This design comes from an exercise in tuning for small area on the open sky130 flow, not from production work.
The RTL was checked by simulation tests, not by an equivalence proof against the original design.
Some runs may be left out. An edit can pass the tests and still lose a function that they never use.
The clock cells of runs 9 to 12 come from the design's own scripts or RTL, not from TritonCTS.
The clock input has no modelled driver; a real chip could not lean on it and would need a root buffer or a full tree.

--- design/flow/config.mk ---
export PLATFORM = sky130hd
export DESIGN_NAME = snake
export DESIGN_NICKNAME = snake
export VERILOG_FILES = /design/flow/design.v
export SDC_FILE = /design/flow/constraint.sdc
export NUM_CORES = 4
export LEC_CHECK = 0
export CAP_MARGIN = 20
export CORE_MARGIN = 2
export CORE_UTILIZATION = 40
export SLEW_MARGIN = 20
--- design/flow/constraint.sdc ---
create_clock -name core_clock -period 15.0 [get_ports {clk}]
set_input_delay 3.0000 -clock core_clock [delete_from_list [all_inputs] [get_ports {clk}]]
set_output_delay 3.0000 -clock core_clock [all_outputs]
set_load 0.01 [all_outputs]
--- design/flow/design.v ---
module snake(hex3_d,hex2_d,hex1_d,hex0_d,p,sw,button,clk,rst,step);
input step;
output [6:0]hex0_d;
output [6:0]hex1_d;
output [6:0]hex2_d;
output [6:0]hex3_d;
input rst;
reg [2:0]hex_d[11:0];
reg  [6:0]record[30:0];    
reg [3:0]x;
reg [2:0]y;
reg [3:0]regp;
integer length;   
localparam integer initheadx=7;
localparam integer initheady=0;
integer headx;
integer heady;
integer tempheadx;
integer tempheady;
reg [1:0]tempdirection;
reg [1:0]direction;
reg blockdirection;
output [3:0]p;
input clk;
input [3:0]sw;
input [2:0]button;
reg error;
reg delete;
integer i;
integer j;
assign p[3]=!regp[3];
assign p[2]=!regp[2];
assign p[1]=!regp[1];
assign p[0]=!regp[0];
always@(posedge clk)
begin
if(rst==1'b0)
begin
	regp=4'b0000;
	delete=1'b1;
	error=1'b0;
	tempdirection=2'b11;
	direction=2'b11;
	blockdirection=1'b0;
	for (i = 0; i < 12; i = i + 1)
	begin
		hex_d[i]=3'b111;
	end
	for (i = 0; i < 31; i = i + 1)
	begin
		record[i]=7'b1111111;
	end
	headx=initheadx;
	heady=initheady;
	x=headx;
	y=heady;
	length=0;
	record[length]={x,y};
	hex_d[initheadx][initheady]=1'b0;
end
else if(step)
begin
	delete=1'b1;
	if(sw[0])
		regp[0]=1'b1;
	if(sw[1])
		regp[1]=1'b1;
	if(sw[2])
		regp[2]=1'b1;
	if(sw[3])
		regp[3]=1'b1;
	delete=1'b1;
	tempheadx=headx;
	tempheady=heady;
	if(button[2]==1'b1)
	begin
		if(button[1]==1'b0&&button[0]==1'b1)
		begin
			direction=2'b11;
		end
		else if(button[1]==1'b1&&button[0]==1'b0)
		begin
			direction=2'b01;
		end
		else
		begin
			direction=2'b00;
		end
	end
	else
	begin
		direction=2'b10;
	end
	tempdirection=direction;
	if(error==1'b0)
	begin
		if(headx==0&&heady==0&&direction==2'b01&&regp[3]==1'b1)
		begin
			regp[3]=1'b0;
			delete=1'b0;
		end
		if(headx==0&&heady==0&&direction==2'b11&&regp[0]==1'b1)
		begin
			regp[0]=1'b0;
			delete=1'b0;
		end
		if(headx==3&&heady==0&&direction==2'b01&&regp[2]==1'b1)
		begin
			regp[2]=1'b0;
			delete=1'b0;
		end
		if(headx==3&&heady==0&&direction==2'b11&&regp[3]==1'b1)
		begin
			regp[3]=1'b0;
			delete=1'b0;
		end
		if(headx==6&&heady==0&&direction==2'b01&&regp[1]==1'b1)
		begin
			regp[1]=1'b0;
			delete=1'b0;
		end
		if(headx==6&&heady==0&&direction==2'b11&&regp[2]==1'b1)
		begin
			regp[2]=1'b0;
			delete=1'b0;
		end
		if(headx==9&&heady==0&&direction==2'b11&&regp[1]==1'b1)
		begin
			regp[1]=1'b0;
			delete=1'b0;
		end
		if(headx==9&&heady==0&&direction==2'b01&&regp[0]==1'b1)
		begin
			regp[0]=1'b0;
			delete=1'b0;
		end
	end
	if(error==1'b0)
	begin
	if(headx==initheadx&&heady==initheady)
		tempdirection=direction;
	case(direction)
	2'b00:
	begin
		if(heady==0)
		begin
			if(blockdirection==1'b0)
			begin
				heady=heady+1;
			end
			else if(blockdirection==1'b1)
			begin
				heady=heady+2;
			end
			if(headx==2||headx==5||headx==8||headx==11)
			begin
				headx=headx-2;
			end
			blockdirection=1'b0;
		end
		else
		begin
			headx=headx+1;
		end
		blockdirection=1'b0;
	end
	2'b01:
	begin
		if(heady!=0)
		begin
			if(blockdirection==1'b1)
			begin			
				if(heady==2)
					headx=headx+3;
				heady=0;
			end
			else if(blockdirection==1'b0)
			begin			
				headx=headx+1;
				blockdirection=1'b1;
				if(heady==2)
					headx=headx+3;
				heady=0;
			end
		end
		else
		begin
			headx=headx+3;
		end
		blockdirection=1'b1;
	end
	2'b10:
	begin
		if(heady==0)
		begin
			if(blockdirection==1'b0)
			begin
				heady=heady+1;
				headx=headx-1;
			end
			else if(blockdirection==1'b1)
			begin
				heady=heady+2;
				headx=headx-1;
			end
		end
		else
		begin
			headx=headx-1;
		end
		blockdirection=1'b1;
	end
	2'b11:
	begin
		if(heady!=0)
		begin
			if(blockdirection==1'b1)
			begin			
				if(heady==1)
					headx=headx-3;
				heady=0;
			end
			else if(blockdirection==1'b0)
			begin			
				headx=headx+1;
				blockdirection=1'b0;
				if(heady==1)
					headx=headx-3;
				heady=0;
			end
		end
		else
		begin
			headx=headx-3;
		end
		blockdirection=1'b0;
	end
	endcase
	if(tempheadx==10&&headx==11&&direction==2'b00)
	begin
		headx=9;
	end
	else if(tempheadx==7&&headx==8&&direction==2'b00)
	begin
		headx=6;
	end
	else if(tempheadx==4&&headx==5&&direction==2'b00)
	begin
		headx=3;
	end
	else if(tempheadx==1&&headx==2&&direction==2'b00)
	begin
		headx=0;
	end
	else if(tempheadx==0&&headx==-1)
	begin
		headx=1;
	end
	else if(tempheadx==3&&headx==2)
	begin
		headx=4;
	end
	else if(tempheadx==6&&headx==5)
	begin
		headx=7;
	end
	else if(tempheadx==9&&headx==8)
	begin
		headx=10;
	end
	else if(headx==-1)
	begin
		headx=11;
	end
	else if(headx==-2)
	begin
		headx=10;
	end
	else if(headx==-3)
	begin
		headx=9;
	end
	else if(headx==14)
	begin
		headx=2;
	end
	else if(headx==13)
	begin
		headx=1;
	end
	else if(headx==12)
	begin
		headx=0;
	end
	if(error==1'b0)
	begin
		if(delete==1'b1)
		begin
			y={record[0][2],record[0][1],record[0][0]};
			x={record[0][6],record[0][5],record[0][4],record[0][3]};
			hex_d[x][y]=1'b1;	
			for(i=0;i<30;i=i+1)
			begin
				record[i]=record[i+1];
			end
			length=length-1;
		end
	end
	if(hex_d[headx][heady]==1'b0)
		error=1'b1;
	if(error==1'b0)
	begin
		hex_d[headx][heady]=1'b0;
		length=length+1;
		x=headx;
		y=heady;
		record[length]={x,y};
	end
	end
	else if(error==1'b1)
	begin
		hex_d[0][0]=1'b0;
		hex_d[0][1]=1'b0;
		hex_d[0][2]=1'b1;
		hex_d[1][0]=1'b0;
		hex_d[1][1]=1'b0;
		hex_d[1][2]=1'b1;
		hex_d[2][0]=1'b0;
		hex_d[3][0]=1'b1;
		hex_d[3][1]=1'b0;
		hex_d[3][2]=1'b0;
		hex_d[4][0]=1'b0;
		hex_d[4][1]=1'b0;
		hex_d[4][2]=1'b0;
		hex_d[5][0]=1'b0;
		hex_d[6][0]=1'b1;
		hex_d[6][1]=1'b0;
		hex_d[6][2]=1'b0;
		hex_d[7][0]=1'b0;
		hex_d[7][1]=1'b0;
		hex_d[7][2]=1'b0;
		hex_d[8][0]=1'b0;
		hex_d[9][0]=1'b0;
		hex_d[9][1]=1'b1;
		hex_d[9][2]=1'b1;
		hex_d[10][0]=1'b1;
		hex_d[10][1]=1'b1;
		hex_d[10][2]=1'b1;
		hex_d[11][0]=1'b1;
	end
end
end
assign hex0_d[0]=hex_d[2][0];
assign hex0_d[1]=hex_d[1][2];
assign hex0_d[2]=hex_d[0][2];
assign hex0_d[3]=hex_d[0][0];
assign hex0_d[4]=hex_d[0][1];
assign hex0_d[5]=hex_d[1][1];
assign hex0_d[6]=hex_d[1][0];
assign hex1_d[0]=hex_d[5][0];
assign hex1_d[1]=hex_d[4][2];
assign hex1_d[2]=hex_d[3][2];
assign hex1_d[3]=hex_d[3][0];
assign hex1_d[4]=hex_d[3][1];
assign hex1_d[5]=hex_d[4][1];
assign hex1_d[6]=hex_d[4][0];
assign hex2_d[0]=hex_d[8][0];
assign hex2_d[1]=hex_d[7][2];
assign hex2_d[2]=hex_d[6][2];
assign hex2_d[3]=hex_d[6][0];
assign hex2_d[4]=hex_d[6][1];
assign hex2_d[5]=hex_d[7][1];
assign hex2_d[6]=hex_d[7][0];
assign hex3_d[0]=hex_d[11][0];
assign hex3_d[1]=hex_d[10][2];
assign hex3_d[2]=hex_d[9][2];
assign hex3_d[3]=hex_d[9][0];
assign hex3_d[4]=hex_d[9][1];
assign hex3_d[5]=hex_d[10][1];
assign hex3_d[6]=hex_d[10][0];
endmodule 
--- design/flow/run.sh ---
#!/bin/bash
# synth_recipe.tcl (not shown) runs the flow's synth.tcl, then flattens the netlist and writes it again
# the make line also repeats each setting of config.mk as NAME=value (left out here)
make -C /OpenROAD-flow-scripts/flow DESIGN_CONFIG=/design/flow/config.mk WORK_HOME=/design/flow/orfs CLKGATE_MAP_FILE= SYNTH_SCRIPT=/design/flow/synth_recipe.tcl finish
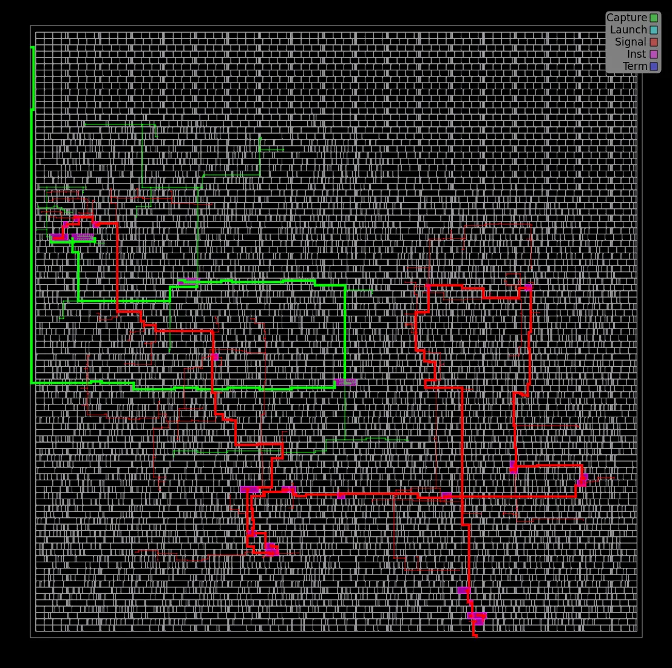
**Above:** run 1 (the worst timing path).
setup_tns: 0 ns
core occupancy in the finished layout: 43.6%
Final Non-Filler Cells: 4536
least setup slack across all paths after layout: 3.68 ns
Final min period: 11.32 ns

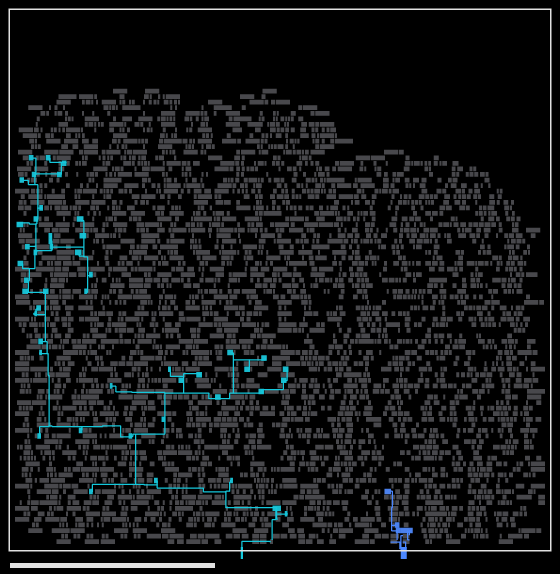
**Above:** run 1 (nets reached from selected ports).
The bar under the picture is 100 um long.
[cyan] rst | direction: input | end cells: 47 | buffers: 2 | wire: 767 um
[blue] button | direction: input | end cells: 5 | buffers: 3 | wire: 61.1 um

==> results.yml, run 1 <==
worst_setup_path:
  critPathLaunchType: "input port"
  crit_path_cell_trace: "clkdlybuf4s50_1 -> inv_1 -> ha_1 -> nor2b_1 -> inv_1 -> ha_2 -> inv_1 -> buf_4 -> o221ai_1 -> a31oi_1 -> a32oi_1 -> or4b_1 -> or4_4 -> nor4b_1 -> a21o_1 -> buf_4 -> mux2_4 -> o32a_1 -> o211a_1 -> o211ai_4 -> buf_4 -> nand4_1 -> a31oi_1 -> o21ai_1"
  worst-endpoint-required_ns: 15.44
  crit_path_end_kind: "flop"
clock_tree:
  cts_buffer_depth: 3
  cts_tree: "yes"
synth:
  netlist_area_mm2: 0.0270
  synthTopCellsByCount: "sky130_fd_sc_hd__nand2_1 (521), sky130_fd_sc_hd__a21oi_1 (431), sky130_fd_sc_hd__dfxtp_1 (328), sky130_fd_sc_hd__clkbuf_1 (262), sky130_fd_sc_hd__nor2_1 (249)"
  total_of_warnings_raised_by_yosys: 3
  synth_seq_area_share_pct: 24.3
  ys_top_cells_by_area: "sky130_fd_sc_hd__dfxtp_1 (24%), sky130_fd_sc_hd__a21oi_1 (8.0%), sky130_fd_sc_hd__nand2_1 (7.2%)"
floorplanning:
  core.rowCount: 95
  floorplan.core_area_mm2: 0.0670
  ioPinCount: 42
layout:
  areaGrowthSynthToFinish_pct: 8.10
  seq_cell_count: 328
  clock_cell_area_share_pct: 4.24
  sequential_share_of_cell_area_pct: 22.5
  clock_buffer_count: 56
  seqCellArea_mm2: 0.00657
  multi_input_area_share_pct: 64.6
  signal_buffer_area_fraction_pct: 3.97
routing:
  route.detailed.wl_per_inst_um: 25.4
  post-route-drc-count: 0
global_routing:
  grt.busiest_layer: "met2"
  grt_antenna_before_repair: 3
  globalRouteOverflowTotal: 0
placement:
  numPortBuffers: 41
  globalplace.congestion: 1.05
sta:
  largest_clock_skew_in_the_final_design_ns: 0.0380
status:
  outcome: "finished clean"
worst_hold_path:
  worst_hold_path_type: "reg2reg"
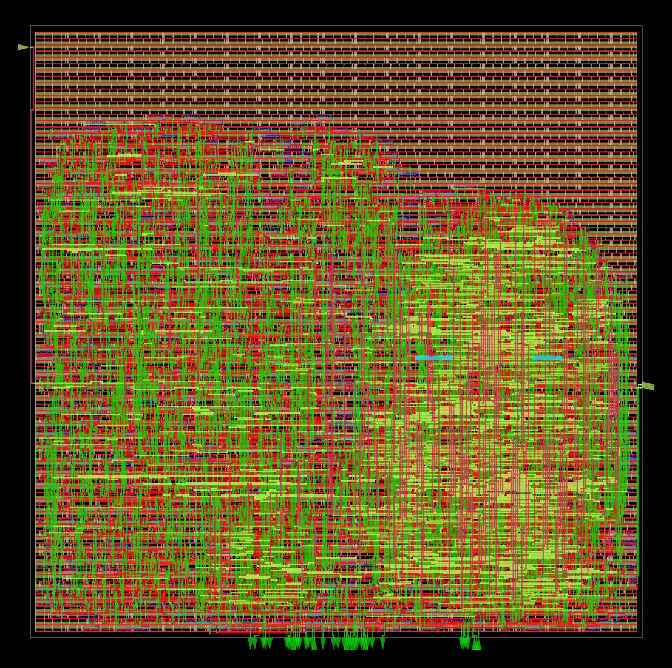
**Above:** run 1 (wires after detailed routing).
Top Layer Used: met5
total wire length after detailed routing: 115000 um

==> run 1: worst paths after layout <==
kind,cells past startpoint,startpoint,end,slack (ns)
hold reg to reg,2,record[30][2]$_SDFFE_PN1P_,record[30][2]$_SDFFE_PN1P_,0.44
setup / recovery,24,button[1],record[19][2]$_SDFFE_PN1P_,3.68
hold / removal,2,record[30][2]$_SDFFE_PN1P_,record[30][2]$_SDFFE_PN1P_,0.44
setup reg to reg,21,headx[1]$_SDFFE_PN1P_,record[19][2]$_SDFFE_PN1P_,4.55
==> run 1: stage by stage <==
stage	cell area, um2	cells	setup WS (ns)
4_1_cts	29200	4535	3.97
3_5_place_dp	28000	4468	3.41
3_3_place_gp	28000	4468	3.61
5_1_grt	29200	4535	3.39
2_1_floorplan	27000	3810	6.63
6_report	29200	4536	3.68
==> run 1: sequential cells by signal (all words and copies together), names as in the netlist <==
register	cells
regp	4
heady	32
length	5
record	217
headx	32
blockdirection	1
hex_d	36
error	1
**Run 1: layout detail**

Region (117, 64) to (147, 94) um. Cells in gray, sequential cells in the stronger gray; small squares are vias.
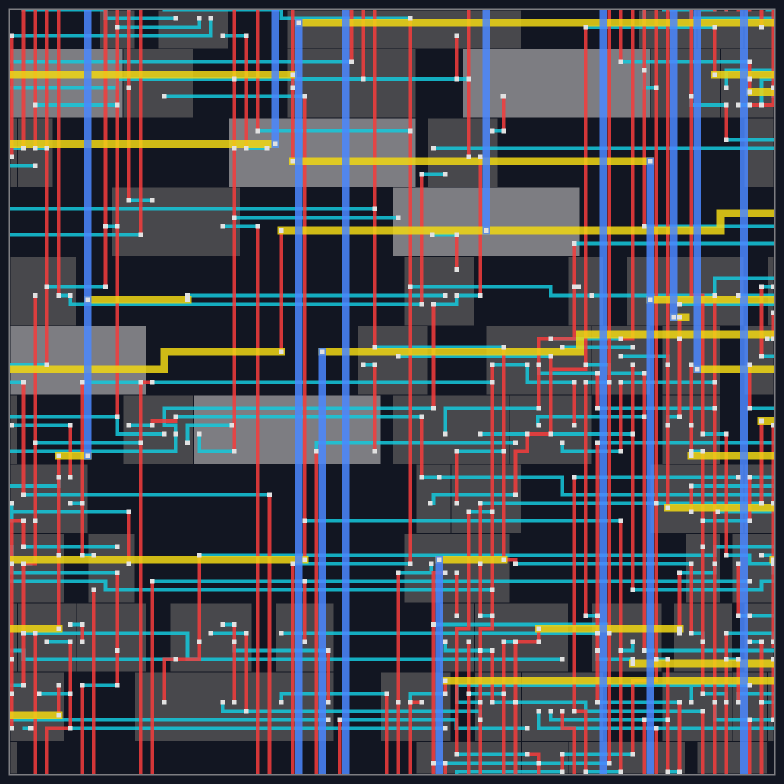

## Run 2: what changed since run 1
==> design/flow/design.v (replaced) <==
module snake(hex3_d,hex2_d,hex1_d,hex0_d,p,sw,button,clk,rst,step);
input clk, rst, step;
input [3:0] sw;
input [2:0] button;
output [6:0] hex0_d, hex1_d, hex2_d, hex3_d;
output [3:0] p;
reg [1:0] hd, td;    
reg [2:0] hs, ts;    
reg blk, errd, len0;
reg [3:0] regp;
function [4:0] mv;
  input [2:0] s; input [1:0] dir; input b;
  reg t, a, c;
  begin
    t = s[2]; a = s[1]; c = s[0];
    if (!t) begin
      if (dir[0]) mv = {dir[1], !dir[1], s};           
      else mv = {2'b00, 1'b1, b, c ^ dir[1]};          
    end else begin
      if (!dir[0]) mv = {2'b00, 1'b1, a, !c};          
      else mv = {dir[1] & !a, !dir[1] & a, 1'b0, c & !b, !(c ^ b)};   
    end
  end
endfunction
wire [1:0] dir = button[2] ? (button[1:0] == 2'b01 ? 2'b11 :
                              button[1:0] == 2'b10 ? 2'b01 : 2'b00) : 2'b10;
wire [3:0] rp = regp | sw;
wire [2:0] cn = hs[2] ? {dir[1] | !dir[0], dir[0], blk}
                      : {dir[1], !dir[0], !(blk & !(dir == 2'b01))};
wire [4:0] hm = mv(hs, dir, blk);
wire [1:0] nd = hd + {hm[4], hm[4] | hm[3]};
wire [2:0] ns = hm[2:0];
wire [3:0] hdo = 4'b0001 << hd;
wire [3:0] tdo = 4'b0001 << td;
wire [7:0] hso = 8'b00000001 << hs;
wire [7:0] tso = 8'b00000001 << ts;
wire [27:0] hit, on;
wire [83:0] tq;
wire [2:0] tcode;
wire err = errd || |hit;
wire [3:0] pt = dir[1] ? {hdo[1], hdo[2], hdo[3], hdo[0]}
                       : {hdo[0], hdo[1], hdo[2], hdo[3]};
wire [3:0] eatv = pt & rp & {4{!err && hs == 3'b000 && dir[0]}};
wire eat = |eatv;
wire del = !eat;
wire [2:0] traw = tcode ^ (ts[2] ? 3'b000 : 3'b011);
wire [4:0] tm = mv(ts, traw[2:1], traw[0]);
wire [1:0] ntd = td + {tm[4], tm[4] | tm[3]};
wire go = rst && step && !err;
wire hw = go && !(del && len0);    
wire tw = go && del && !len0;      
wire es = rst && step && err;      
always @(posedge clk) begin
  if (!rst) begin
    hd <= 2'd2; hs <= 3'b001; td <= 2'd2; ts <= 3'b001;
    blk <= 1'b0; errd <= 1'b0; len0 <= 1'b1; regp <= 4'd0;
  end else if (step) begin
    regp <= rp & ~eatv;
    if (err) errd <= 1'b1;
    else begin
      hd <= nd; hs <= ns; blk <= dir[1] ^ dir[0];
      if (eat) len0 <= 1'b0;
      if (del && len0) begin
        td <= nd; ts <= ns;
      end else if (del) begin
        td <= ntd; ts <= tm[2:0];
      end
    end
  end
end
localparam [31:0] LIT = 32'b00000001_11110110_11110110_00110111;
wire [3:0] hwd = hdo & {4{hw}};
wire [3:0] twd = tdo & {4{tw}};
wire [3:0] hdv = hdo & {4{!errd}};
genvar g;
generate for (g = 0; g < 32; g = g + 1) begin : c
  localparam integer D = g / 8, S = g % 8;
  if (S != 3) begin : u
    localparam integer K = D * 7 + (S > 3 ? S - 1 : S);
    snake_cell #(.LIT(LIT[g])) sc (.clk(clk), .rst(rst), .es(es), .cn(cn),
      .hd(hdo[D]), .hwd(hwd[D]), .hdv(hdv[D]), .hs(hso[S]),
      .td(tdo[D]), .twd(twd[D]), .ts(tso[S]),
      .tq(tq[K*3 +: 3]), .hit(hit[K]), .on(on[K]));
  end
end endgenerate
generate for (g = 0; g < 3; g = g + 1) begin : tc
  wire [27:0] sel;
  genvar k;
  for (k = 0; k < 28; k = k + 1) begin : b
    assign sel[k] = tq[k*3 + g];
  end
  assign tcode[g] = |sel;
end endgenerate
assign hex0_d = ~{on[1], on[4], on[3], on[0], on[5], on[6], on[2]};
assign hex1_d = ~{on[8], on[11], on[10], on[7], on[12], on[13], on[9]};
assign hex2_d = ~{on[15], on[18], on[17], on[14], on[19], on[20], on[16]};
assign hex3_d = ~{on[22], on[25], on[24], on[21], on[26], on[27], on[23]};
assign p = ~regp;
endmodule
module snake_cell #(parameter LIT = 1'b0) (
  input clk, input rst, input es, input [2:0] cn,
  input hd, input hwd, input hdv, input hs,
  input td, input twd, input ts,
  output [2:0] tq, output hit, output on);
reg [2:0] q;
wire occ = |q;
wire wr = hwd & hs | es & LIT;
wire clr = twd & ts | es & !LIT | !rst;
wire keep = !(wr | clr);
always @(posedge clk)
  q <= ({3{wr}} & cn) | ({3{keep}} & q);
assign tq = q & {3{td & ts}};
assign hit = occ & hd & hs;
assign on = occ | hdv & hs;
endmodule
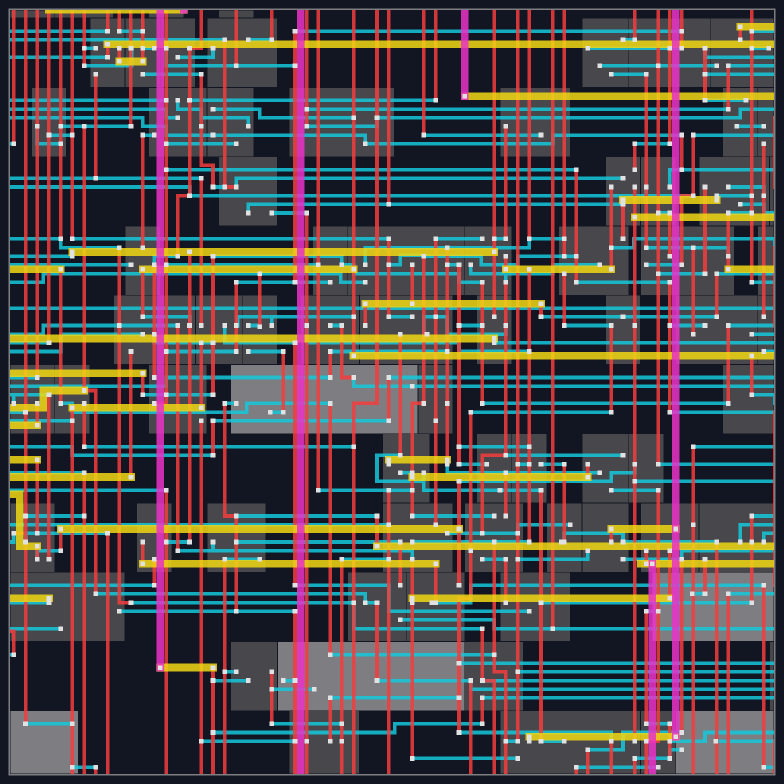
**Above:** run 2 (layout detail).
Region (47, 22) to (77, 52) um. Cells in gray, sequential cells in the stronger gray; small squares are vias.
[cyan] met1
[red] met2
[magenta] met4
[yellow] met3
most frequent: nor2_1 (9), nand2_1 (8)
sequential cells in the window: 4
cells with their middle in the window: 62

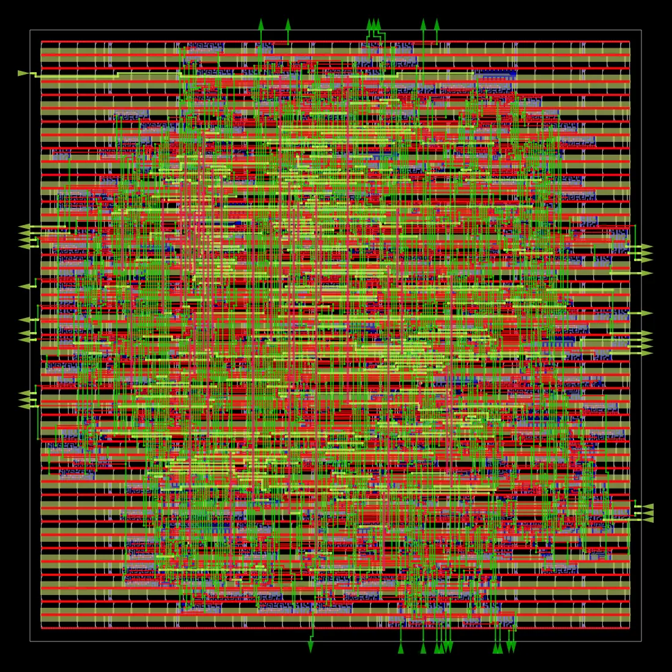
**Above:** run 2 (wires after detailed routing).
GRT Overall Usage: 30.1%
total wire length after detailed routing: 23900 um

==> run 2 against run 1 <==
Against the previous run: global-route usage is 1.5 points lower; highest routed layer is now met4; final area fell by 77%; clock skew fell by 0.027 ns; largest cell class unchanged; synthesized area fell by 78%.
==> results.yml, run 2 <==
worst_hold_path:
  min_path_cells: 1
  timing.hold.worst.start: "c[5].u.sc.q[0]$_DFF_P_"
  worst_hold_path_type: "reg2reg"
  end_point_of_the_most_critical_hold_path: "c[5].u.sc.q[0]$_DFF_P_"
placement:
  area_after_detailed_placement_mm2: 0.00643
  pre_cts_ws_ns: 8.05
  numPortBuffers: 41
  globalplace.congestion: 0.989
layout:
  largest_register_ffs: 84
  postLayoutCellArea_mm2: 0.00678
  core_occupancy_in_the_finished_layout_pct: 47.2
  finalNonFillerCells: 893
worst_setup_path:
  crit_path_end_kind: "output port"
  setup.reg_to_reg.worst_slack_ns: 10.62
  crit_path_cell_trace: "nand2b_1 -> nor2_1 -> a2111oi_0 -> clkdlybuf4s50_1"
  worst-endpoint-required_ns: 12.00
  ff2ff_path_depth: 11
global_routing:
  grt_antenna_before_repair: 0
  globalRouteOverflowTotal: 0
clock_tree:
  cts_tree: "yes"
sta:
  period_needed_ns: 6.44
  least_setup_slack_across_all_paths_after_layout_ns: 8.56
synth:
  synth_seq_area_share_pct: 34.7
  total_of_warnings_raised_by_yosys: 3
  ys_top_cells_by_area: "sky130_fd_sc_hd__dfxtp_1 (35%), sky130_fd_sc_hd__a221o_1 (5.0%), sky130_fd_sc_hd__nand2_1 (3.7%)"
floorplanning:
  core.rowCount: 44
status:
  outcome: "finished clean"
## run 2: cell count changes after synthesis, moves of 141 or more
cell,before,now
sky130_fd_sc_hd__a21oi_1,431,28
sky130_fd_sc_hd__o21ai_0,164,23
sky130_fd_sc_hd__dfxtp_1,328,101
sky130_fd_sc_hd__nand2_1,521,57
sky130_fd_sc_hd__clkbuf_1,262,31
sky130_fd_sc_hd__nor2_1,249,49
## run 2: kinds of logic (layout without fill, tap and decap cells)
family / count (synthesis) / count (layout) / synth area share [%]
adder cells (fa/ha/maj): 11 / 11 / 2.36
flip-flops: 101 / 101 / 34.7
XOR/XNOR: 8 / 8 / 1.20
AO/OA/AOI/OAI: 266 / 266 / 35.3
multiplexers: 19 / 19 / 3.65
buffers and inverters: 64 / 93 / 4.33
AND/OR/NAND/NOR: 211 / 211 / 18.5
## run 2: cell type report
cell class,instances,share of cell area [%]
repair buffers,58,7.94
flip-flops and latches,101,29.8
clock buffers,9,3.32
clock inverters,7,1.79
well taps,184,3.40
inverters,19,1.05
multi-input cells,515,52.7
**Run 2: signal wires on met3**

The bar under the picture is 20 um long.
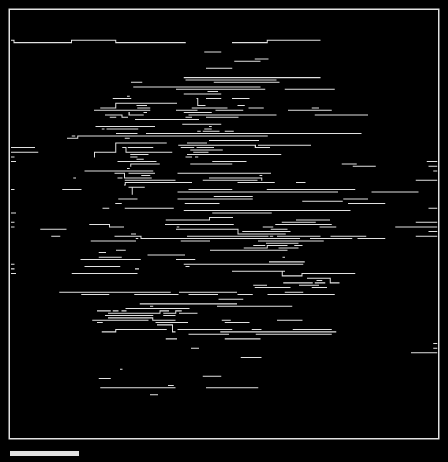

## Run 3: what changed since run 2
==> design/flow/flow/run.sh (new file) <==
#!/bin/bash
# Own layout flow: the standard layout, with two changes:
#  - synthesis maps the logic with an area-oriented ABC script (flow/area.abc)
#    instead of ORFS's speed script; everything else in synthesis (the
#    script synth_recipe.tcl sources, the flattening and renaming) is unchanged,
#    so the registers are the standard synthesis's;
#  - the port buffers are the smallest buffer cell.
# Each step's full output goes to a log file in the work folder.
set -euo pipefail
W=$(pwd)
export OWN_ABC_SCRIPT=$W/flow/area.abc

# ORFS's synth.tcl with only its ABC call changed
sed 's|log_cmd abc {\*}\$abc_args|log_cmd abc -script $::env(OWN_ABC_SCRIPT) {*}$lib_args {*}$lib_dont_use_args|' \
  "$FLOW_HOME/scripts/synth.tcl" > "$W/own_synth_core.tcl"
grep -q OWN_ABC_SCRIPT "$W/own_synth_core.tcl"
# The standard flow's synthesis script, sourcing that copy
sed "s|source \$::env(SCRIPTS_DIR)/synth.tcl|source $W/own_synth_core.tcl|" synth_recipe.tcl > "$W/own_synth.tcl"
grep -q own_synth_core "$W/own_synth.tcl"
# standard.sh with that synthesis script
sed "s|SYNTH_SCRIPT=[^ ]*|SYNTH_SCRIPT=$W/own_synth.tcl|" standard.sh > "$W/own_standard.sh"
grep -q own_synth.tcl "$W/own_standard.sh"

bash "$W/own_standard.sh" synth > "$W/synth.log" 2>&1
bash "$W/own_standard.sh" finish "BUFFER_PORTS_ARGS=-buffer_cell sky130_fd_sc_hd__buf_1" > "$W/layout.log" 2>&1
test -s "$W/out/final.def"
==> design/flow/flow/area.abc (new file) <==
strash
&get -n
&st
&syn2
&dch -f
&nf -a -R 2000 -F 10 -A 10
&put
topo
==> design/flow/standard.sh (new file) <==
#!/bin/bash
# synth_recipe.tcl (not shown) runs the flow's synth.tcl, then flattens the netlist and writes it again
# the make line also repeats each setting of config.mk as NAME=value (left out here)
make -C /OpenROAD-flow-scripts/flow DESIGN_CONFIG=/design/flow/config.mk WORK_HOME=/design/flow/orfs CLKGATE_MAP_FILE= SYNTH_SCRIPT=/design/flow/synth_recipe.tcl "${@:-finish}"
removed: design/flow/run.sh
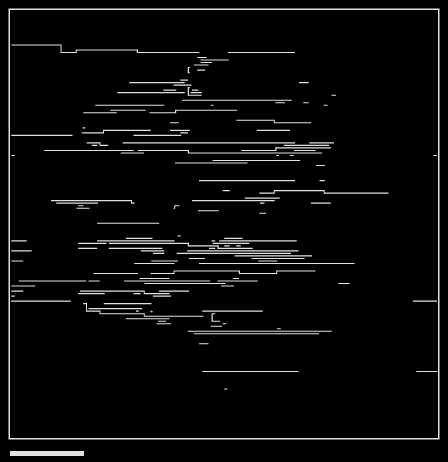
**Above:** run 3 (signal wires on met3).
The bar under the picture is 20 um long.
longest straight run: 46.5 um
nets with wire on the layer: 80
wire length on this layer: 1480 um
main direction: horizontal
share of all routed wire: 8.6%

==> run 3 against run 2 <==
Against the previous run: critical path type is now in2reg; routed wire length shrank 28%; still clean; critical endpoint is now c[25].u.sc.q[1]$_DFF_P_; first-iteration DRC count shrank 29%; die area shrank 14%.
==> results.yml, run 3 <==
status:
  outcome: "finished clean"
layout:
  postLayoutCellArea_mm2: 0.00586
  num-nonclk-inverters: 14
  clock_buffer_count: 11
  nNonClkBuffers: 56
  signal_buffer_area_fraction_pct: 4.54
  multi_input_area_share_pct: 51.2
  sequential_share_of_cell_area_pct: 34.5
  largest_register_ffs: 84
  largest_class: "multi-input combinational cells"
  nMultiInputCombCells: 502
  areaGrowthSynthToFinish_pct: 17.1
  seqCellArea_mm2: 0.00202
  core_occupancy_in_the_finished_layout_pct: 48.4
worst_setup_path:
  cp.depth: 17
  critPathLaunchType: "input port"
  ff2ff_path_depth: 12
  crit_path_cell_trace: "buf_1 -> clkinv_1 -> ha_1 -> nand2b_1 -> clkinv_1 -> nand2_1 -> o21ai_0 -> a21oi_1 -> nor4_1 -> nor2_1 -> nand2_1 -> nand2_1 -> nand3_1 -> nor2_1 -> a221oi_1 -> nand2_1 -> o21ai_0"
  worst-endpoint-required_ns: 15.18
  cp-endpoint: "c[25].u.sc.q[1]$_DFF_P_"
  regToRegStartpoint: "hs[2]$_SDFFE_PN0P_"
  crit_path_end_kind: "flop"
  setup.reg_to_reg.worst_slack_ns: 9.90
synth:
  synth-xor-area-share_pct: 1.05
  dominant_combinational_cell_family_by_area_after_synthesis: "compound AO/OA/AOI/OAI gates"
  synth_fa_ha_area_share_pct: 2.75
  total_of_warnings_raised_by_yosys: 3
  synth_seq_area_share_pct: 40.4
  ys_top_cells_by_area: "sky130_fd_sc_hd__dfxtp_1 (40%), sky130_fd_sc_hd__o21ai_0 (9.8%), sky130_fd_sc_hd__nand2_1 (9.4%)"
  synthTopCellsByCount: "sky130_fd_sc_hd__nand2_1 (125), sky130_fd_sc_hd__dfxtp_1 (101), sky130_fd_sc_hd__o21ai_0 (98), sky130_fd_sc_hd__a21oi_1 (51), sky130_fd_sc_hd__a221oi_1 (31)"
  synth_compound_gate_area_share_pct: 35.8
global_routing:
  grt_antenna_before_repair: 0
  globalRouteOverflowTotal: 0
worst_hold_path:
  timing.hold.worst.start: "c[17].u.sc.q[1]$_DFF_P_"
  end_point_of_the_most_critical_hold_path: "c[17].u.sc.q[1]$_DFF_P_"
placement:
  area_after_detailed_placement_mm2: 0.00556
  post_placement_cell_count: 841
  numPortBuffers: 41
floorplanning:
  floorplan.tapcells: 168
  ioPinCount: 42
  floorplan.core_area_mm2: 0.0121
  core.rowCount: 40
sta:
  finalSetupTns_ns: 0
  least_setup_slack_across_all_paths_after_layout_ns: 8.71
clock_tree:
  cts_tree: "yes"
  cts_buffer_depth: 2
routing:
  post-route-drc-count: 0
  route.detailed.wl_per_inst_um: 20.2
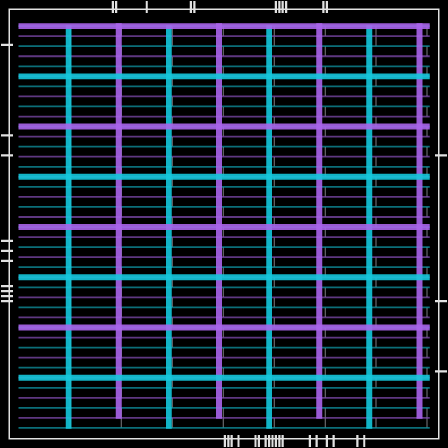
**Above:** run 3 (PDN straps and rails).
Pins as bars on the die edge. Tap cells in gray.
[cyan] VSS
[purple] VDD
tap cells: 168
met4 straps: 8

-- run 3: changes by cell type in the layout (fill, tap and decap cells not counted), moves of 21 or more --
cell and change:
sky130_fd_sc_hd__nor3_1 -26, sky130_fd_sc_hd__a21oi_1 +22, sky130_fd_sc_hd__nand2_1 +68, sky130_fd_sc_hd__clkdlybuf4s50_1 -41, sky130_fd_sc_hd__nor2_1 -24, sky130_fd_sc_hd__buf_1 +41, sky130_fd_sc_hd__o21ai_0 +75, sky130_fd_sc_hd__a221o_1 -27
sky130_fd_sc_hd__a21boi_0 -21
-- run 3: cell families after synthesis --
kind of cell,after synthesis
compound gates,276
xor+xnor,6
fa+ha+maj,11
buf+inv,14
flops,101
mux,7
simple gates,202
-- run 3: tightest hold or removal path: cells and delay by family, from the launching register on --
family             cells  cell delay [ns]
DFF                    1             0.34
and+or+nand+nor        1             0.05
AOI/OAI and AO/OA      1             0.06
-- run 3: metal layers --
metal | wire length, um | GRT usage [%]
met5 | 0 | 0
met4 | 614 | 10.5
met3 | 1480 | 7.37
met2 | 7920 | 42.9
met1 | 7270 | 34.3
**Run 3: wires after detailed routing**

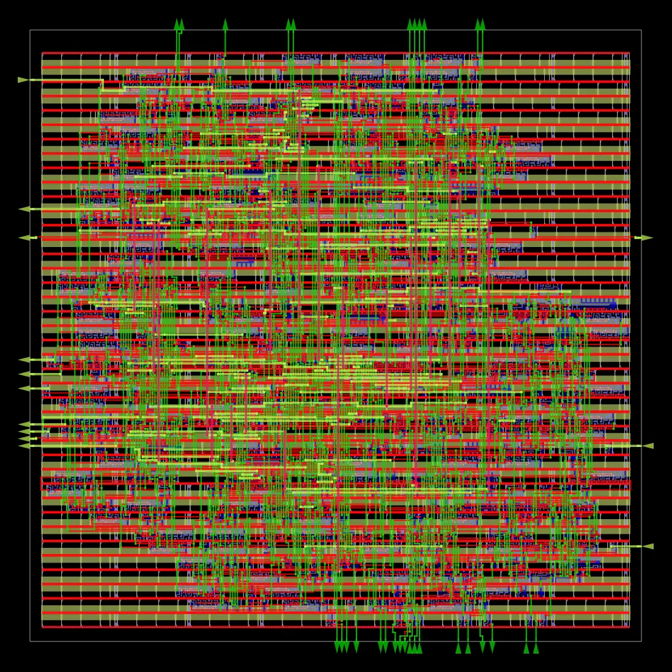

## Run 4: what changed since run 3
--- a/design/flow/flow/run.sh
+++ b/design/flow/flow/run.sh
@@ -5,5 +5,6 @@
 #    script synth_recipe.tcl sources, the flattening and renaming) is unchanged,
 #    so the registers are the standard synthesis's;
-#  - the port buffers are the smallest buffer cell.
+#  - the port buffers are the smallest buffer cell;
+#  - clock tree synthesis uses clkbuf_8 buffers and no dummy loads.
 # Each step's full output goes to a log file in the work folder.
 set -euo pipefail
@@ -23,4 +24,6 @@
 
 bash "$W/own_standard.sh" synth > "$W/synth.log" 2>&1
-bash "$W/own_standard.sh" finish "BUFFER_PORTS_ARGS=-buffer_cell sky130_fd_sc_hd__buf_1" > "$W/layout.log" 2>&1
+bash "$W/own_standard.sh" finish "BUFFER_PORTS_ARGS=-buffer_cell sky130_fd_sc_hd__buf_1" \
+  "CTS_ARGS=-sink_clustering_enable -repair_clock_nets -dont_use_dummy_load -buf_list sky130_fd_sc_hd__clkbuf_8" \
+  > "$W/layout.log" 2>&1
 test -s "$W/out/final.def"
--- a/design/flow/config.mk
+++ b/design/flow/config.mk
@@ -8,4 +8,4 @@
 export CAP_MARGIN = 20
 export CORE_MARGIN = 2
-export CORE_UTILIZATION = 40
+export CORE_UTILIZATION = 60
 export SLEW_MARGIN = 20
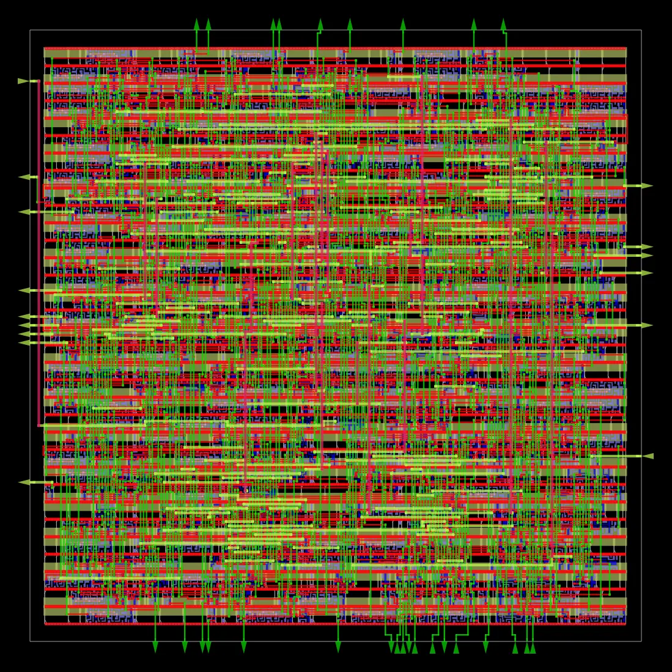
**Above:** run 4 (wires after detailed routing).
total length of routed met2 wires: 7410 um
number of vias in the routed layout: 5468
Top Layer Used: met4
total wire length after detailed routing: 16200 um
GRT Overall Usage: 37.1%

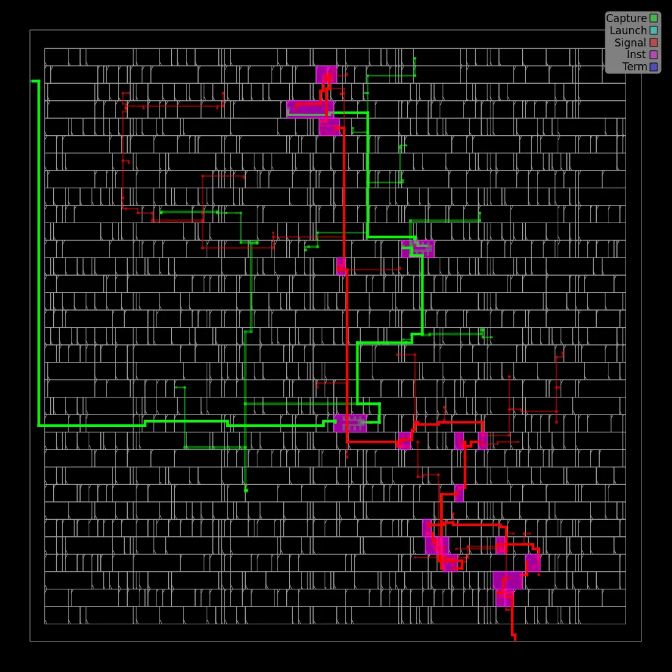
**Above:** run 4 (the worst timing path).
Final min period: 6.17 ns
least setup slack across all paths after layout: 8.83 ns
core occupancy in the finished layout: 68.8%
Final Non-Filler Cells: 787

==> run 4 against run 3 <==
Against the previous run: synthesized area did not move; synthesized cell count did not move; critical path type unchanged; critical endpoint is now c[10].u.sc.q[0]$_DFF_P_; non-clock buffer count did not move; still clean.
==> results.yml, run 4 <==
status:
  outcome: "finished clean"
placement:
  pre_cts_ws_ns: 8.51
  globalplace.congestion: 0.950
  numPortBuffers: 41
clock_tree:
  cts_tree: "yes"
  cts_buffer_depth: 2
synth:
  total_of_warnings_raised_by_yosys: 3
  netlist_area_mm2: 0.00501
layout:
  postLayoutCellArea_mm2: 0.00559
  seqCellArea_mm2: 0.00202
  largest_register_ffs: 84
floorplanning:
  ioPinCount: 42
  floorplan.core_area_mm2: 0.00813
  core.rowCount: 33
sta:
  finalSetupTns_ns: 0
  largest_clock_skew_in_the_final_design_ns: 0.0330
worst_hold_path:
  min_path_cells: 2
  worst_hold_path_type: "reg2reg"
  end_point_of_the_most_critical_hold_path: "c[30].u.sc.q[2]$_DFF_P_"
global_routing:
  grt_antenna_before_repair: 0
worst_setup_path:
  crit_path_end_kind: "flop"
  regToRegEndpoint: "c[0].u.sc.q[1]$_DFF_P_"
  cp-endpoint: "c[10].u.sc.q[0]$_DFF_P_"
## run 4: cell count changes in the layout (fill, tap and decap cells not counted), sizes merged
cell,previous run,this run
bufinv,1,0
clkbuf,11,9
clkinv,15,14
clkinvlp,1,0
inv,2,0
## run 4: cells by family after synthesis
family                     synth area share, %
xor gates and xnor gates                  1.05
adders and majority gates                 2.75
and+or+nand+nor                           17.6
AOI/OAI and AO/OA                         35.8
DFF                                       40.4
buffers and inverters                     1.05
muxes                                     1.40
## run 4: metal layers
layer / up-vias / wire (um) / global-route usage [%]
met2: 295 / 7410 / 57.9
met4: 0 / 501 / 16.2
met3: 40 / 1570 / 8.30
li1: 2545 / - / -
met1: 2588 / 6680 / 49.4
met5: - / 0 / 0
## run 4: cell type report
type,count,share of cell area (%)
multi-input combinational,502,53.6
sequential,101,36.1
timing repair buffer,56,4.76
tap,105,2.35
clock buffer,9,2.21
inverter,14,0.939
**Run 4: layout detail**

Region (33, 14) to (63, 44) um. Cells in gray, sequential cells in the stronger gray; small squares are vias.
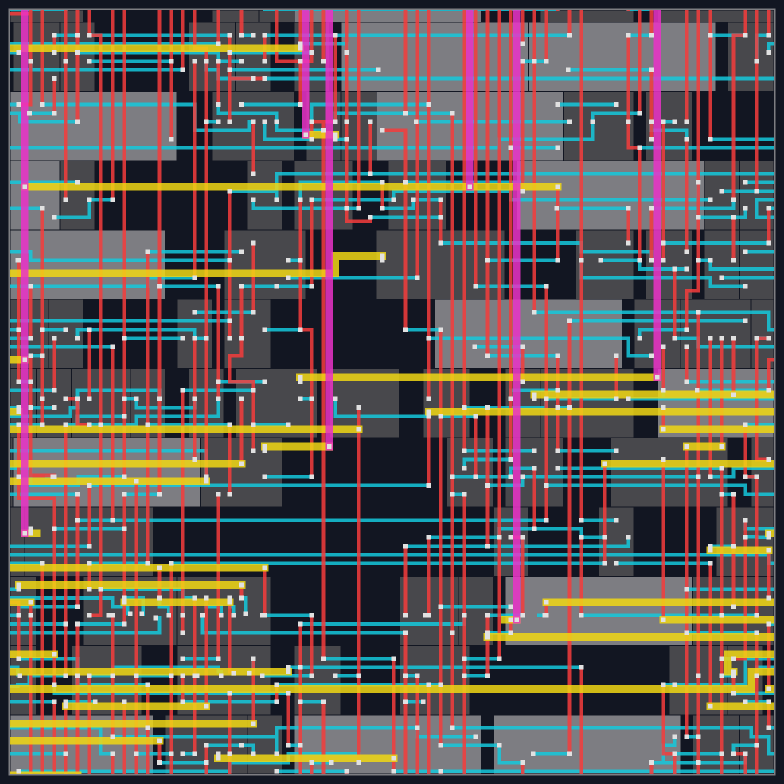

## Run 5: files that changed since run 4, shown whole
==> design/flow/design.v <==
module snake(hex3_d,hex2_d,hex1_d,hex0_d,p,sw,button,clk,rst,step);
input clk, rst, step;
input [3:0] sw;
input [2:0] button;
output [6:0] hex0_d, hex1_d, hex2_d, hex3_d;
output [3:0] p;
reg [1:0] hd, td;    
reg [2:0] hs, ts;    
reg blk, tblk, errd, len0;
reg [3:0] regp;
function [4:0] mv;
  input [2:0] s; input [1:0] dir; input b;
  reg t, a, c;
  begin
    t = s[2]; a = s[1]; c = s[0];
    if (!t) begin
      if (dir[0]) mv = {dir[1], !dir[1], s};           
      else mv = {2'b00, 1'b1, b, c ^ dir[1]};          
    end else begin
      if (!dir[0]) mv = {2'b00, 1'b1, a, !c};          
      else mv = {dir[1] & !a, !dir[1] & a, 1'b0, c & !b, !(c ^ b)};   
    end
  end
endfunction
function [1:0] dstep;
  input [1:0] d; input [1:0] st;
  begin
    dstep = {d[1] ^ (st[0] & d[0] | st[1] & !d[0]), d[0] ^ (st[0] | st[1])};
  end
endfunction
wire [1:0] dir = button[2] ? (button[1:0] == 2'b01 ? 2'b11 :
                              button[1:0] == 2'b10 ? 2'b01 : 2'b00) : 2'b10;
wire [3:0] rp = regp | sw;
wire [4:0] hm = mv(hs, dir, blk);
wire [1:0] nd = dstep(hd, hm[4:3]);
wire [2:0] ns = hm[2:0];
wire [3:0] hdo = {hd == 2'd3, hd == 2'd2, hd == 2'd1, hd == 2'd0};
wire [3:0] tdo = {td == 2'd3, td == 2'd2, td == 2'd1, td == 2'd0};
wire [6:0] hso = {hs == 3'd7, hs == 3'd6, hs == 3'd5, hs == 3'd4, hs == 3'd2, hs == 3'd1, hs == 3'd0};
wire [6:0] tso = {ts == 3'd7, ts == 3'd6, ts == 3'd5, ts == 3'd4, ts == 3'd2, ts == 3'd1, ts == 3'd0};
wire [27:0] hit, on;
wire [55:0] tq;
wire [1:0] tdir;
wire [3:0] hitd;
wire err = errd || |hitd;
wire [3:0] pt = dir[1] ? {hdo[1], hdo[2], hdo[3], hdo[0]}
                       : {hdo[0], hdo[1], hdo[2], hdo[3]};
wire [3:0] eatv = pt & rp & {4{!err && hs == 3'b000 && dir[0]}};
wire eat = |eatv;
wire del = !eat;
wire [4:0] tm = mv(ts, tdir, tblk);
wire [1:0] ntd = dstep(td, tm[4:3]);
wire go = rst && step && !err;
wire hw = go && !(del && len0);    
wire tw = go && del && !len0;      
always @(posedge clk) begin
  if (!rst) begin
    hd <= 2'd2; hs <= 3'b001; td <= 2'd2; ts <= 3'b001;
    blk <= 1'b0; tblk <= 1'b0; errd <= 1'b0; len0 <= 1'b1; regp <= 4'd0;
  end else if (step) begin
    regp <= rp & ~eatv;
    if (err) errd <= 1'b1;
    else begin
      hd <= nd; hs <= ns; blk <= dir[1] ^ dir[0];
      if (eat) len0 <= 1'b0;
      if (del && len0) begin
        td <= nd; ts <= ns; tblk <= dir[1] ^ dir[0];
      end else if (del) begin
        td <= ntd; ts <= tm[2:0]; tblk <= tdir[1] ^ tdir[0];
      end
    end
  end
end
localparam [31:0] LIT = 32'b00000001_11110110_11110110_00110111;
wire [3:0] hwd = hdo & {4{hw}};
wire [3:0] twd = tdo & {4{tw}} | {4{!rst}};    
wire [6:0] tsr = tso | {7{!rst}};
wire [3:0] hdv = hdo & {4{!errd}};
genvar g;
generate for (g = 0; g < 32; g = g + 1) begin : c
  localparam integer D = g / 8, S = g % 8;
  if (S != 3) begin : u
    localparam integer J = S > 3 ? S - 1 : S;
    localparam integer K = D * 7 + J;
    snake_cell #(.LIT(LIT[g])) sc (.clk(clk), .errd(errd), .dir(dir),
      .hwd(hwd[D]), .hdv(hdv[D]), .hs(hso[J]),
      .twd(twd[D]), .ts(tso[J]), .tsr(tsr[J]),
      .tq(tq[K*2 +: 2]), .hit(hit[K]), .on(on[K]));
  end
end endgenerate
wire [7:0] tqd;
generate for (g = 0; g < 4; g = g + 1) begin : rd
  assign tqd[g*2 +: 2] = tq[g*14 +: 2] | tq[g*14+2 +: 2] | tq[g*14+4 +: 2] | tq[g*14+6 +: 2]
                       | tq[g*14+8 +: 2] | tq[g*14+10 +: 2] | tq[g*14+12 +: 2];
  assign hitd[g] = |hit[g*7 +: 7] & hdo[g];
end endgenerate
assign tdir = tqd[1:0] & {2{tdo[0]}} | tqd[3:2] & {2{tdo[1]}}
            | tqd[5:4] & {2{tdo[2]}} | tqd[7:6] & {2{tdo[3]}};
assign hex0_d = ~{on[1], on[4], on[3], on[0], on[5], on[6], on[2]};
assign hex1_d = ~{on[8], on[11], on[10], on[7], on[12], on[13], on[9]};
assign hex2_d = ~{on[15], on[18], on[17], on[14], on[19], on[20], on[16]};
assign hex3_d = ~{on[22], on[25], on[24], on[21], on[26], on[27], on[23]};
assign p = ~regp;
endmodule
module snake_cell #(parameter LIT = 1'b0) (
  input clk, input errd, input [1:0] dir,
  input hwd, input hdv, input hs,
  input twd, input ts, input tsr,
  output [1:0] tq, output hit, output on);
reg occ;
reg [1:0] dr;
wire wr = hwd & hs;
always @(posedge clk) begin
  occ <= wr | occ & !(twd & tsr);
  if (wr) dr <= dir;
end
assign tq = dr & {2{ts}};
assign hit = occ & hs;
assign on = errd ? LIT : occ | hdv & hs;
endmodule
==> design/flow/flow/area.abc <==
strash
&get -n
&st
&dch -f
&nf -a -R 1000
&put
strash
&get -n
&st
&dch -f
&nf -a -R 1000
&put
topo
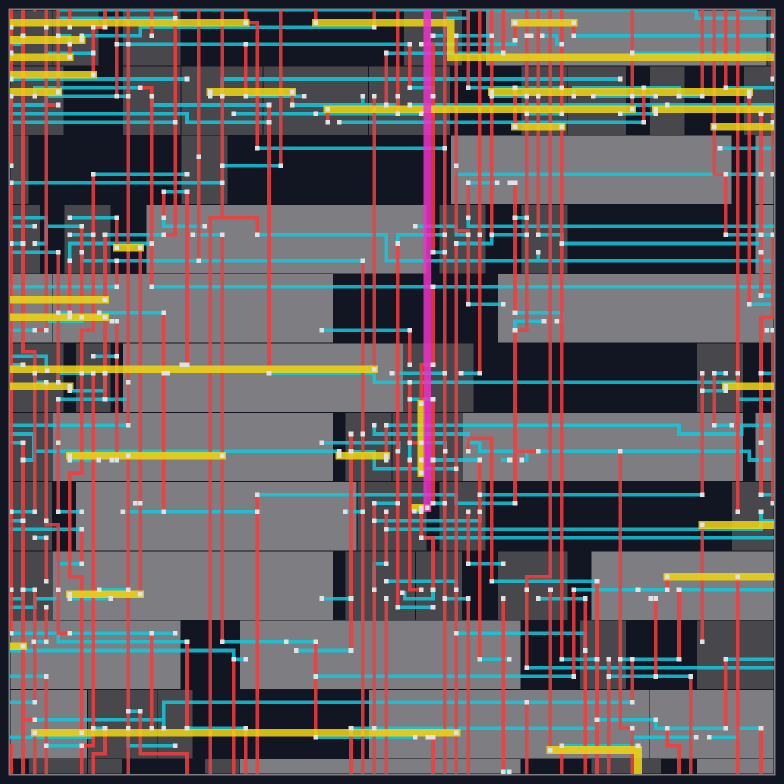
**Above:** run 5 (layout detail).
Region (31, 13) to (61, 43) um. Cells in gray, sequential cells in the stronger gray; small squares are vias.
[yellow] met3
[cyan] met1
[magenta] met4
[red] met2
sequential cells in the window: 14
cells with their middle in the window: 51
most frequent: edfxtp_1 (13), nor3_1 (7), a22oi_1 (6)
netlist names of flops here include: c.u.sc.dr (13), c.u.sc.occ (1)

==> run 5 against run 4 <==
Against the previous run: hold slack worse by 0.015 ns; final cell count is 20% lower; die area is 5.3% lower; critical path depth is 6 lower; still clean on timing, DRC and antenna; setup slack worse by 0.17 ns; first-iteration DRC count is 21% lower; register-to-register slack worse by 0.10 ns; critical endpoint is now c[22].u.sc.dr[1]$_DFFE_PP_; clock skew is 0.0039 ns lower; highest routed layer unchanged.
==> results.yml, run 5 <==
global_routing:
  globalRouteOverflowTotal: 0
  gr-usage-all-layers_pct: 32.9
  grt_first_pass_wirelength_um: 21700
placement:
  pre_cts_ws_ns: 8.35
  numPortBuffers: 41
  post_placement_cell_count: 621
  globalplace.congestion: 0.920
worst_setup_path:
  worst-endpoint-required_ns: 15.02
  startpoint: "button[1]"
  regToRegStartpoint: "hs[0]$_SDFFE_PN1P_"
  worstPathArrival_ns: 6.36
  setup.reg_to_reg.worst_slack_ns: 9.86
  critPathLaunchType: "input port"
  crit_path_cell_trace: "buf_1 -> clkinv_1 -> ha_1 -> nor2b_2 -> buf_4 -> nand3_1 -> a211oi_1 -> nor4_1 -> nand2_1 -> nand3_1 -> nor3_1"
status:
  outcome: "finished clean"
synth:
  ys_top_cells_by_area: "sky130_fd_sc_hd__edfxtp_1 (36%), sky130_fd_sc_hd__dfxtp_1 (19%), sky130_fd_sc_hd__o21ai_0 (8.0%)"
  total_of_warnings_raised_by_yosys: 3
  synthTopCellsByCount: "sky130_fd_sc_hd__o21ai_0 (76), sky130_fd_sc_hd__edfxtp_1 (56), sky130_fd_sc_hd__dfxtp_1 (46), sky130_fd_sc_hd__nor2_1 (37)"
  netlist_area_mm2: 0.00473
  synth_seq_area_share_pct: 55.0
sta:
  period_needed_ns: 6.34
  finalSetupTns_ns: 0
  largest_clock_skew_in_the_final_design_ns: 0.0291
  period_utilisation_layout_pct: 42.3
layout:
  postLayoutCellArea_mm2: 0.00521
  areaGrowthSynthToFinish_pct: 10.2
clock_tree:
  cts_buffer_depth: 2
  cts_tree: "yes"
routing:
  vias: 4264
  route.detailed.wl_per_inst_um: 21.6
floorplanning:
  floorplan.core_area_mm2: 0.00769
  ioPinCount: 42
worst_hold_path:
  timing.hold.worst.start: "tblk$_SDFFE_PN0P_"
  worst_hold_path_type: "reg2reg"
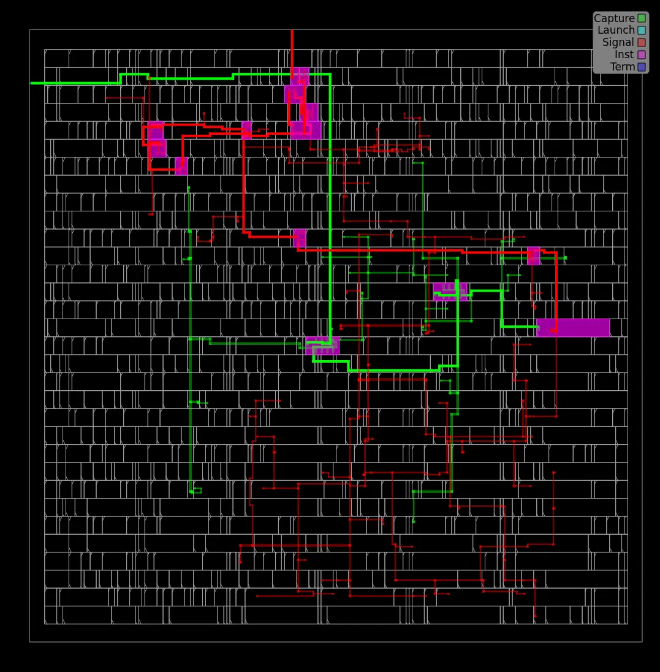
**Above:** run 5 (the worst timing path).
core occupancy in the finished layout: 67.8%
Final Non-Filler Cells: 630
least setup slack across all paths after layout: 8.66 ns

## run 5: layout make-up
cell class / count / share of cell area (%)
Clock buffer: 9 / 2.38
Inverter: 13 / 0.936
Multi-Input combinational cell: 354 / 40.1
Sequential cell: 102 / 49.9
Tap cell: 102 / 2.45
Timing Repair Buffer: 50 / 4.25
## run 5: per-layer routing
layer | GRT usage [%] | wire length (um)
met4 | 12.6 | 410
met3 | 4.96 | 1350
met1 | 47.6 | 5670
met5 | 0 | 0
met2 | 50.1 | 6180
## run 5: cells by family (layout without fill, tap and decap cells)
logic type      after synthesis  in the layout  synth area share [%]
flops                       102            102                  55.0
xor+xnor                      6              6                  1.11
mux                           1              1                 0.212
simple gates                151            151                  15.5
compound gates              189            189                  25.3
buf+inv                      13             72                  1.03
fa+ha+maj                     7              7                  1.85
## run 5: final timing paths
check | end | cells past startpoint
worst max-delay path | c[22].u.sc.dr[1]$_DFFE_PP_ | 11
worst min-delay path | tblk$_SDFFE_PN0P_ | 2
worst max register to register | c[22].u.sc.dr[1]$_DFFE_PP_ | 12
worst min register to register | tblk$_SDFFE_PN0P_ | 2
**Run 5: wires after detailed routing**

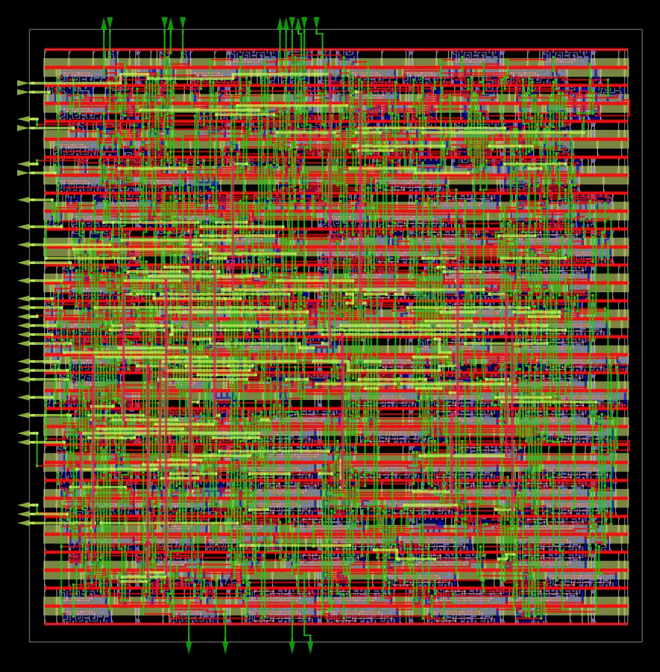

## Run 6: what changed since run 5
--- a/design/flow/flow/run.sh
+++ b/design/flow/flow/run.sh
@@ -1,11 +1,3 @@
 #!/bin/bash
-# Own layout flow: the standard layout, with two changes:
-#  - synthesis maps the logic with an area-oriented ABC script (flow/area.abc)
-#    instead of ORFS's speed script; everything else in synthesis (the
-#    script synth_recipe.tcl sources, the flattening and renaming) is unchanged,
-#    so the registers are the standard synthesis's;
-#  - the port buffers are the smallest buffer cell;
-#  - clock tree synthesis uses clkbuf_8 buffers and no dummy loads.
-# Each step's full output goes to a log file in the work folder.
 set -euo pipefail
 W=$(pwd)
--- a/design/flow/config.mk
+++ b/design/flow/config.mk
@@ -8,4 +8,5 @@
 export CAP_MARGIN = 20
 export CORE_MARGIN = 2
-export CORE_UTILIZATION = 60
+export CORE_UTILIZATION = 75
+export GPL_TIMING_DRIVEN = 0
 export SLEW_MARGIN = 20
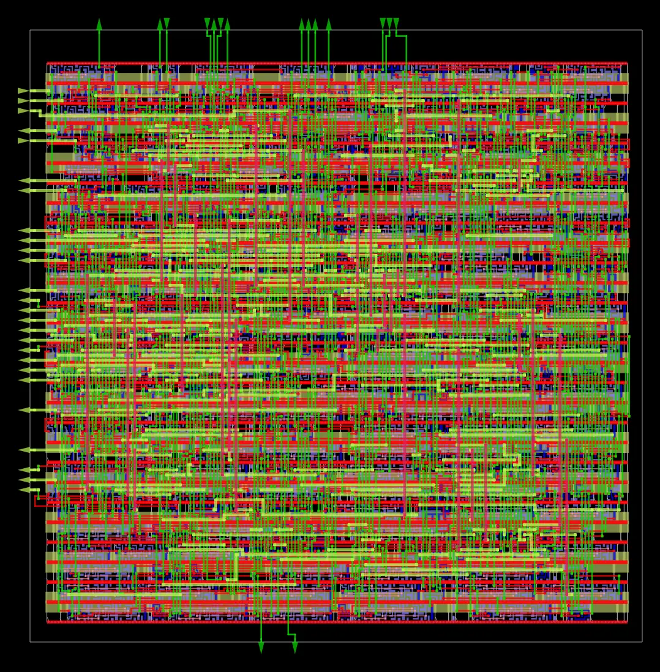
**Above:** run 6 (wires after detailed routing).
number of vias in the routed layout: 4497
GRT Overall Usage: 40.0%

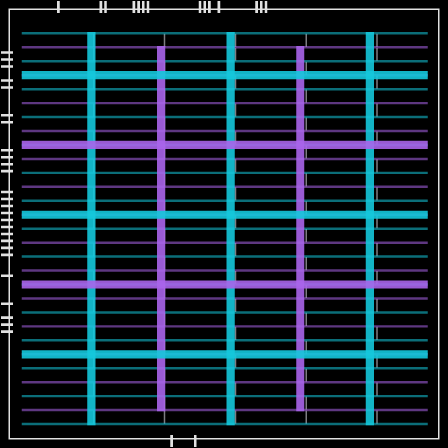
**Above:** run 6 (PDN straps and rails).
Pins as bars on the die edge. Tap cells in gray.
[cyan] VSS
[purple] VDD
met5 straps: 5
rows: 28
signal pins: 42
tap cells: 75

==> run 6 against run 5 <==
Against the previous run: still clean; global-route usage rose by 7.1 points.
==> results.yml, run 6 <==
layout:
  seqCellArea_mm2: 0.00260
  areaGrowthSynthToFinish_pct: 9.04
  core_occupancy_in_the_finished_layout_pct: 85.6
  postLayoutCellArea_mm2: 0.00516
routing:
  routed-wl-met3_um: 1970
  route.detailed.wl_per_inst_um: 23.3
  met2RoutedLength_um: 6230
  drt_wl_total_um: 13800
  routed.top_layer: "met4"
global_routing:
  groute.layer.met1.usage_pct: 54.0
  globalRouteOverflowTotal: 0
  grt.busiest_layer: "met2"
  grt_first_pass_wirelength_um: 21700
  grt_antenna_before_repair: 0
sta:
  period_needed_ns: 6.78
  period_utilisation_layout_pct: 45.2
  finalSetupTns_ns: 0
clock_tree:
  cts_tree: "yes"
  cts_buffer_depth: 2
placement:
  globalplace.congestion: 0.952
  area_after_detailed_placement_mm2: 0.00502
  pre_cts_ws_ns: 8.28
  post_placement_cell_count: 586
worst_setup_path:
  critPathLaunchType: "input port"
  worstPathArrival_ns: 7.00
  worst-endpoint-required_ns: 15.22
  crit_path_cell_trace: "buf_1 -> clkinv_1 -> ha_1 -> nand2b_2 -> o22ai_1 -> a211oi_1 -> nor4_1 -> nand2_1 -> nand3_1 -> or2_0 -> o21ai_0"
worst_hold_path:
  worst_hold_path_type: "reg2reg"
status:
  outcome: "finished clean"
synth:
  ys_top_cells_by_area: "sky130_fd_sc_hd__edfxtp_1 (36%), sky130_fd_sc_hd__dfxtp_1 (19%), sky130_fd_sc_hd__o21ai_0 (8.0%)"
  synth_seq_area_share_pct: 55.0
floorplanning:
  floorplan.core_area_mm2: 0.00603
  core.rowCount: 28
  ioPinCount: 42
run 6: cell counts after synthesis:
Identical to the previous run, type by type.
run 6: cell families (layout without fill, tap and decap cells):
logic type	after synthesis	count (layout)	synth area share, %
XOR/XNOR	6	6	1.11
AND/OR/NAND/NOR	151	151	15.5
flip-flops	102	102	55.0
buffers and inverters	13	64	1.03
AO/OA/AOI/OAI	189	189	25.3
adder cells (fa/ha/maj)	7	7	1.85
multiplexers	1	1	0.212
run 6: cell type report:
type,instances,area share (%)
multi-input cells,354,41.0
flip-flops and latches,102,50.4
clock buffers,9,2.40
repair buffers,42,3.39
inverters,13,0.946
well taps,75,1.82
run 6: final timing paths:
| kind | from | end | slack [ns] | cells past startpoint |
|---|---|---|---|---|
| worst max register to register | hs[2]$_SDFFE_PN0P_ | c[30].u.sc.occ$_DFF_P_ | 9.32 | 13 |
| worst min register to register | tblk$_SDFFE_PN0P_ | tblk$_SDFFE_PN0P_ | 0.47 | 2 |
| worst max-delay path | button[1] | c[30].u.sc.occ$_DFF_P_ | 8.22 | 11 |
| worst min-delay path | tblk$_SDFFE_PN0P_ | tblk$_SDFFE_PN0P_ | 0.47 | 2 |
**Run 6: signal wires on met3**

The bar under the picture is 20 um long.
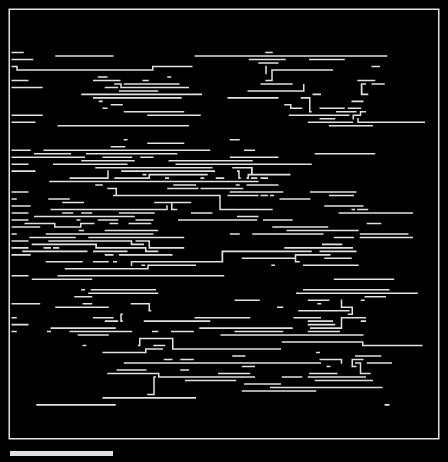

## Run 7: what changed since run 6
--- a/design/flow/design.v
+++ b/design/flow/design.v
@@ -113,5 +113,5 @@
 always @(posedge clk) begin
   occ <= wr | occ & !(twd & tsr);
-  if (wr) dr <= dir;
+  if (!occ) dr <= dir;
 end
 assign tq = dr & {2{ts}};
==> design/flow/flow/area.abc (replaced) <==
strash
&get -n
&st
&deepsyn -T 30
&dch -f
&nf -a -R 1000
&put
topo
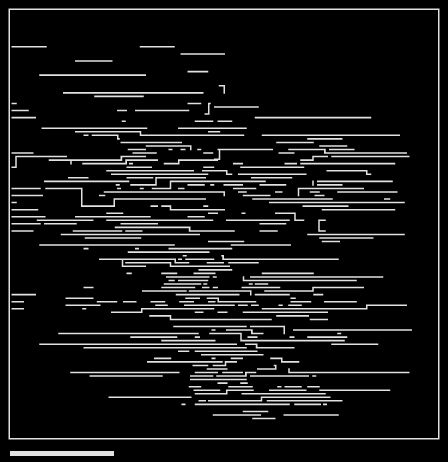
**Above:** run 7 (signal wires on met3).
The bar under the picture is 20 um long.
share of all routed wire: 15%
main direction: horizontal
longest straight run: 37.7 um
wire length on this layer: 2110 um
total wire length after detailed routing: 14100 um
global-route met3 utilization: 11.8%
number of vias in the routed layout: 4342

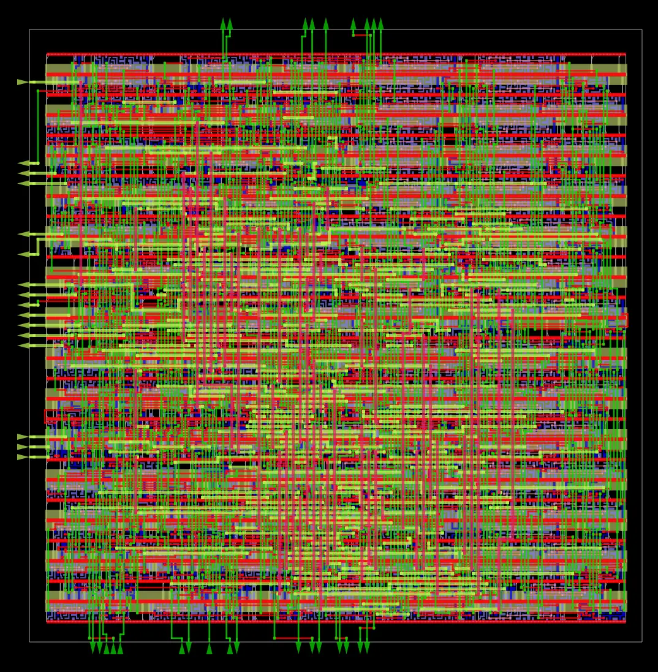
**Above:** run 7 (wires after detailed routing).
DR WL/cell: 24.3 um
total length of routed met2 wires: 6350 um
GRT Overall Usage: 43.7%
Met1 Wirelength: 4730 um

==> run 7 against run 6 <==
Against the previous run: still clean on timing, DRC and antenna; largest cell class unchanged; critical path type unchanged; final area fell by 3.2%; global-route usage rose by 3.7 points; critical path depth rose by 3; critical endpoint is now c[5].u.sc.occ$_DFF_P_.
==> results.yml, run 7 <==
status:
  outcome: "finished clean"
clock_tree:
  cts_tree: "yes"
routing:
  post-route-drc-count: 0
  routed.top_layer: "met4"
  routed-wl-met3_um: 2110
synth:
  synthTopCellsByCount: "sky130_fd_sc_hd__o21ai_0 (70), sky130_fd_sc_hd__edfxtp_1 (56), sky130_fd_sc_hd__clkinv_1 (47), sky130_fd_sc_hd__dfxtp_1 (46), sky130_fd_sc_hd__nand2_1 (40)"
  synth-xor-area-share_pct: 0.954
  netlist_area_mm2: 0.00459
  synth.mux.area_fraction_pct: 0.436
  dominant_combinational_cell_family_by_area_after_synthesis: "compound AO/OA/AOI/OAI gates"
  synth_seq_area_share_pct: 56.7
  total_of_warnings_raised_by_yosys: 3
  synth_compound_gate_area_share_pct: 24.8
global_routing:
  met2_usage_pct: 67.8
  grt_first_pass_wirelength_um: 21400
  grt.busiest_layer: "met2"
  grt_antenna_before_repair: 0
  groute.layer.met1.usage_pct: 56.7
layout:
  sequential_share_of_cell_area_pct: 52.1
  core_occupancy_in_the_finished_layout_pct: 84.4
  clock_buffer_count: 9
  seqCellArea_mm2: 0.00260
  finalNonFillerCells: 580
  areaGrowthSynthToFinish_pct: 8.86
  num-nonclk-inverters: 47
  postLayoutCellArea_mm2: 0.00499
  seq_cell_count: 102
  signal_buffer_area_fraction_pct: 3.08
  nMultiInputCombCells: 306
  largest_class: "sequential cells"
  multi_input_area_share_pct: 36.9
  clock_cell_area_share_pct: 2.48
floorplanning:
  floorplan.core_area_mm2: 0.00592
  floorplan.tapcells: 75
  ioPinCount: 42
worst_setup_path:
  crit_path_cell_trace: "buf_1 -> clkinv_1 -> ha_1 -> nand2b_2 -> clkinv_1 -> xnor2_1 -> nor2b_1 -> o311ai_0 -> and3_1 -> nand2_1 -> nor2_1 -> a21oi_1 -> o21ai_0 -> o21ai_0"
  ff2ff_path_depth: 15
  cp.depth: 14
  worst-endpoint-required_ns: 15.23
  critPathLaunchType: "input port"
  worstPathArrival_ns: 6.20
  crit_path_end_kind: "flop"
placement:
  area_after_detailed_placement_mm2: 0.00487
  globalplace.congestion: 0.988
  post_placement_cell_count: 571
  numPortBuffers: 41
  pre_cts_ws_ns: 8.50
worst_hold_path:
  min_path_cells: 2
  worst_hold_path_type: "reg2reg"
sta:
  period_utilisation_layout_pct: 39.8
  largest_clock_skew_in_the_final_design_ns: 0.0212
  finalSetupTns_ns: 0
  period_needed_ns: 5.97
-- run 7: changes by cell type in the layout (fill, tap and decap cells not counted), moves of 6 or more --
cell and change:
sky130_fd_sc_hd__clkinv_1 +34, sky130_fd_sc_hd__nor3_1 -21, sky130_fd_sc_hd__nand2_1 +10, sky130_fd_sc_hd__and2_0 -9, sky130_fd_sc_hd__nor2_1 -7, sky130_fd_sc_hd__nor2b_1 -7, sky130_fd_sc_hd__a31oi_1 -6, sky130_fd_sc_hd__nand4_1 +6
sky130_fd_sc_hd__o21ai_0 -6
-- run 7: path summary, 6_finish.rpt --
path	start	endpoint	slack (ns)
hold / removal	blk$_SDFFE_PN0P_	blk$_SDFFE_PN0P_	0.50
setup / recovery	button[1]	c[5].u.sc.occ$_DFF_P_	9.03
hold reg to reg	blk$_SDFFE_PN0P_	blk$_SDFFE_PN0P_	0.50
setup reg to reg	hs[2]$_SDFFE_PN0P_	c[5].u.sc.occ$_DFF_P_	10.06
**Run 7: nets reached from selected ports**

The bar under the picture is 20 um long.
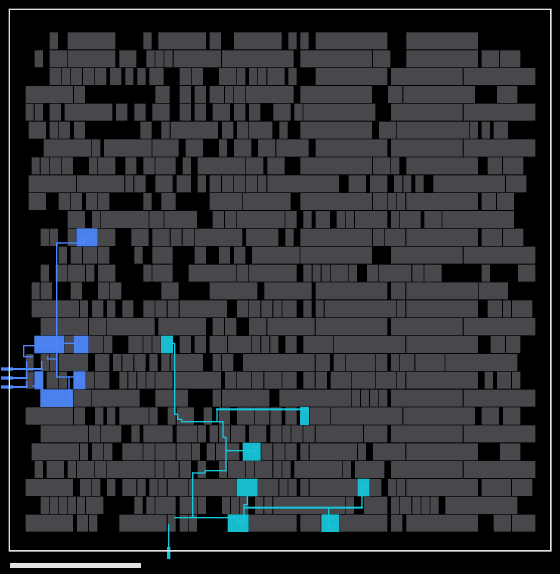

## Run 8: what changed since run 7
==> design/flow/run.sh (new file) <==
#!/bin/bash
# synth_recipe.tcl (not shown) runs the flow's synth.tcl, then flattens the netlist and writes it again
# the make line also repeats each setting of config.mk as NAME=value (left out here)
make -C /OpenROAD-flow-scripts/flow DESIGN_CONFIG=/design/flow/config.mk WORK_HOME=/design/flow/orfs CLKGATE_MAP_FILE= SYNTH_SCRIPT=/design/flow/synth_recipe.tcl finish
--- a/design/flow/config.mk
+++ b/design/flow/config.mk
@@ -8,5 +8,6 @@
 export CAP_MARGIN = 20
 export CORE_MARGIN = 2
-export CORE_UTILIZATION = 75
+export CORE_UTILIZATION = 70
+export CTS_BUF_LIST = sky130_fd_sc_hd__clkbuf_8
 export GPL_TIMING_DRIVEN = 0
 export SLEW_MARGIN = 20
removed: design/flow/flow/run.sh
removed: design/flow/flow/area.abc
removed: design/flow/standard.sh
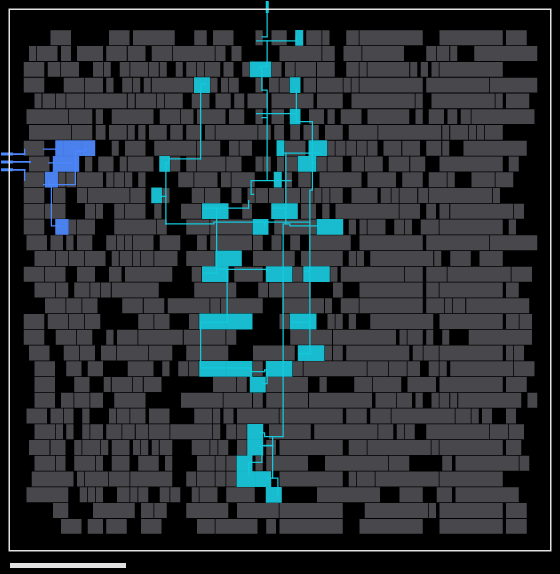
**Above:** run 8 (nets reached from selected ports).
The bar under the picture is 20 um long.
[blue] button | direction: input | end cells: 6 | buffers: 3 | wire: 39.8 um
[cyan] rst | direction: input | end cells: 33 | buffers: 4 | wire: 331 um

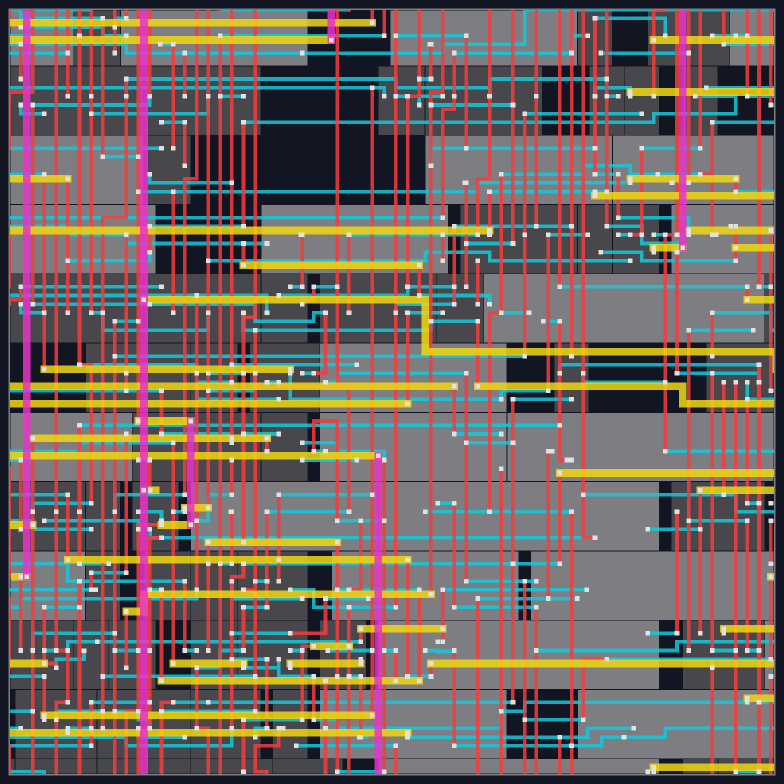
**Above:** run 8 (layout detail).
Region (32, 13) to (62, 43) um. Cells in gray, sequential cells in the stronger gray; small squares are vias.
[red] met2
[magenta] met4
[yellow] met3
[cyan] met1
cells with their middle in the window: 65
sequential cells in the window: 19
netlist names of flops here include: c.u.sc.occ (12), c.u.sc.dr (7)
most frequent: dfxtp_1 (12), o21ai_1 (10)

==> run 8 against run 7 <==
Against the previous run: still clean on timing, DRC and antenna; clock-buffer cell count stayed put; register-to-register slack better by 1.6 ns; non-clock buffer count is 39 higher; first-iteration DRC count fell by 19%; final area grew 26%; maximum frequency decreased by 4.5%; clock skew is 0.0071 ns lower; global-route usage decreased by 6.1 points; critical path type unchanged; largest cell class unchanged.
==> results.yml, run 8 <==
worst_setup_path:
  crit_path_cell_trace: "clkdlybuf4s50_1 -> inv_1 -> ha_1 -> nand2b_1 -> inv_1 -> nand2_1 -> nor2_1 -> a21oi_1 -> or4_1 -> clkbuf_1 -> o32ai_1"
  worstPathArrival_ns: 6.51
  setup.reg_to_reg.worst_slack_ns: 11.67
  crit_path_end_kind: "flop"
  cp.depth: 11
sta:
  finalSetupTns_ns: 0
layout:
  num-nonclk-inverters: 49
  seq_cell_count: 102
  core_occupancy_in_the_finished_layout_pct: 81.3
  nNonClkBuffers: 80
clock_tree:
  cts_tree: "yes"
  cts_buffer_depth: 2
global_routing:
  global_route_met3_utilization_pct: 6.12
  gr-usage-all-layers_pct: 37.6
  met2_usage_pct: 60.7
floorplanning:
  ioPinCount: 42
  floorplan.tapcells: 102
routing:
  met2RoutedLength_um: 7300
  drt_wl_total_um: 15700
  route.detailed.wl_per_inst_um: 22.3
status:
  outcome: "finished clean"
placement:
  post_placement_cell_count: 689
  pre_cts_ws_ns: 8.44
synth:
  synthTopCellsByCount: "sky130_fd_sc_hd__edfxtp_1 (56), sky130_fd_sc_hd__inv_1 (47), sky130_fd_sc_hd__dfxtp_1 (46), sky130_fd_sc_hd__nand2_1 (31), sky130_fd_sc_hd__mux2i_1 (26)"
## run 8: changes by cell type in the layout (fill, tap and decap cells not counted), sizes merged, moves of 24 or more
cell,previous run,this run
inv,0,53
clkinv,47,2
clkdlybuf4s50,0,40
o21ai,70,40
mux2i,2,26
## run 8: worst max path at each step
stage,slack [ns],start,end
after floorplan,9.46,button[1],c[13].u.sc.occ$_DFF_P_
after global placement,8.52,button[1],c[26].u.sc.occ$_DFF_P_
after detailed placement,8.44,button[1],c[26].u.sc.occ$_DFF_P_
after CTS,8.84,button[1],c[26].u.sc.occ$_DFF_P_
after global routing,8.59,button[1],c[26].u.sc.occ$_DFF_P_
final,8.75,button[1],c[26].u.sc.occ$_DFF_P_
## run 8: kinds of logic (layout without fill, tap and decap cells)
kind of cell | Yosys count | in the layout | synth area share [%]
and+or+nand+nor | 145 | 145 | 14.5
buffers and inverters | 89 | 145 | 7.01
xor gates and xnor gates | 3 | 3 | 0.472
adders and majority gates | 7 | 7 | 1.57
muxes | 36 | 36 | 7.57
DFF | 102 | 102 | 46.7
AOI/OAI and AO/OA | 165 | 165 | 22.2
**Run 8: the worst timing path**

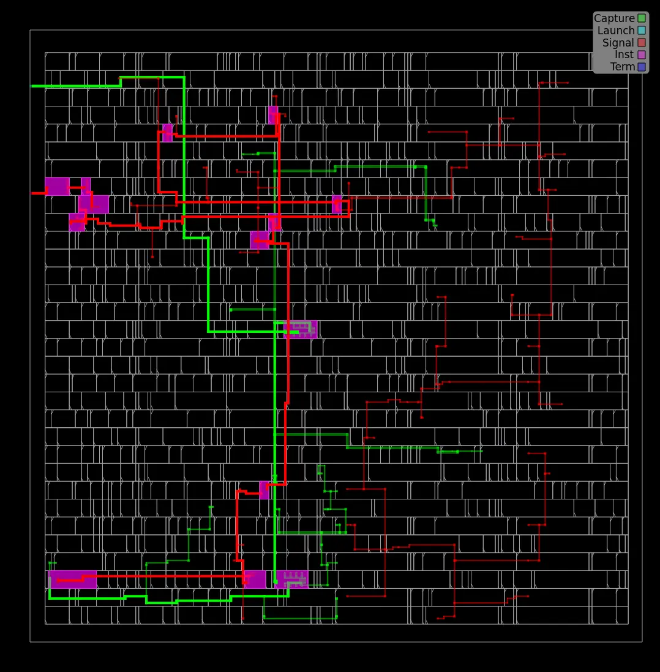

## Run 9: what changed since run 8
==> design/flow/flow/run.sh (new file) <==
#!/bin/bash
# Own layout flow: the standard layout (standard.sh), with these changes:
#  - synthesis maps the logic with an area-oriented ABC script (flow/area.abc)
#    instead of ORFS's speed script; everything else in synthesis (the
#    script synth_recipe.tcl sources, the flattening and renaming) is unchanged,
#    so the registers are the standard synthesis's;
#  - the port buffers are the smallest buffer cell;
#  - the clock tree is built by flow/clock_tree.tcl (a root buffer and six
#    clkbuf_8 buffers, each driving a sixth of the registers) instead of by
#    TritonCTS;
set -euo pipefail
W=$(pwd)
export OWN_ABC_SCRIPT=$W/flow/area.abc
export OWN_CTS_ROOT=sky130_fd_sc_hd__clkbuf_2
export OWN_CTS_CELL=sky130_fd_sc_hd__clkbuf_8
export OWN_CTS_NBUF=6

# ORFS's synth.tcl with only its ABC call changed
sed 's|log_cmd abc {\*}\$abc_args|log_cmd abc -script $::env(OWN_ABC_SCRIPT) {*}$lib_args {*}$lib_dont_use_args|' \
  "$FLOW_HOME/scripts/synth.tcl" > "$W/own_synth_core.tcl"
grep -q OWN_ABC_SCRIPT "$W/own_synth_core.tcl"
# The standard flow's synthesis script, sourcing that copy
sed "s|source \$::env(SCRIPTS_DIR)/synth.tcl|source $W/own_synth_core.tcl|" synth_recipe.tcl > "$W/own_synth.tcl"
grep -q own_synth_core "$W/own_synth.tcl"
# standard.sh with that synthesis script
sed "s|SYNTH_SCRIPT=[^ ]*|SYNTH_SCRIPT=$W/own_synth.tcl|" standard.sh > "$W/own_standard.sh"
grep -q own_synth.tcl "$W/own_standard.sh"

bash "$W/own_standard.sh" synth > "$W/synth.log" 2>&1
bash "$W/own_standard.sh" finish "BUFFER_PORTS_ARGS=-buffer_cell sky130_fd_sc_hd__buf_1" \
  "PRE_CTS_TCL=$W/flow/clock_tree.tcl" > "$W/layout.log" 2>&1
test -s "$W/out/final.def"
==> design/flow/flow/area.abc (new file) <==
strash
&get -n
&st
&deepsyn -T 30
&dch -f
&nf -a -R 1000
&put
topo
==> design/flow/flow/clock_tree.tcl (new file) <==
# Sourced by ORFS's cts.tcl before clock tree synthesis (PRE_CTS_TCL): builds
# a small two-level clock tree instead of TritonCTS's H-tree. The registers
# are split by placement into OWN_CTS_NBUF balanced groups (alternating
# median cuts in x and y). The clock port drives one root buffer
# (OWN_CTS_ROOT), placed at the centre of the registers, which drives one
# OWN_CTS_CELL buffer per group, placed at the group's centre; each of these
# drives its group's clock pins. clock_tree_synthesis then only marks the
# clock propagated.
set own_nbuf $::env(OWN_CTS_NBUF)
set own_cell $::env(OWN_CTS_CELL)
set own_block [ord::get_db_block]
set own_clk [$own_block findNet clk]
set own_master [[ord::get_db] findMaster $own_cell]

set own_sinks {}
foreach it [$own_clk getITerms] {
  set bb [[$it getInst] getBBox]
  lappend own_sinks [list $it [expr {([$bb xMin] + [$bb xMax]) / 2}] \
                             [expr {([$bb yMin] + [$bb yMax]) / 2}]]
}

proc own_split { sinks n axis } {
  if { $n <= 1 } { return [list $sinks] }
  set idx [expr { $axis == 0 ? 1 : 2 }]
  set sorted [lsort -integer -index $idx $sinks]
  set m [expr { $n / 2 }]
  set half [expr { ([llength $sorted] * $m + $n / 2) / $n }]
  set a [lrange $sorted 0 [expr { $half - 1 }]]
  set b [lrange $sorted $half end]
  return [concat [own_split $a $m [expr { 1 - $axis }]] \
                 [own_split $b [expr { $n - $m }] [expr { 1 - $axis }]]]
}

set own_rx 0
set own_ry 0
foreach s $own_sinks {
  set own_rx [expr { $own_rx + [lindex $s 1] }]
  set own_ry [expr { $own_ry + [lindex $s 2] }]
}
set own_root [odb::dbInst_create $own_block [[ord::get_db] findMaster $::env(OWN_CTS_ROOT)] "clkbuf_own_root"]
set own_rnet [odb::dbNet_create $own_block "clk_own_root"]
$own_rnet setSigType CLOCK
[$own_root findITerm A] connect $own_clk
[$own_root findITerm X] connect $own_rnet
$own_root setLocation [expr { $own_rx / [llength $own_sinks] }] [expr { $own_ry / [llength $own_sinks] }]
$own_root setPlacementStatus PLACED

set own_k 0
foreach group [own_split $own_sinks $own_nbuf 0] {
  set sx 0
  set sy 0
  foreach s $group {
    set sx [expr { $sx + [lindex $s 1] }]
    set sy [expr { $sy + [lindex $s 2] }]
  }
  set cx [expr { $sx / [llength $group] }]
  set cy [expr { $sy / [llength $group] }]
  set inst [odb::dbInst_create $own_block $own_master "clkbuf_own_$own_k"]
  set net [odb::dbNet_create $own_block "clk_own_$own_k"]
  $net setSigType CLOCK
  [$inst findITerm A] connect $own_rnet
  [$inst findITerm X] connect $net
  foreach s $group {
    set it [lindex $s 0]
    $it disconnect
    $it connect $net
  }
  $inst setLocation $cx $cy
  $inst setPlacementStatus PLACED
  puts "own clock tree: buffer $own_k drives [llength $group] registers"
  incr own_k
}

rename clock_tree_synthesis own_unused_clock_tree_synthesis
proc clock_tree_synthesis { args } {
  set_propagated_clock [all_clocks]
}
==> design/flow/standard.sh (new file) <==
#!/bin/bash
# synth_recipe.tcl (not shown) runs the flow's synth.tcl, then flattens the netlist and writes it again
# the make line also repeats each setting of config.mk as NAME=value (left out here)
make -C /OpenROAD-flow-scripts/flow DESIGN_CONFIG=/design/flow/config.mk WORK_HOME=/design/flow/orfs CLKGATE_MAP_FILE= SYNTH_SCRIPT=/design/flow/synth_recipe.tcl "${@:-finish}"
--- a/design/flow/config.mk
+++ b/design/flow/config.mk
@@ -8,6 +8,5 @@
 export CAP_MARGIN = 20
 export CORE_MARGIN = 2
-export CORE_UTILIZATION = 70
-export CTS_BUF_LIST = sky130_fd_sc_hd__clkbuf_8
+export CORE_UTILIZATION = 75
 export GPL_TIMING_DRIVEN = 0
 export SLEW_MARGIN = 20
removed: design/flow/run.sh
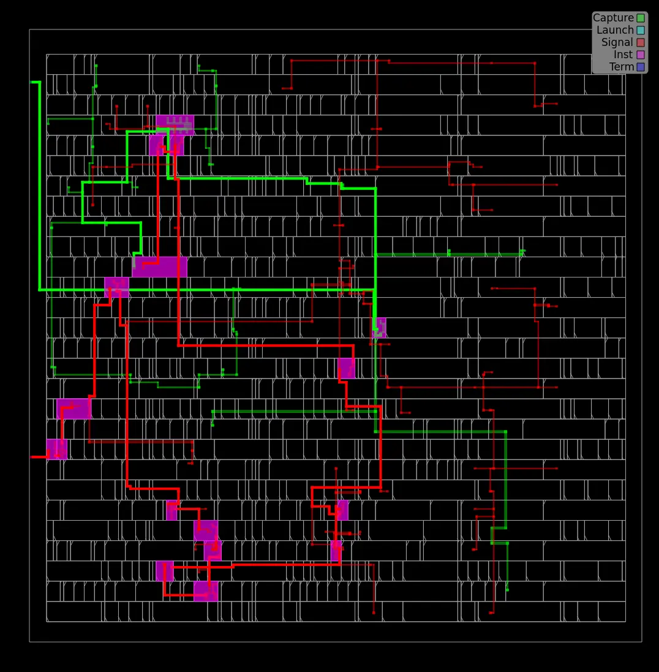
**Above:** run 9 (the worst timing path).
Final Non-Filler Cells: 578
core occupancy in the finished layout: 83.7%
least setup slack across all paths after layout: 9.31 ns

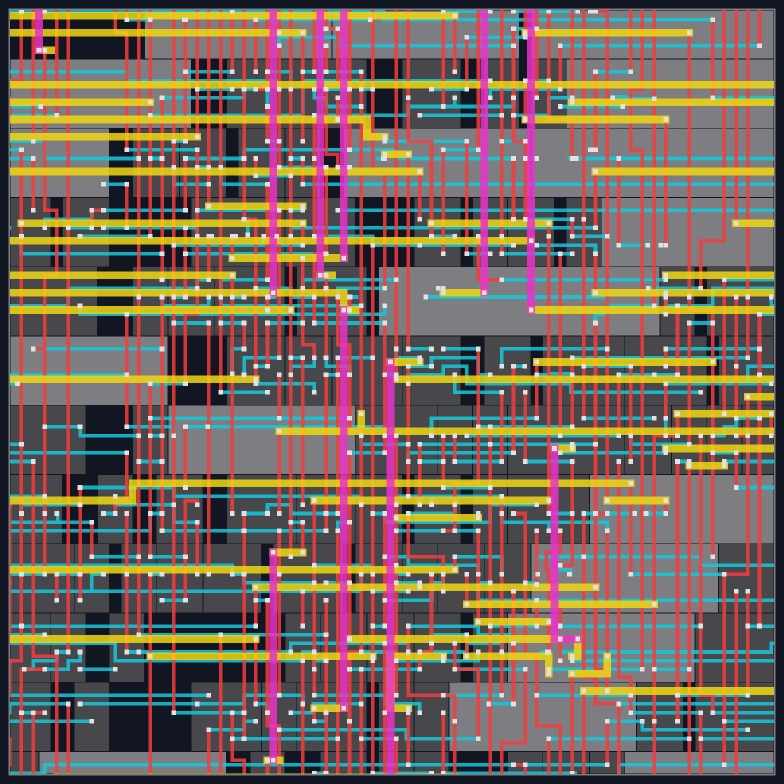
**Above:** run 9 (layout detail).
Region (26, 10) to (56, 40) um. Cells in gray, sequential cells in the stronger gray; small squares are vias.
[red] met2
[yellow] met3
[magenta] met4
[cyan] met1
netlist names of flops here include: c.u.sc.dr (6), c.u.sc.occ (4), hd (2)
most frequent: o21ai_0 (15), nor2_1 (11), nand2_1 (11)
cells with their middle in the window: 98
sequential cells in the window: 16

==> run 9 against run 8 <==
Against the previous run: critical path type unchanged; die area down 22%; still clean on timing, DRC and antenna; sequential share of layout area up 11 points; clock skew about the same; final cell count down 18%; setup slack better by 0.57 ns; largest cell class unchanged; utilization up 2.4 points.
==> results.yml, run 9 <==
synth:
  synth_seq_area_share_pct: 56.7
  synth.mux.area_fraction_pct: 0.436
  ys_top_cells_by_area: "sky130_fd_sc_hd__edfxtp_1 (37%), sky130_fd_sc_hd__dfxtp_1 (20%), sky130_fd_sc_hd__o21ai_0 (7.6%)"
  synthTopCellsByCount: "sky130_fd_sc_hd__o21ai_0 (70), sky130_fd_sc_hd__edfxtp_1 (56), sky130_fd_sc_hd__clkinv_1 (47), sky130_fd_sc_hd__dfxtp_1 (46), sky130_fd_sc_hd__nand2_1 (40)"
  dominant_combinational_cell_family_by_area_after_synthesis: "compound AO/OA/AOI/OAI gates"
  synth_fa_ha_area_share_pct: 1.91
  post_synthesis_simple_gate_area_fraction_pct: 11.4
  synth-xor-area-share_pct: 0.954
  synth_compound_gate_area_share_pct: 24.8
layout:
  postLayoutCellArea_mm2: 0.00496
  largest_register_ffs: 56
floorplanning:
  core.rowCount: 28
  floorplan.core_area_mm2: 0.00592
  ioPinCount: 42
worst_setup_path:
  crit_path_cell_trace: "buf_1 -> clkinv_1 -> ha_1 -> nand2b_2 -> clkinv_1 -> xnor2_1 -> nor2b_1 -> o311ai_0 -> and3_1 -> nand2_1 -> nor2_1 -> a31oi_1 -> o21ai_0 -> o21ai_0"
  worstPathArrival_ns: 6.11
  cp-endpoint: "c[31].u.sc.occ$_DFF_P_"
  critPathLaunchType: "input port"
  regToRegStartpoint: "hs[0]$_SDFFE_PN1P_"
  regToRegEndpoint: "c[31].u.sc.occ$_DFF_P_"
placement:
  globalplace.congestion: 0.988
  numPortBuffers: 41
  pre_cts_ws_ns: 8.50
  area_after_detailed_placement_mm2: 0.00487
status:
  outcome: "finished clean"
worst_hold_path:
  end_point_of_the_most_critical_hold_path: "blk$_SDFFE_PN0P_"
global_routing:
  globalRouteOverflowTotal: 0
  grt_first_pass_wirelength_um: 20000
routing:
  post-route-drc-count: 0
  route.detailed.wl_per_inst_um: 23.0
  vias: 4153
  drt_wl_total_um: 13300
sta:
  period_utilisation_layout_pct: 37.9
  largest_clock_skew_in_the_final_design_ns: 0.0143
  period_needed_ns: 5.69
-- run 9: changes by cell type in the layout (fill, tap and decap cells not counted), sizes merged, moves of 13 or more --
cell,before,now
inv,53,0
clkinv,2,47
mux2i,26,2
o21ai,40,70
o211ai,23,1
buf,19,41
a22oi,2,23
clkbuf,30,7
clkdlybuf4s50,40,0
nand2b,15,2
-- run 9: routing by layer --
metal,up-vias,part of all wire [%],GRT usage (%)
li1,1820,-,-
met5,-,0,0
met1,1948,37,54.0
met4,0,3.8,13.7
met2,329,48,64.6
met3,56,12,5.65
-- run 9: final cells by class --
type                    count  area [um2]
repair buffers             41         154
well taps                  75        93.8
flip-flops and latches    102        2600
multi-input cells         306        1840
fillers                   343         962
inverters                  47         176
plain buffers               7        87.6
-- run 9: logic make-up (layout without fill, tap and decap cells) --
kind of cell,Yosys count,after routing
compound gates,179,179
xor+xnor,5,5
fa+ha+maj,7,7
buf+inv,47,95
flops,102,102
mux,2,2
simple gates,113,113
**Run 9: wires after detailed routing**

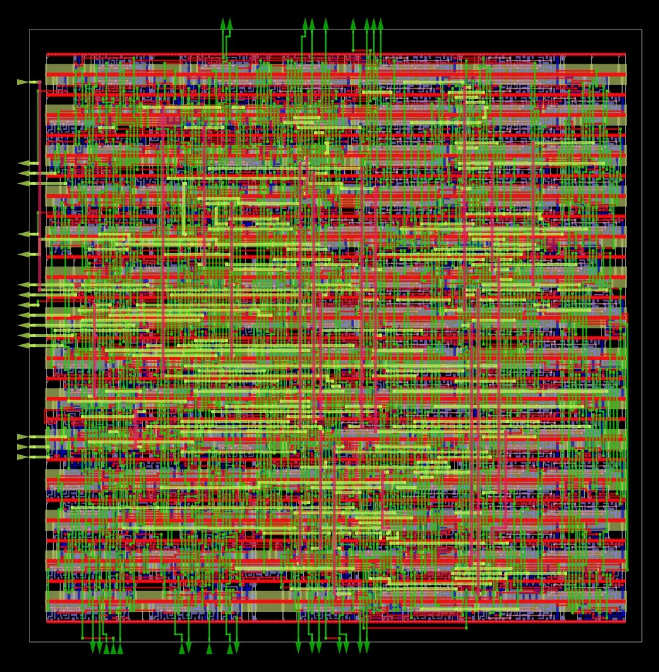

## Run 10: what changed since run 9
--- a/design/flow/flow/run.sh
+++ b/design/flow/flow/run.sh
@@ -6,6 +6,6 @@
 #    so the registers are the standard synthesis's;
 #  - the port buffers are the smallest buffer cell;
-#  - the clock tree is built by flow/clock_tree.tcl (a root buffer and six
-#    clkbuf_8 buffers, each driving a sixth of the registers) instead of by
+#  - the clock tree is built by flow/clock_tree.tcl (a root buffer and seven
+#    clkbuf_8 buffers, each driving a seventh of the registers) instead of by
 #    TritonCTS;
 set -euo pipefail
@@ -14,5 +14,5 @@
 export OWN_CTS_ROOT=sky130_fd_sc_hd__clkbuf_2
 export OWN_CTS_CELL=sky130_fd_sc_hd__clkbuf_8
-export OWN_CTS_NBUF=6
+export OWN_CTS_NBUF=7
 
 # ORFS's synth.tcl with only its ABC call changed
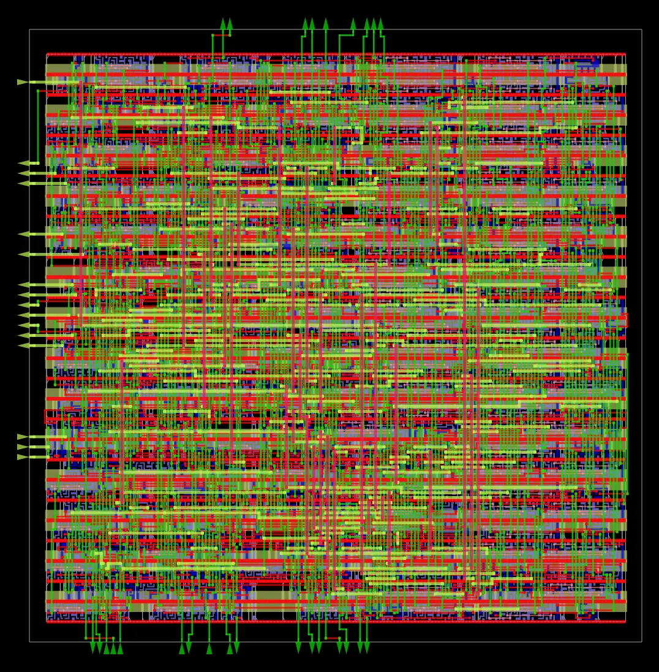
**Above:** run 10 (wires after detailed routing).
total length of routed met2 wires: 6250 um
DR WL/cell: 23.5 um
met3 wire len: 1770 um
number of vias in the routed layout: 4218

==> run 10 against run 9 <==
Against the previous run: utilization up 0.23 points; clock skew is essentially flat; highest routed layer unchanged.
==> results.yml, run 10 <==
status:
  outcome: "finished clean"
worst_setup_path:
  setup.reg_to_reg.worst_slack_ns: 10.33
  worstPathArrival_ns: 6.14
  crit_path_end_kind: "flop"
  worst-endpoint-required_ns: 15.49
routing:
  post-route-drc-count: 0
  drt_wl_total_um: 13600
synth:
  synth_seq_area_share_pct: 56.7
  synth.mux.area_fraction_pct: 0.436
  synth-xor-area-share_pct: 0.954
  dominant_combinational_cell_family_by_area_after_synthesis: "compound AO/OA/AOI/OAI gates"
  synth_compound_gate_area_share_pct: 24.8
layout:
  core_occupancy_in_the_finished_layout_pct: 84.0
  areaGrowthSynthToFinish_pct: 8.37
  finalNonFillerCells: 579
sta:
  period_utilisation_layout_pct: 37.7
  finalSetupTns_ns: 0
floorplanning:
  floorplan.core_area_mm2: 0.00592
global_routing:
  globalRouteOverflowTotal: 0
  global_route_met3_utilization_pct: 6.09
  gr-usage-all-layers_pct: 40.5
  grt.busiest_layer: "met2"
placement:
  numPortBuffers: 41
  post_placement_cell_count: 571
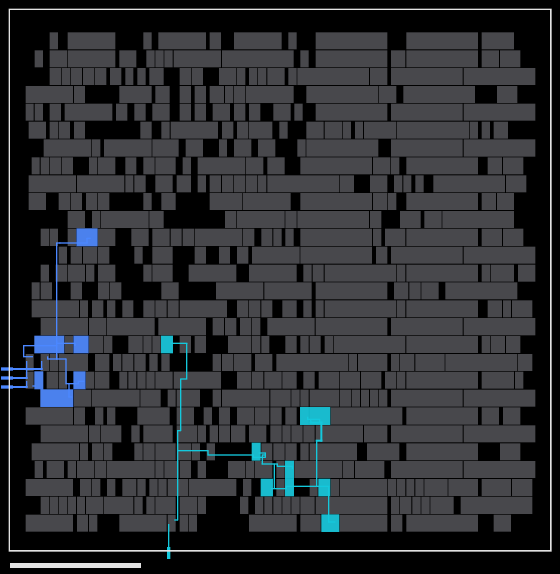
**Above:** run 10 (nets reached from selected ports).
The bar under the picture is 20 um long.
[blue] button | direction: input | end cells: 6 | buffers: 3 | wire: 61.0 um
[cyan] rst | direction: input | end cells: 9 | buffers: 1 | wire: 91.8 um

-- run 10: cell counts after synthesis --
No cell type changed its count.
-- run 10: layout make-up --
| class | instances | area, um2 |
|---|---|---|
| flip-flops and latches | 102 | 2600 |
| multi-input cells | 306 | 1840 |
| fillers | 348 | 948 |
| inverters | 47 | 176 |
| repair buffers | 41 | 154 |
| plain buffers | 8 | 101 |
| well taps | 75 | 93.8 |
-- run 10: final timing paths --
| path | endpoint | cells past startpoint | startpoint |
|---|---|---|---|
| worst max-delay path | c[31].u.sc.occ$_DFF_P_ | 14 | button[1] |
| worst min-delay path | blk$_SDFFE_PN0P_ | 2 | blk$_SDFFE_PN0P_ |
| worst max register to register | c[31].u.sc.occ$_DFF_P_ | 15 | hs[2]$_SDFFE_PN0P_ |
| worst min register to register | blk$_SDFFE_PN0P_ | 2 | blk$_SDFFE_PN0P_ |
**Run 10: signal wires on met3**

The bar under the picture is 20 um long.
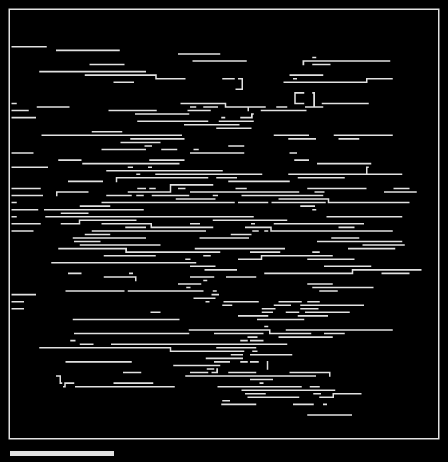

## Run 11: what changed since run 10
--- a/design/flow/design.v
+++ b/design/flow/design.v
@@ -113,5 +113,5 @@
 always @(posedge clk) begin
   occ <= wr | occ & !(twd & tsr);
-  if (!occ) dr <= dir;
+  dr <= dir & {2{wr}} | dr & {2{!(twd & tsr)}};
 end
 assign tq = dr & {2{ts}};
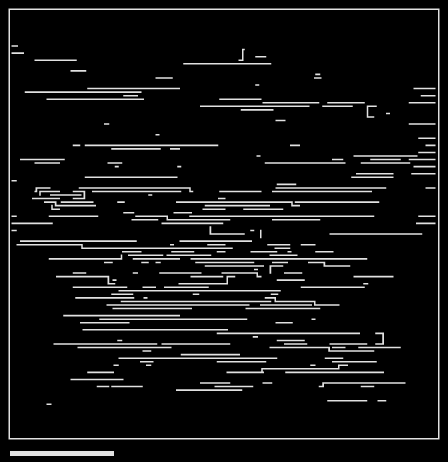
**Above:** run 11 (signal wires on met3).
The bar under the picture is 20 um long.
main direction: horizontal
wire length on this layer: 1560 um
longest straight run: 35.2 um
total wire length after detailed routing: 13800 um
global-route met3 utilization: 8.68%

==> run 11 against run 10 <==
Against the previous run: still clean; first-iteration DRC count decreased by 2.9%; global-route usage increased by 0.27 points; synthesized cell count increased by 22%.
==> results.yml, run 11 <==
global_routing:
  grt_first_pass_wirelength_um: 21000
  gr-usage-all-layers_pct: 40.8
layout:
  multi_input_area_share_pct: 50.1
  multi_input_area_mm2: 0.00248
  areaGrowthSynthToFinish_pct: 8.41
  largest_register_ffs: 56
  seqCellArea_mm2: 0.00204
  postLayoutCellArea_mm2: 0.00495
  sequential_share_of_cell_area_pct: 41.2
placement:
  globalplace.congestion: 0.958
  numPortBuffers: 41
  post_placement_cell_count: 671
routing:
  vias: 4762
worst_setup_path:
  crit_path_end_kind: "flop"
  worstPathArrival_ns: 6.79
floorplanning:
  core.rowCount: 28
status:
  outcome: "finished clean"
sta:
  period_needed_ns: 6.29
synth:
  ys_top_cells_by_area: "sky130_fd_sc_hd__dfxtp_1 (45%), sky130_fd_sc_hd__nand2_1 (9.8%), sky130_fd_sc_hd__o21ai_0 (8.0%)"
worst_hold_path:
  worst_hold_path_type: "reg2reg"
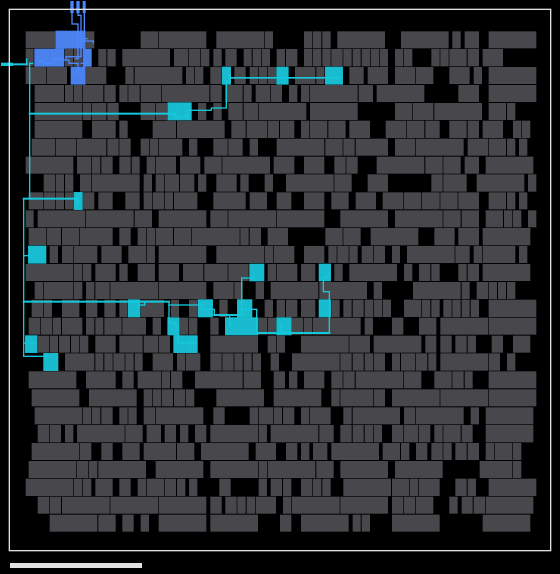
**Above:** run 11 (nets reached from selected ports).
The bar under the picture is 20 um long.
[cyan] rst | direction: input | end cells: 21 | buffers: 1 | wire: 204 um
[blue] button | direction: input | end cells: 5 | buffers: 3 | wire: 36.1 um

==> run 11: routing by layer <==
metal	routed length, um	GRT usage, %
met4	777	17.0
met5	0	0
met2	6180	65.8
met1	5230	53.1
met3	1560	8.68
==> run 11: worst paths after layout <==
path | slack (ns) | depth (start not counted) | from | to
setup / recovery | 8.71 | 16 | button[1] | c[23].u.sc.dr[1]$_DFF_P_
hold / removal | 0.46 | 2 | c[4].u.sc.dr[1]$_DFF_P_ | c[4].u.sc.dr[1]$_DFF_P_
setup reg to reg | 9.56 | 17 | hs[0]$_SDFFE_PN1P_ | c[23].u.sc.dr[1]$_DFF_P_
hold reg to reg | 0.46 | 2 | c[4].u.sc.dr[1]$_DFF_P_ | c[4].u.sc.dr[1]$_DFF_P_
==> run 11: kinds of logic (layout without fill, tap and decap cells) <==
kind of cell,count (synthesis),count (layout),share of synthesized area [%]
buffers and inverters,21,70,1.73
DFF,102,102,44.7
AOI/OAI and AO/OA,208,208,30.1
adders and majority gates,7,7,1.92
xor gates and xnor gates,4,4,0.767
and+or+nand+nor,212,212,20.5
muxes,1,1,0.219
**Run 11: wires after detailed routing**

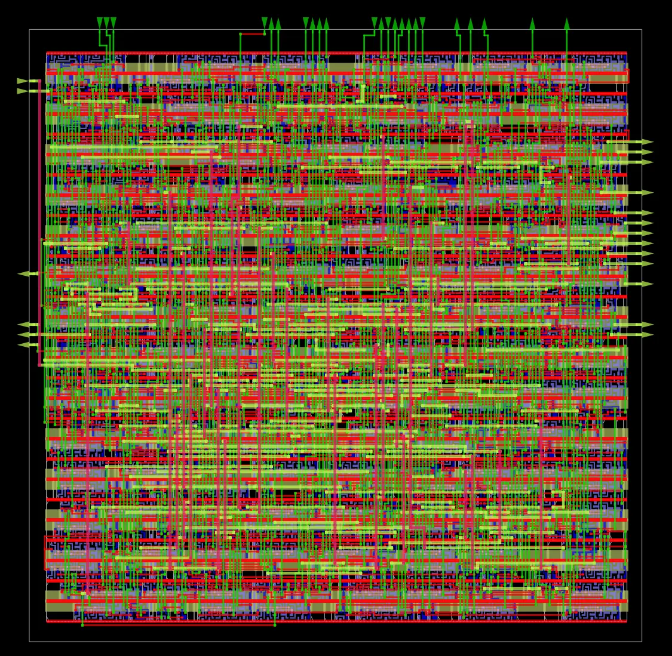

## Run 12: what changed since run 11
--- a/design/flow/flow/run.sh
+++ b/design/flow/flow/run.sh
@@ -7,5 +7,5 @@
 #  - the port buffers are the smallest buffer cell;
 #  - the clock tree is built by flow/clock_tree.tcl (a root buffer and seven
-#    clkbuf_8 buffers, each driving a seventh of the registers) instead of by
+#    buf_6 buffers, each driving a seventh of the registers) instead of by
 #    TritonCTS;
 set -euo pipefail
@@ -13,5 +13,5 @@
 export OWN_ABC_SCRIPT=$W/flow/area.abc
 export OWN_CTS_ROOT=sky130_fd_sc_hd__clkbuf_2
-export OWN_CTS_CELL=sky130_fd_sc_hd__clkbuf_8
+export OWN_CTS_CELL=sky130_fd_sc_hd__buf_6
 export OWN_CTS_NBUF=7
 
--- a/design/flow/flow/clock_tree.tcl
+++ b/design/flow/flow/clock_tree.tcl
@@ -18,4 +18,10 @@
   lappend own_sinks [list $it [expr {([$bb xMin] + [$bb xMax]) / 2}] \
                              [expr {([$bb yMin] + [$bb yMax]) / 2}]]
+}
+
+proc own_out { inst } {
+  foreach it [$inst getITerms] {
+    if { [$it getIoType] == "OUTPUT" } { return $it }
+  }
 }
 
@@ -42,5 +48,5 @@
 $own_rnet setSigType CLOCK
 [$own_root findITerm A] connect $own_clk
-[$own_root findITerm X] connect $own_rnet
+[own_out $own_root] connect $own_rnet
 $own_root setLocation [expr { $own_rx / [llength $own_sinks] }] [expr { $own_ry / [llength $own_sinks] }]
 $own_root setPlacementStatus PLACED
@@ -60,5 +66,5 @@
   $net setSigType CLOCK
   [$inst findITerm A] connect $own_rnet
-  [$inst findITerm X] connect $net
+  [own_out $inst] connect $net
   foreach s $group {
     set it [lindex $s 0]
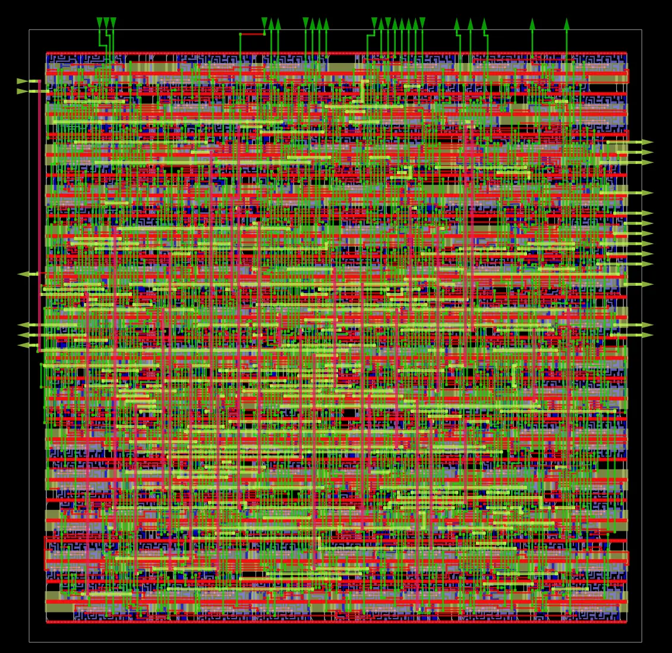
**Above:** run 12 (wires after detailed routing).
Met1 Wirelength: 5370 um
total wire length after detailed routing: 13800 um
number of vias in the routed layout: 4762

==> run 12 against run 11 <==
Against the previous run: still clean on timing, DRC and antenna; final area down 0.35%; maximum frequency down 1.5%; die area unchanged; via count unchanged; flip-flop and latch count unchanged; global-route usage down 0.37 points; routed wire length up 0.11%; synthesized cell count unchanged; utilization down 0.30 points; critical path type unchanged; largest cell class unchanged; highest routed layer unchanged.
==> results.yml, run 12 <==
synth:
  post_synthesis_simple_gate_area_fraction_pct: 20.5
  synth-xor-area-share_pct: 0.767
  ys_top_cells_by_area: "sky130_fd_sc_hd__dfxtp_1 (45%), sky130_fd_sc_hd__nand2_1 (9.8%), sky130_fd_sc_hd__o21ai_0 (8.0%)"
  synth_compound_gate_area_share_pct: 30.1
  synth_fa_ha_area_share_pct: 1.92
  total_of_warnings_raised_by_yosys: 3
sta:
  finalSetupTns_ns: 0
  least_setup_slack_across_all_paths_after_layout_ns: 8.62
  largest_clock_skew_in_the_final_design_ns: 0.00992
  period_utilisation_layout_pct: 42.5
floorplanning:
  floorplan.tapcells: 75
  core.rowCount: 28
  floorplan.core_area_mm2: 0.00592
worst_setup_path:
  cp.depth: 16
  crit_path_cell_trace: "buf_1 -> clkinv_1 -> ha_1 -> nand2b_1 -> clkinv_1 -> and3_1 -> and2_0 -> a21boi_0 -> o21ai_0 -> nand3_1 -> clkinv_1 -> nand2_1 -> nand2_1 -> nor3_1 -> nand2_1 -> o21ai_0"
  setup.reg_to_reg.worst_slack_ns: 9.53
  critPathLaunchType: "input port"
  worstPathArrival_ns: 6.82
  worst-endpoint-required_ns: 15.44
layout:
  num-nonclk-inverters: 21
  sequential_share_of_cell_area_pct: 41.4
  nMultiInputCombCells: 432
  seqCellArea_mm2: 0.00204
  final.fill_count: 404
  largest_register_ffs: 56
  largest_class: "multi-input combinational cells"
worst_hold_path:
  timing.hold.worst.start: "c[4].u.sc.dr[1]$_DFF_P_"
  end_point_of_the_most_critical_hold_path: "c[4].u.sc.dr[1]$_DFF_P_"
global_routing:
  groute.layer.met1.usage_pct: 52.3
  grt_antenna_before_repair: 0
  grt.busiest_layer: "met2"
  met2_usage_pct: 65.2
  gr-usage-all-layers_pct: 40.4
routing:
  met2RoutedLength_um: 6260
  routed.top_layer: "met4"
  route.detailed.wl_per_inst_um: 20.3
status:
  outcome: "finished clean"
placement:
  pre_cts_ws_ns: 8.22
  post_placement_cell_count: 671
  numPortBuffers: 41
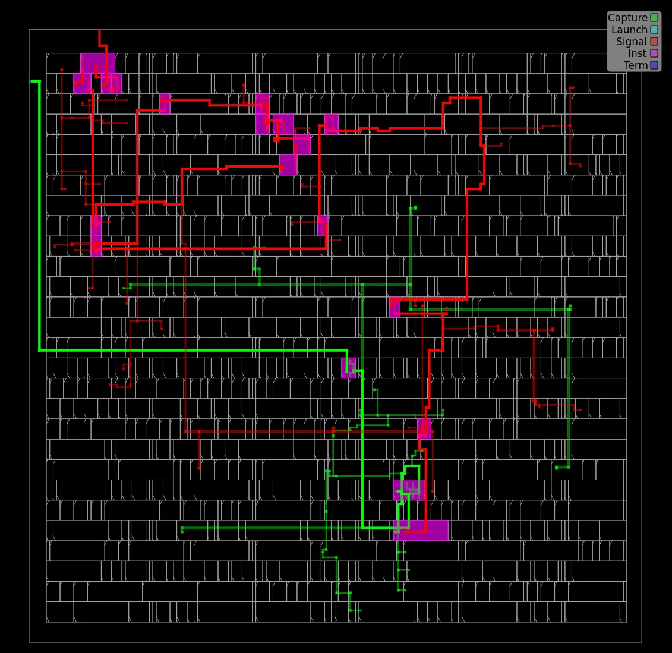
**Above:** run 12 (the worst timing path).
core occupancy in the finished layout: 83.3%
Final Non-Filler Cells: 679

run 12: cell counts after synthesis:
No cell type changed its count.
run 12: through the flow:
stage | area, um2
2_1_floorplan | 4570
3_3_place_gp | 4820
3_5_place_dp | 4830
4_1_cts | 4910
5_1_grt | 4930
6_report | 4930
run 12: worst max path at each step:
| stage | slack (ns) | from | endpoint |
|---|---|---|---|
| 2_1_floorplan | 9.38 | button[1] | c[21].u.sc.dr[0]$_DFF_P_ |
| 3_3_place_gp | 8.33 | button[1] | c[22].u.sc.dr[0]$_DFF_P_ |
| 3_5_place_dp | 8.22 | button[1] | c[23].u.sc.dr[1]$_DFF_P_ |
| 4_1_cts | 8.74 | button[1] | c[23].u.sc.dr[1]$_DFF_P_ |
| 5_1_grt | 8.35 | button[1] | c[20].u.sc.dr[1]$_DFF_P_ |
| 6_report | 8.62 | button[1] | c[23].u.sc.dr[1]$_DFF_P_ |

==> screenshots <==
PDN straps and rails.
Pins as bars on the die edge. Tap cells in gray.
panel A
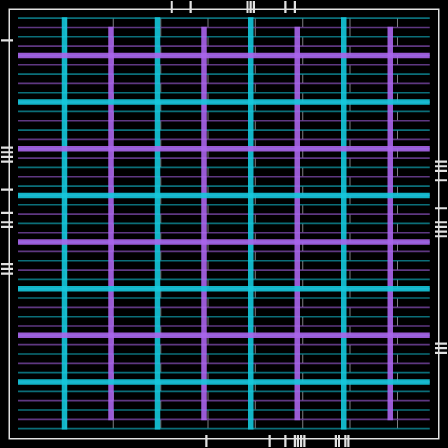
panel B
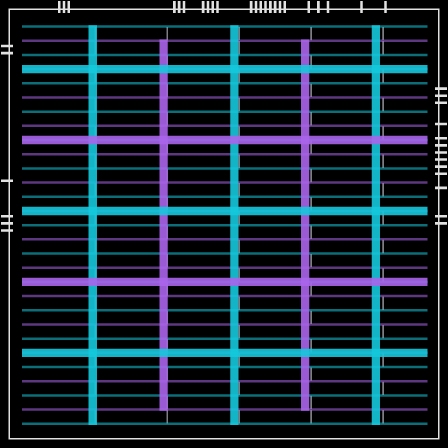
panel C
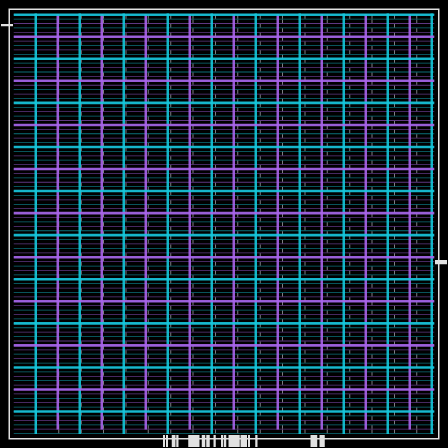
panel D
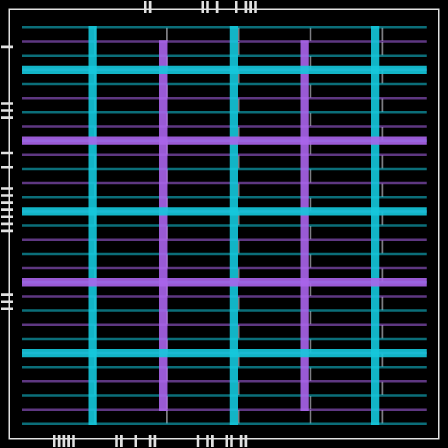
panel E
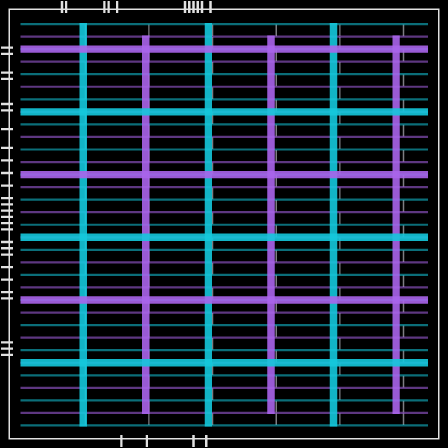
Panel E comes from run 5.
Panel A comes from run 2.
Panel C comes from run 1.
Panel B comes from run 12.
Panel D comes from run 10.
The one with the largest die is panel C.

-- port drivers added, routing unchanged --
How much do the figures lean on ideal ports? The routed layouts below were timed once more, with nothing changed but the port constraints. Step 1 (the two cells are an assumption about what drives the block):
set clk [get_ports {clk}]
set_driving_cell -lib_cell sky130_fd_sc_hd__clkbuf_16 $clk
set_driving_cell -lib_cell sky130_fd_sc_hd__buf_2 [delete_from_list [all_inputs] $clk]
Step 2 adds t to the input delays and takes it off the output delays; t is the mean of the earliest and latest rising clock arrival at the registers after step 1. Input paths then give back, and output paths get back, about the clock's delay inside the block. Three values: ideal, step 1, step 2; two values: the first two.
run	t (ns)	setup slack, ns	hold slack, ns
run 1	0.628	3.685 / 3.722 / 3.094	0.443 / 0.443 / 0.443
run 2	0.408	8.561 / 8.519 / 8.174	0.494 / 0.494 / 0.494
run 3	0.396	8.706 / 8.728 / 8.333	0.477 / 0.477 / 0.477
run 4	0.393	8.830 / 8.842 / 8.449	0.477 / 0.477 / 0.477
run 5	0.388	8.662 / 8.672 / 8.284	0.462 / 0.462 / 0.462
run 6	0.389	8.221 / 8.228 / 7.840	0.468 / 0.468 / 0.468
run 7	0.381	9.027 / 9.041 / 8.660	0.497 / 0.497 / 0.497
run 8	0.400	8.748 / 8.759 / 8.359	0.526 / 0.526 / 0.526
run 9	0.570	9.314 / 9.328 / 8.759	0.504 / 0.504 / 0.504
run 10	0.626	9.350 / 9.362 / 8.738	0.501 / 0.501 / 0.501
run 11	0.617	8.713 / 8.719 / 8.102	0.465 / 0.465 / 0.465
run 12	0.561	8.620 / 8.624 / 8.063	0.465 / 0.465 / 0.465
After both steps every run listed still meets setup and hold. For run 10, which loses most, drivers alone change the setup slack by +0.012 ns; drivers and shift together by -0.612 ns.
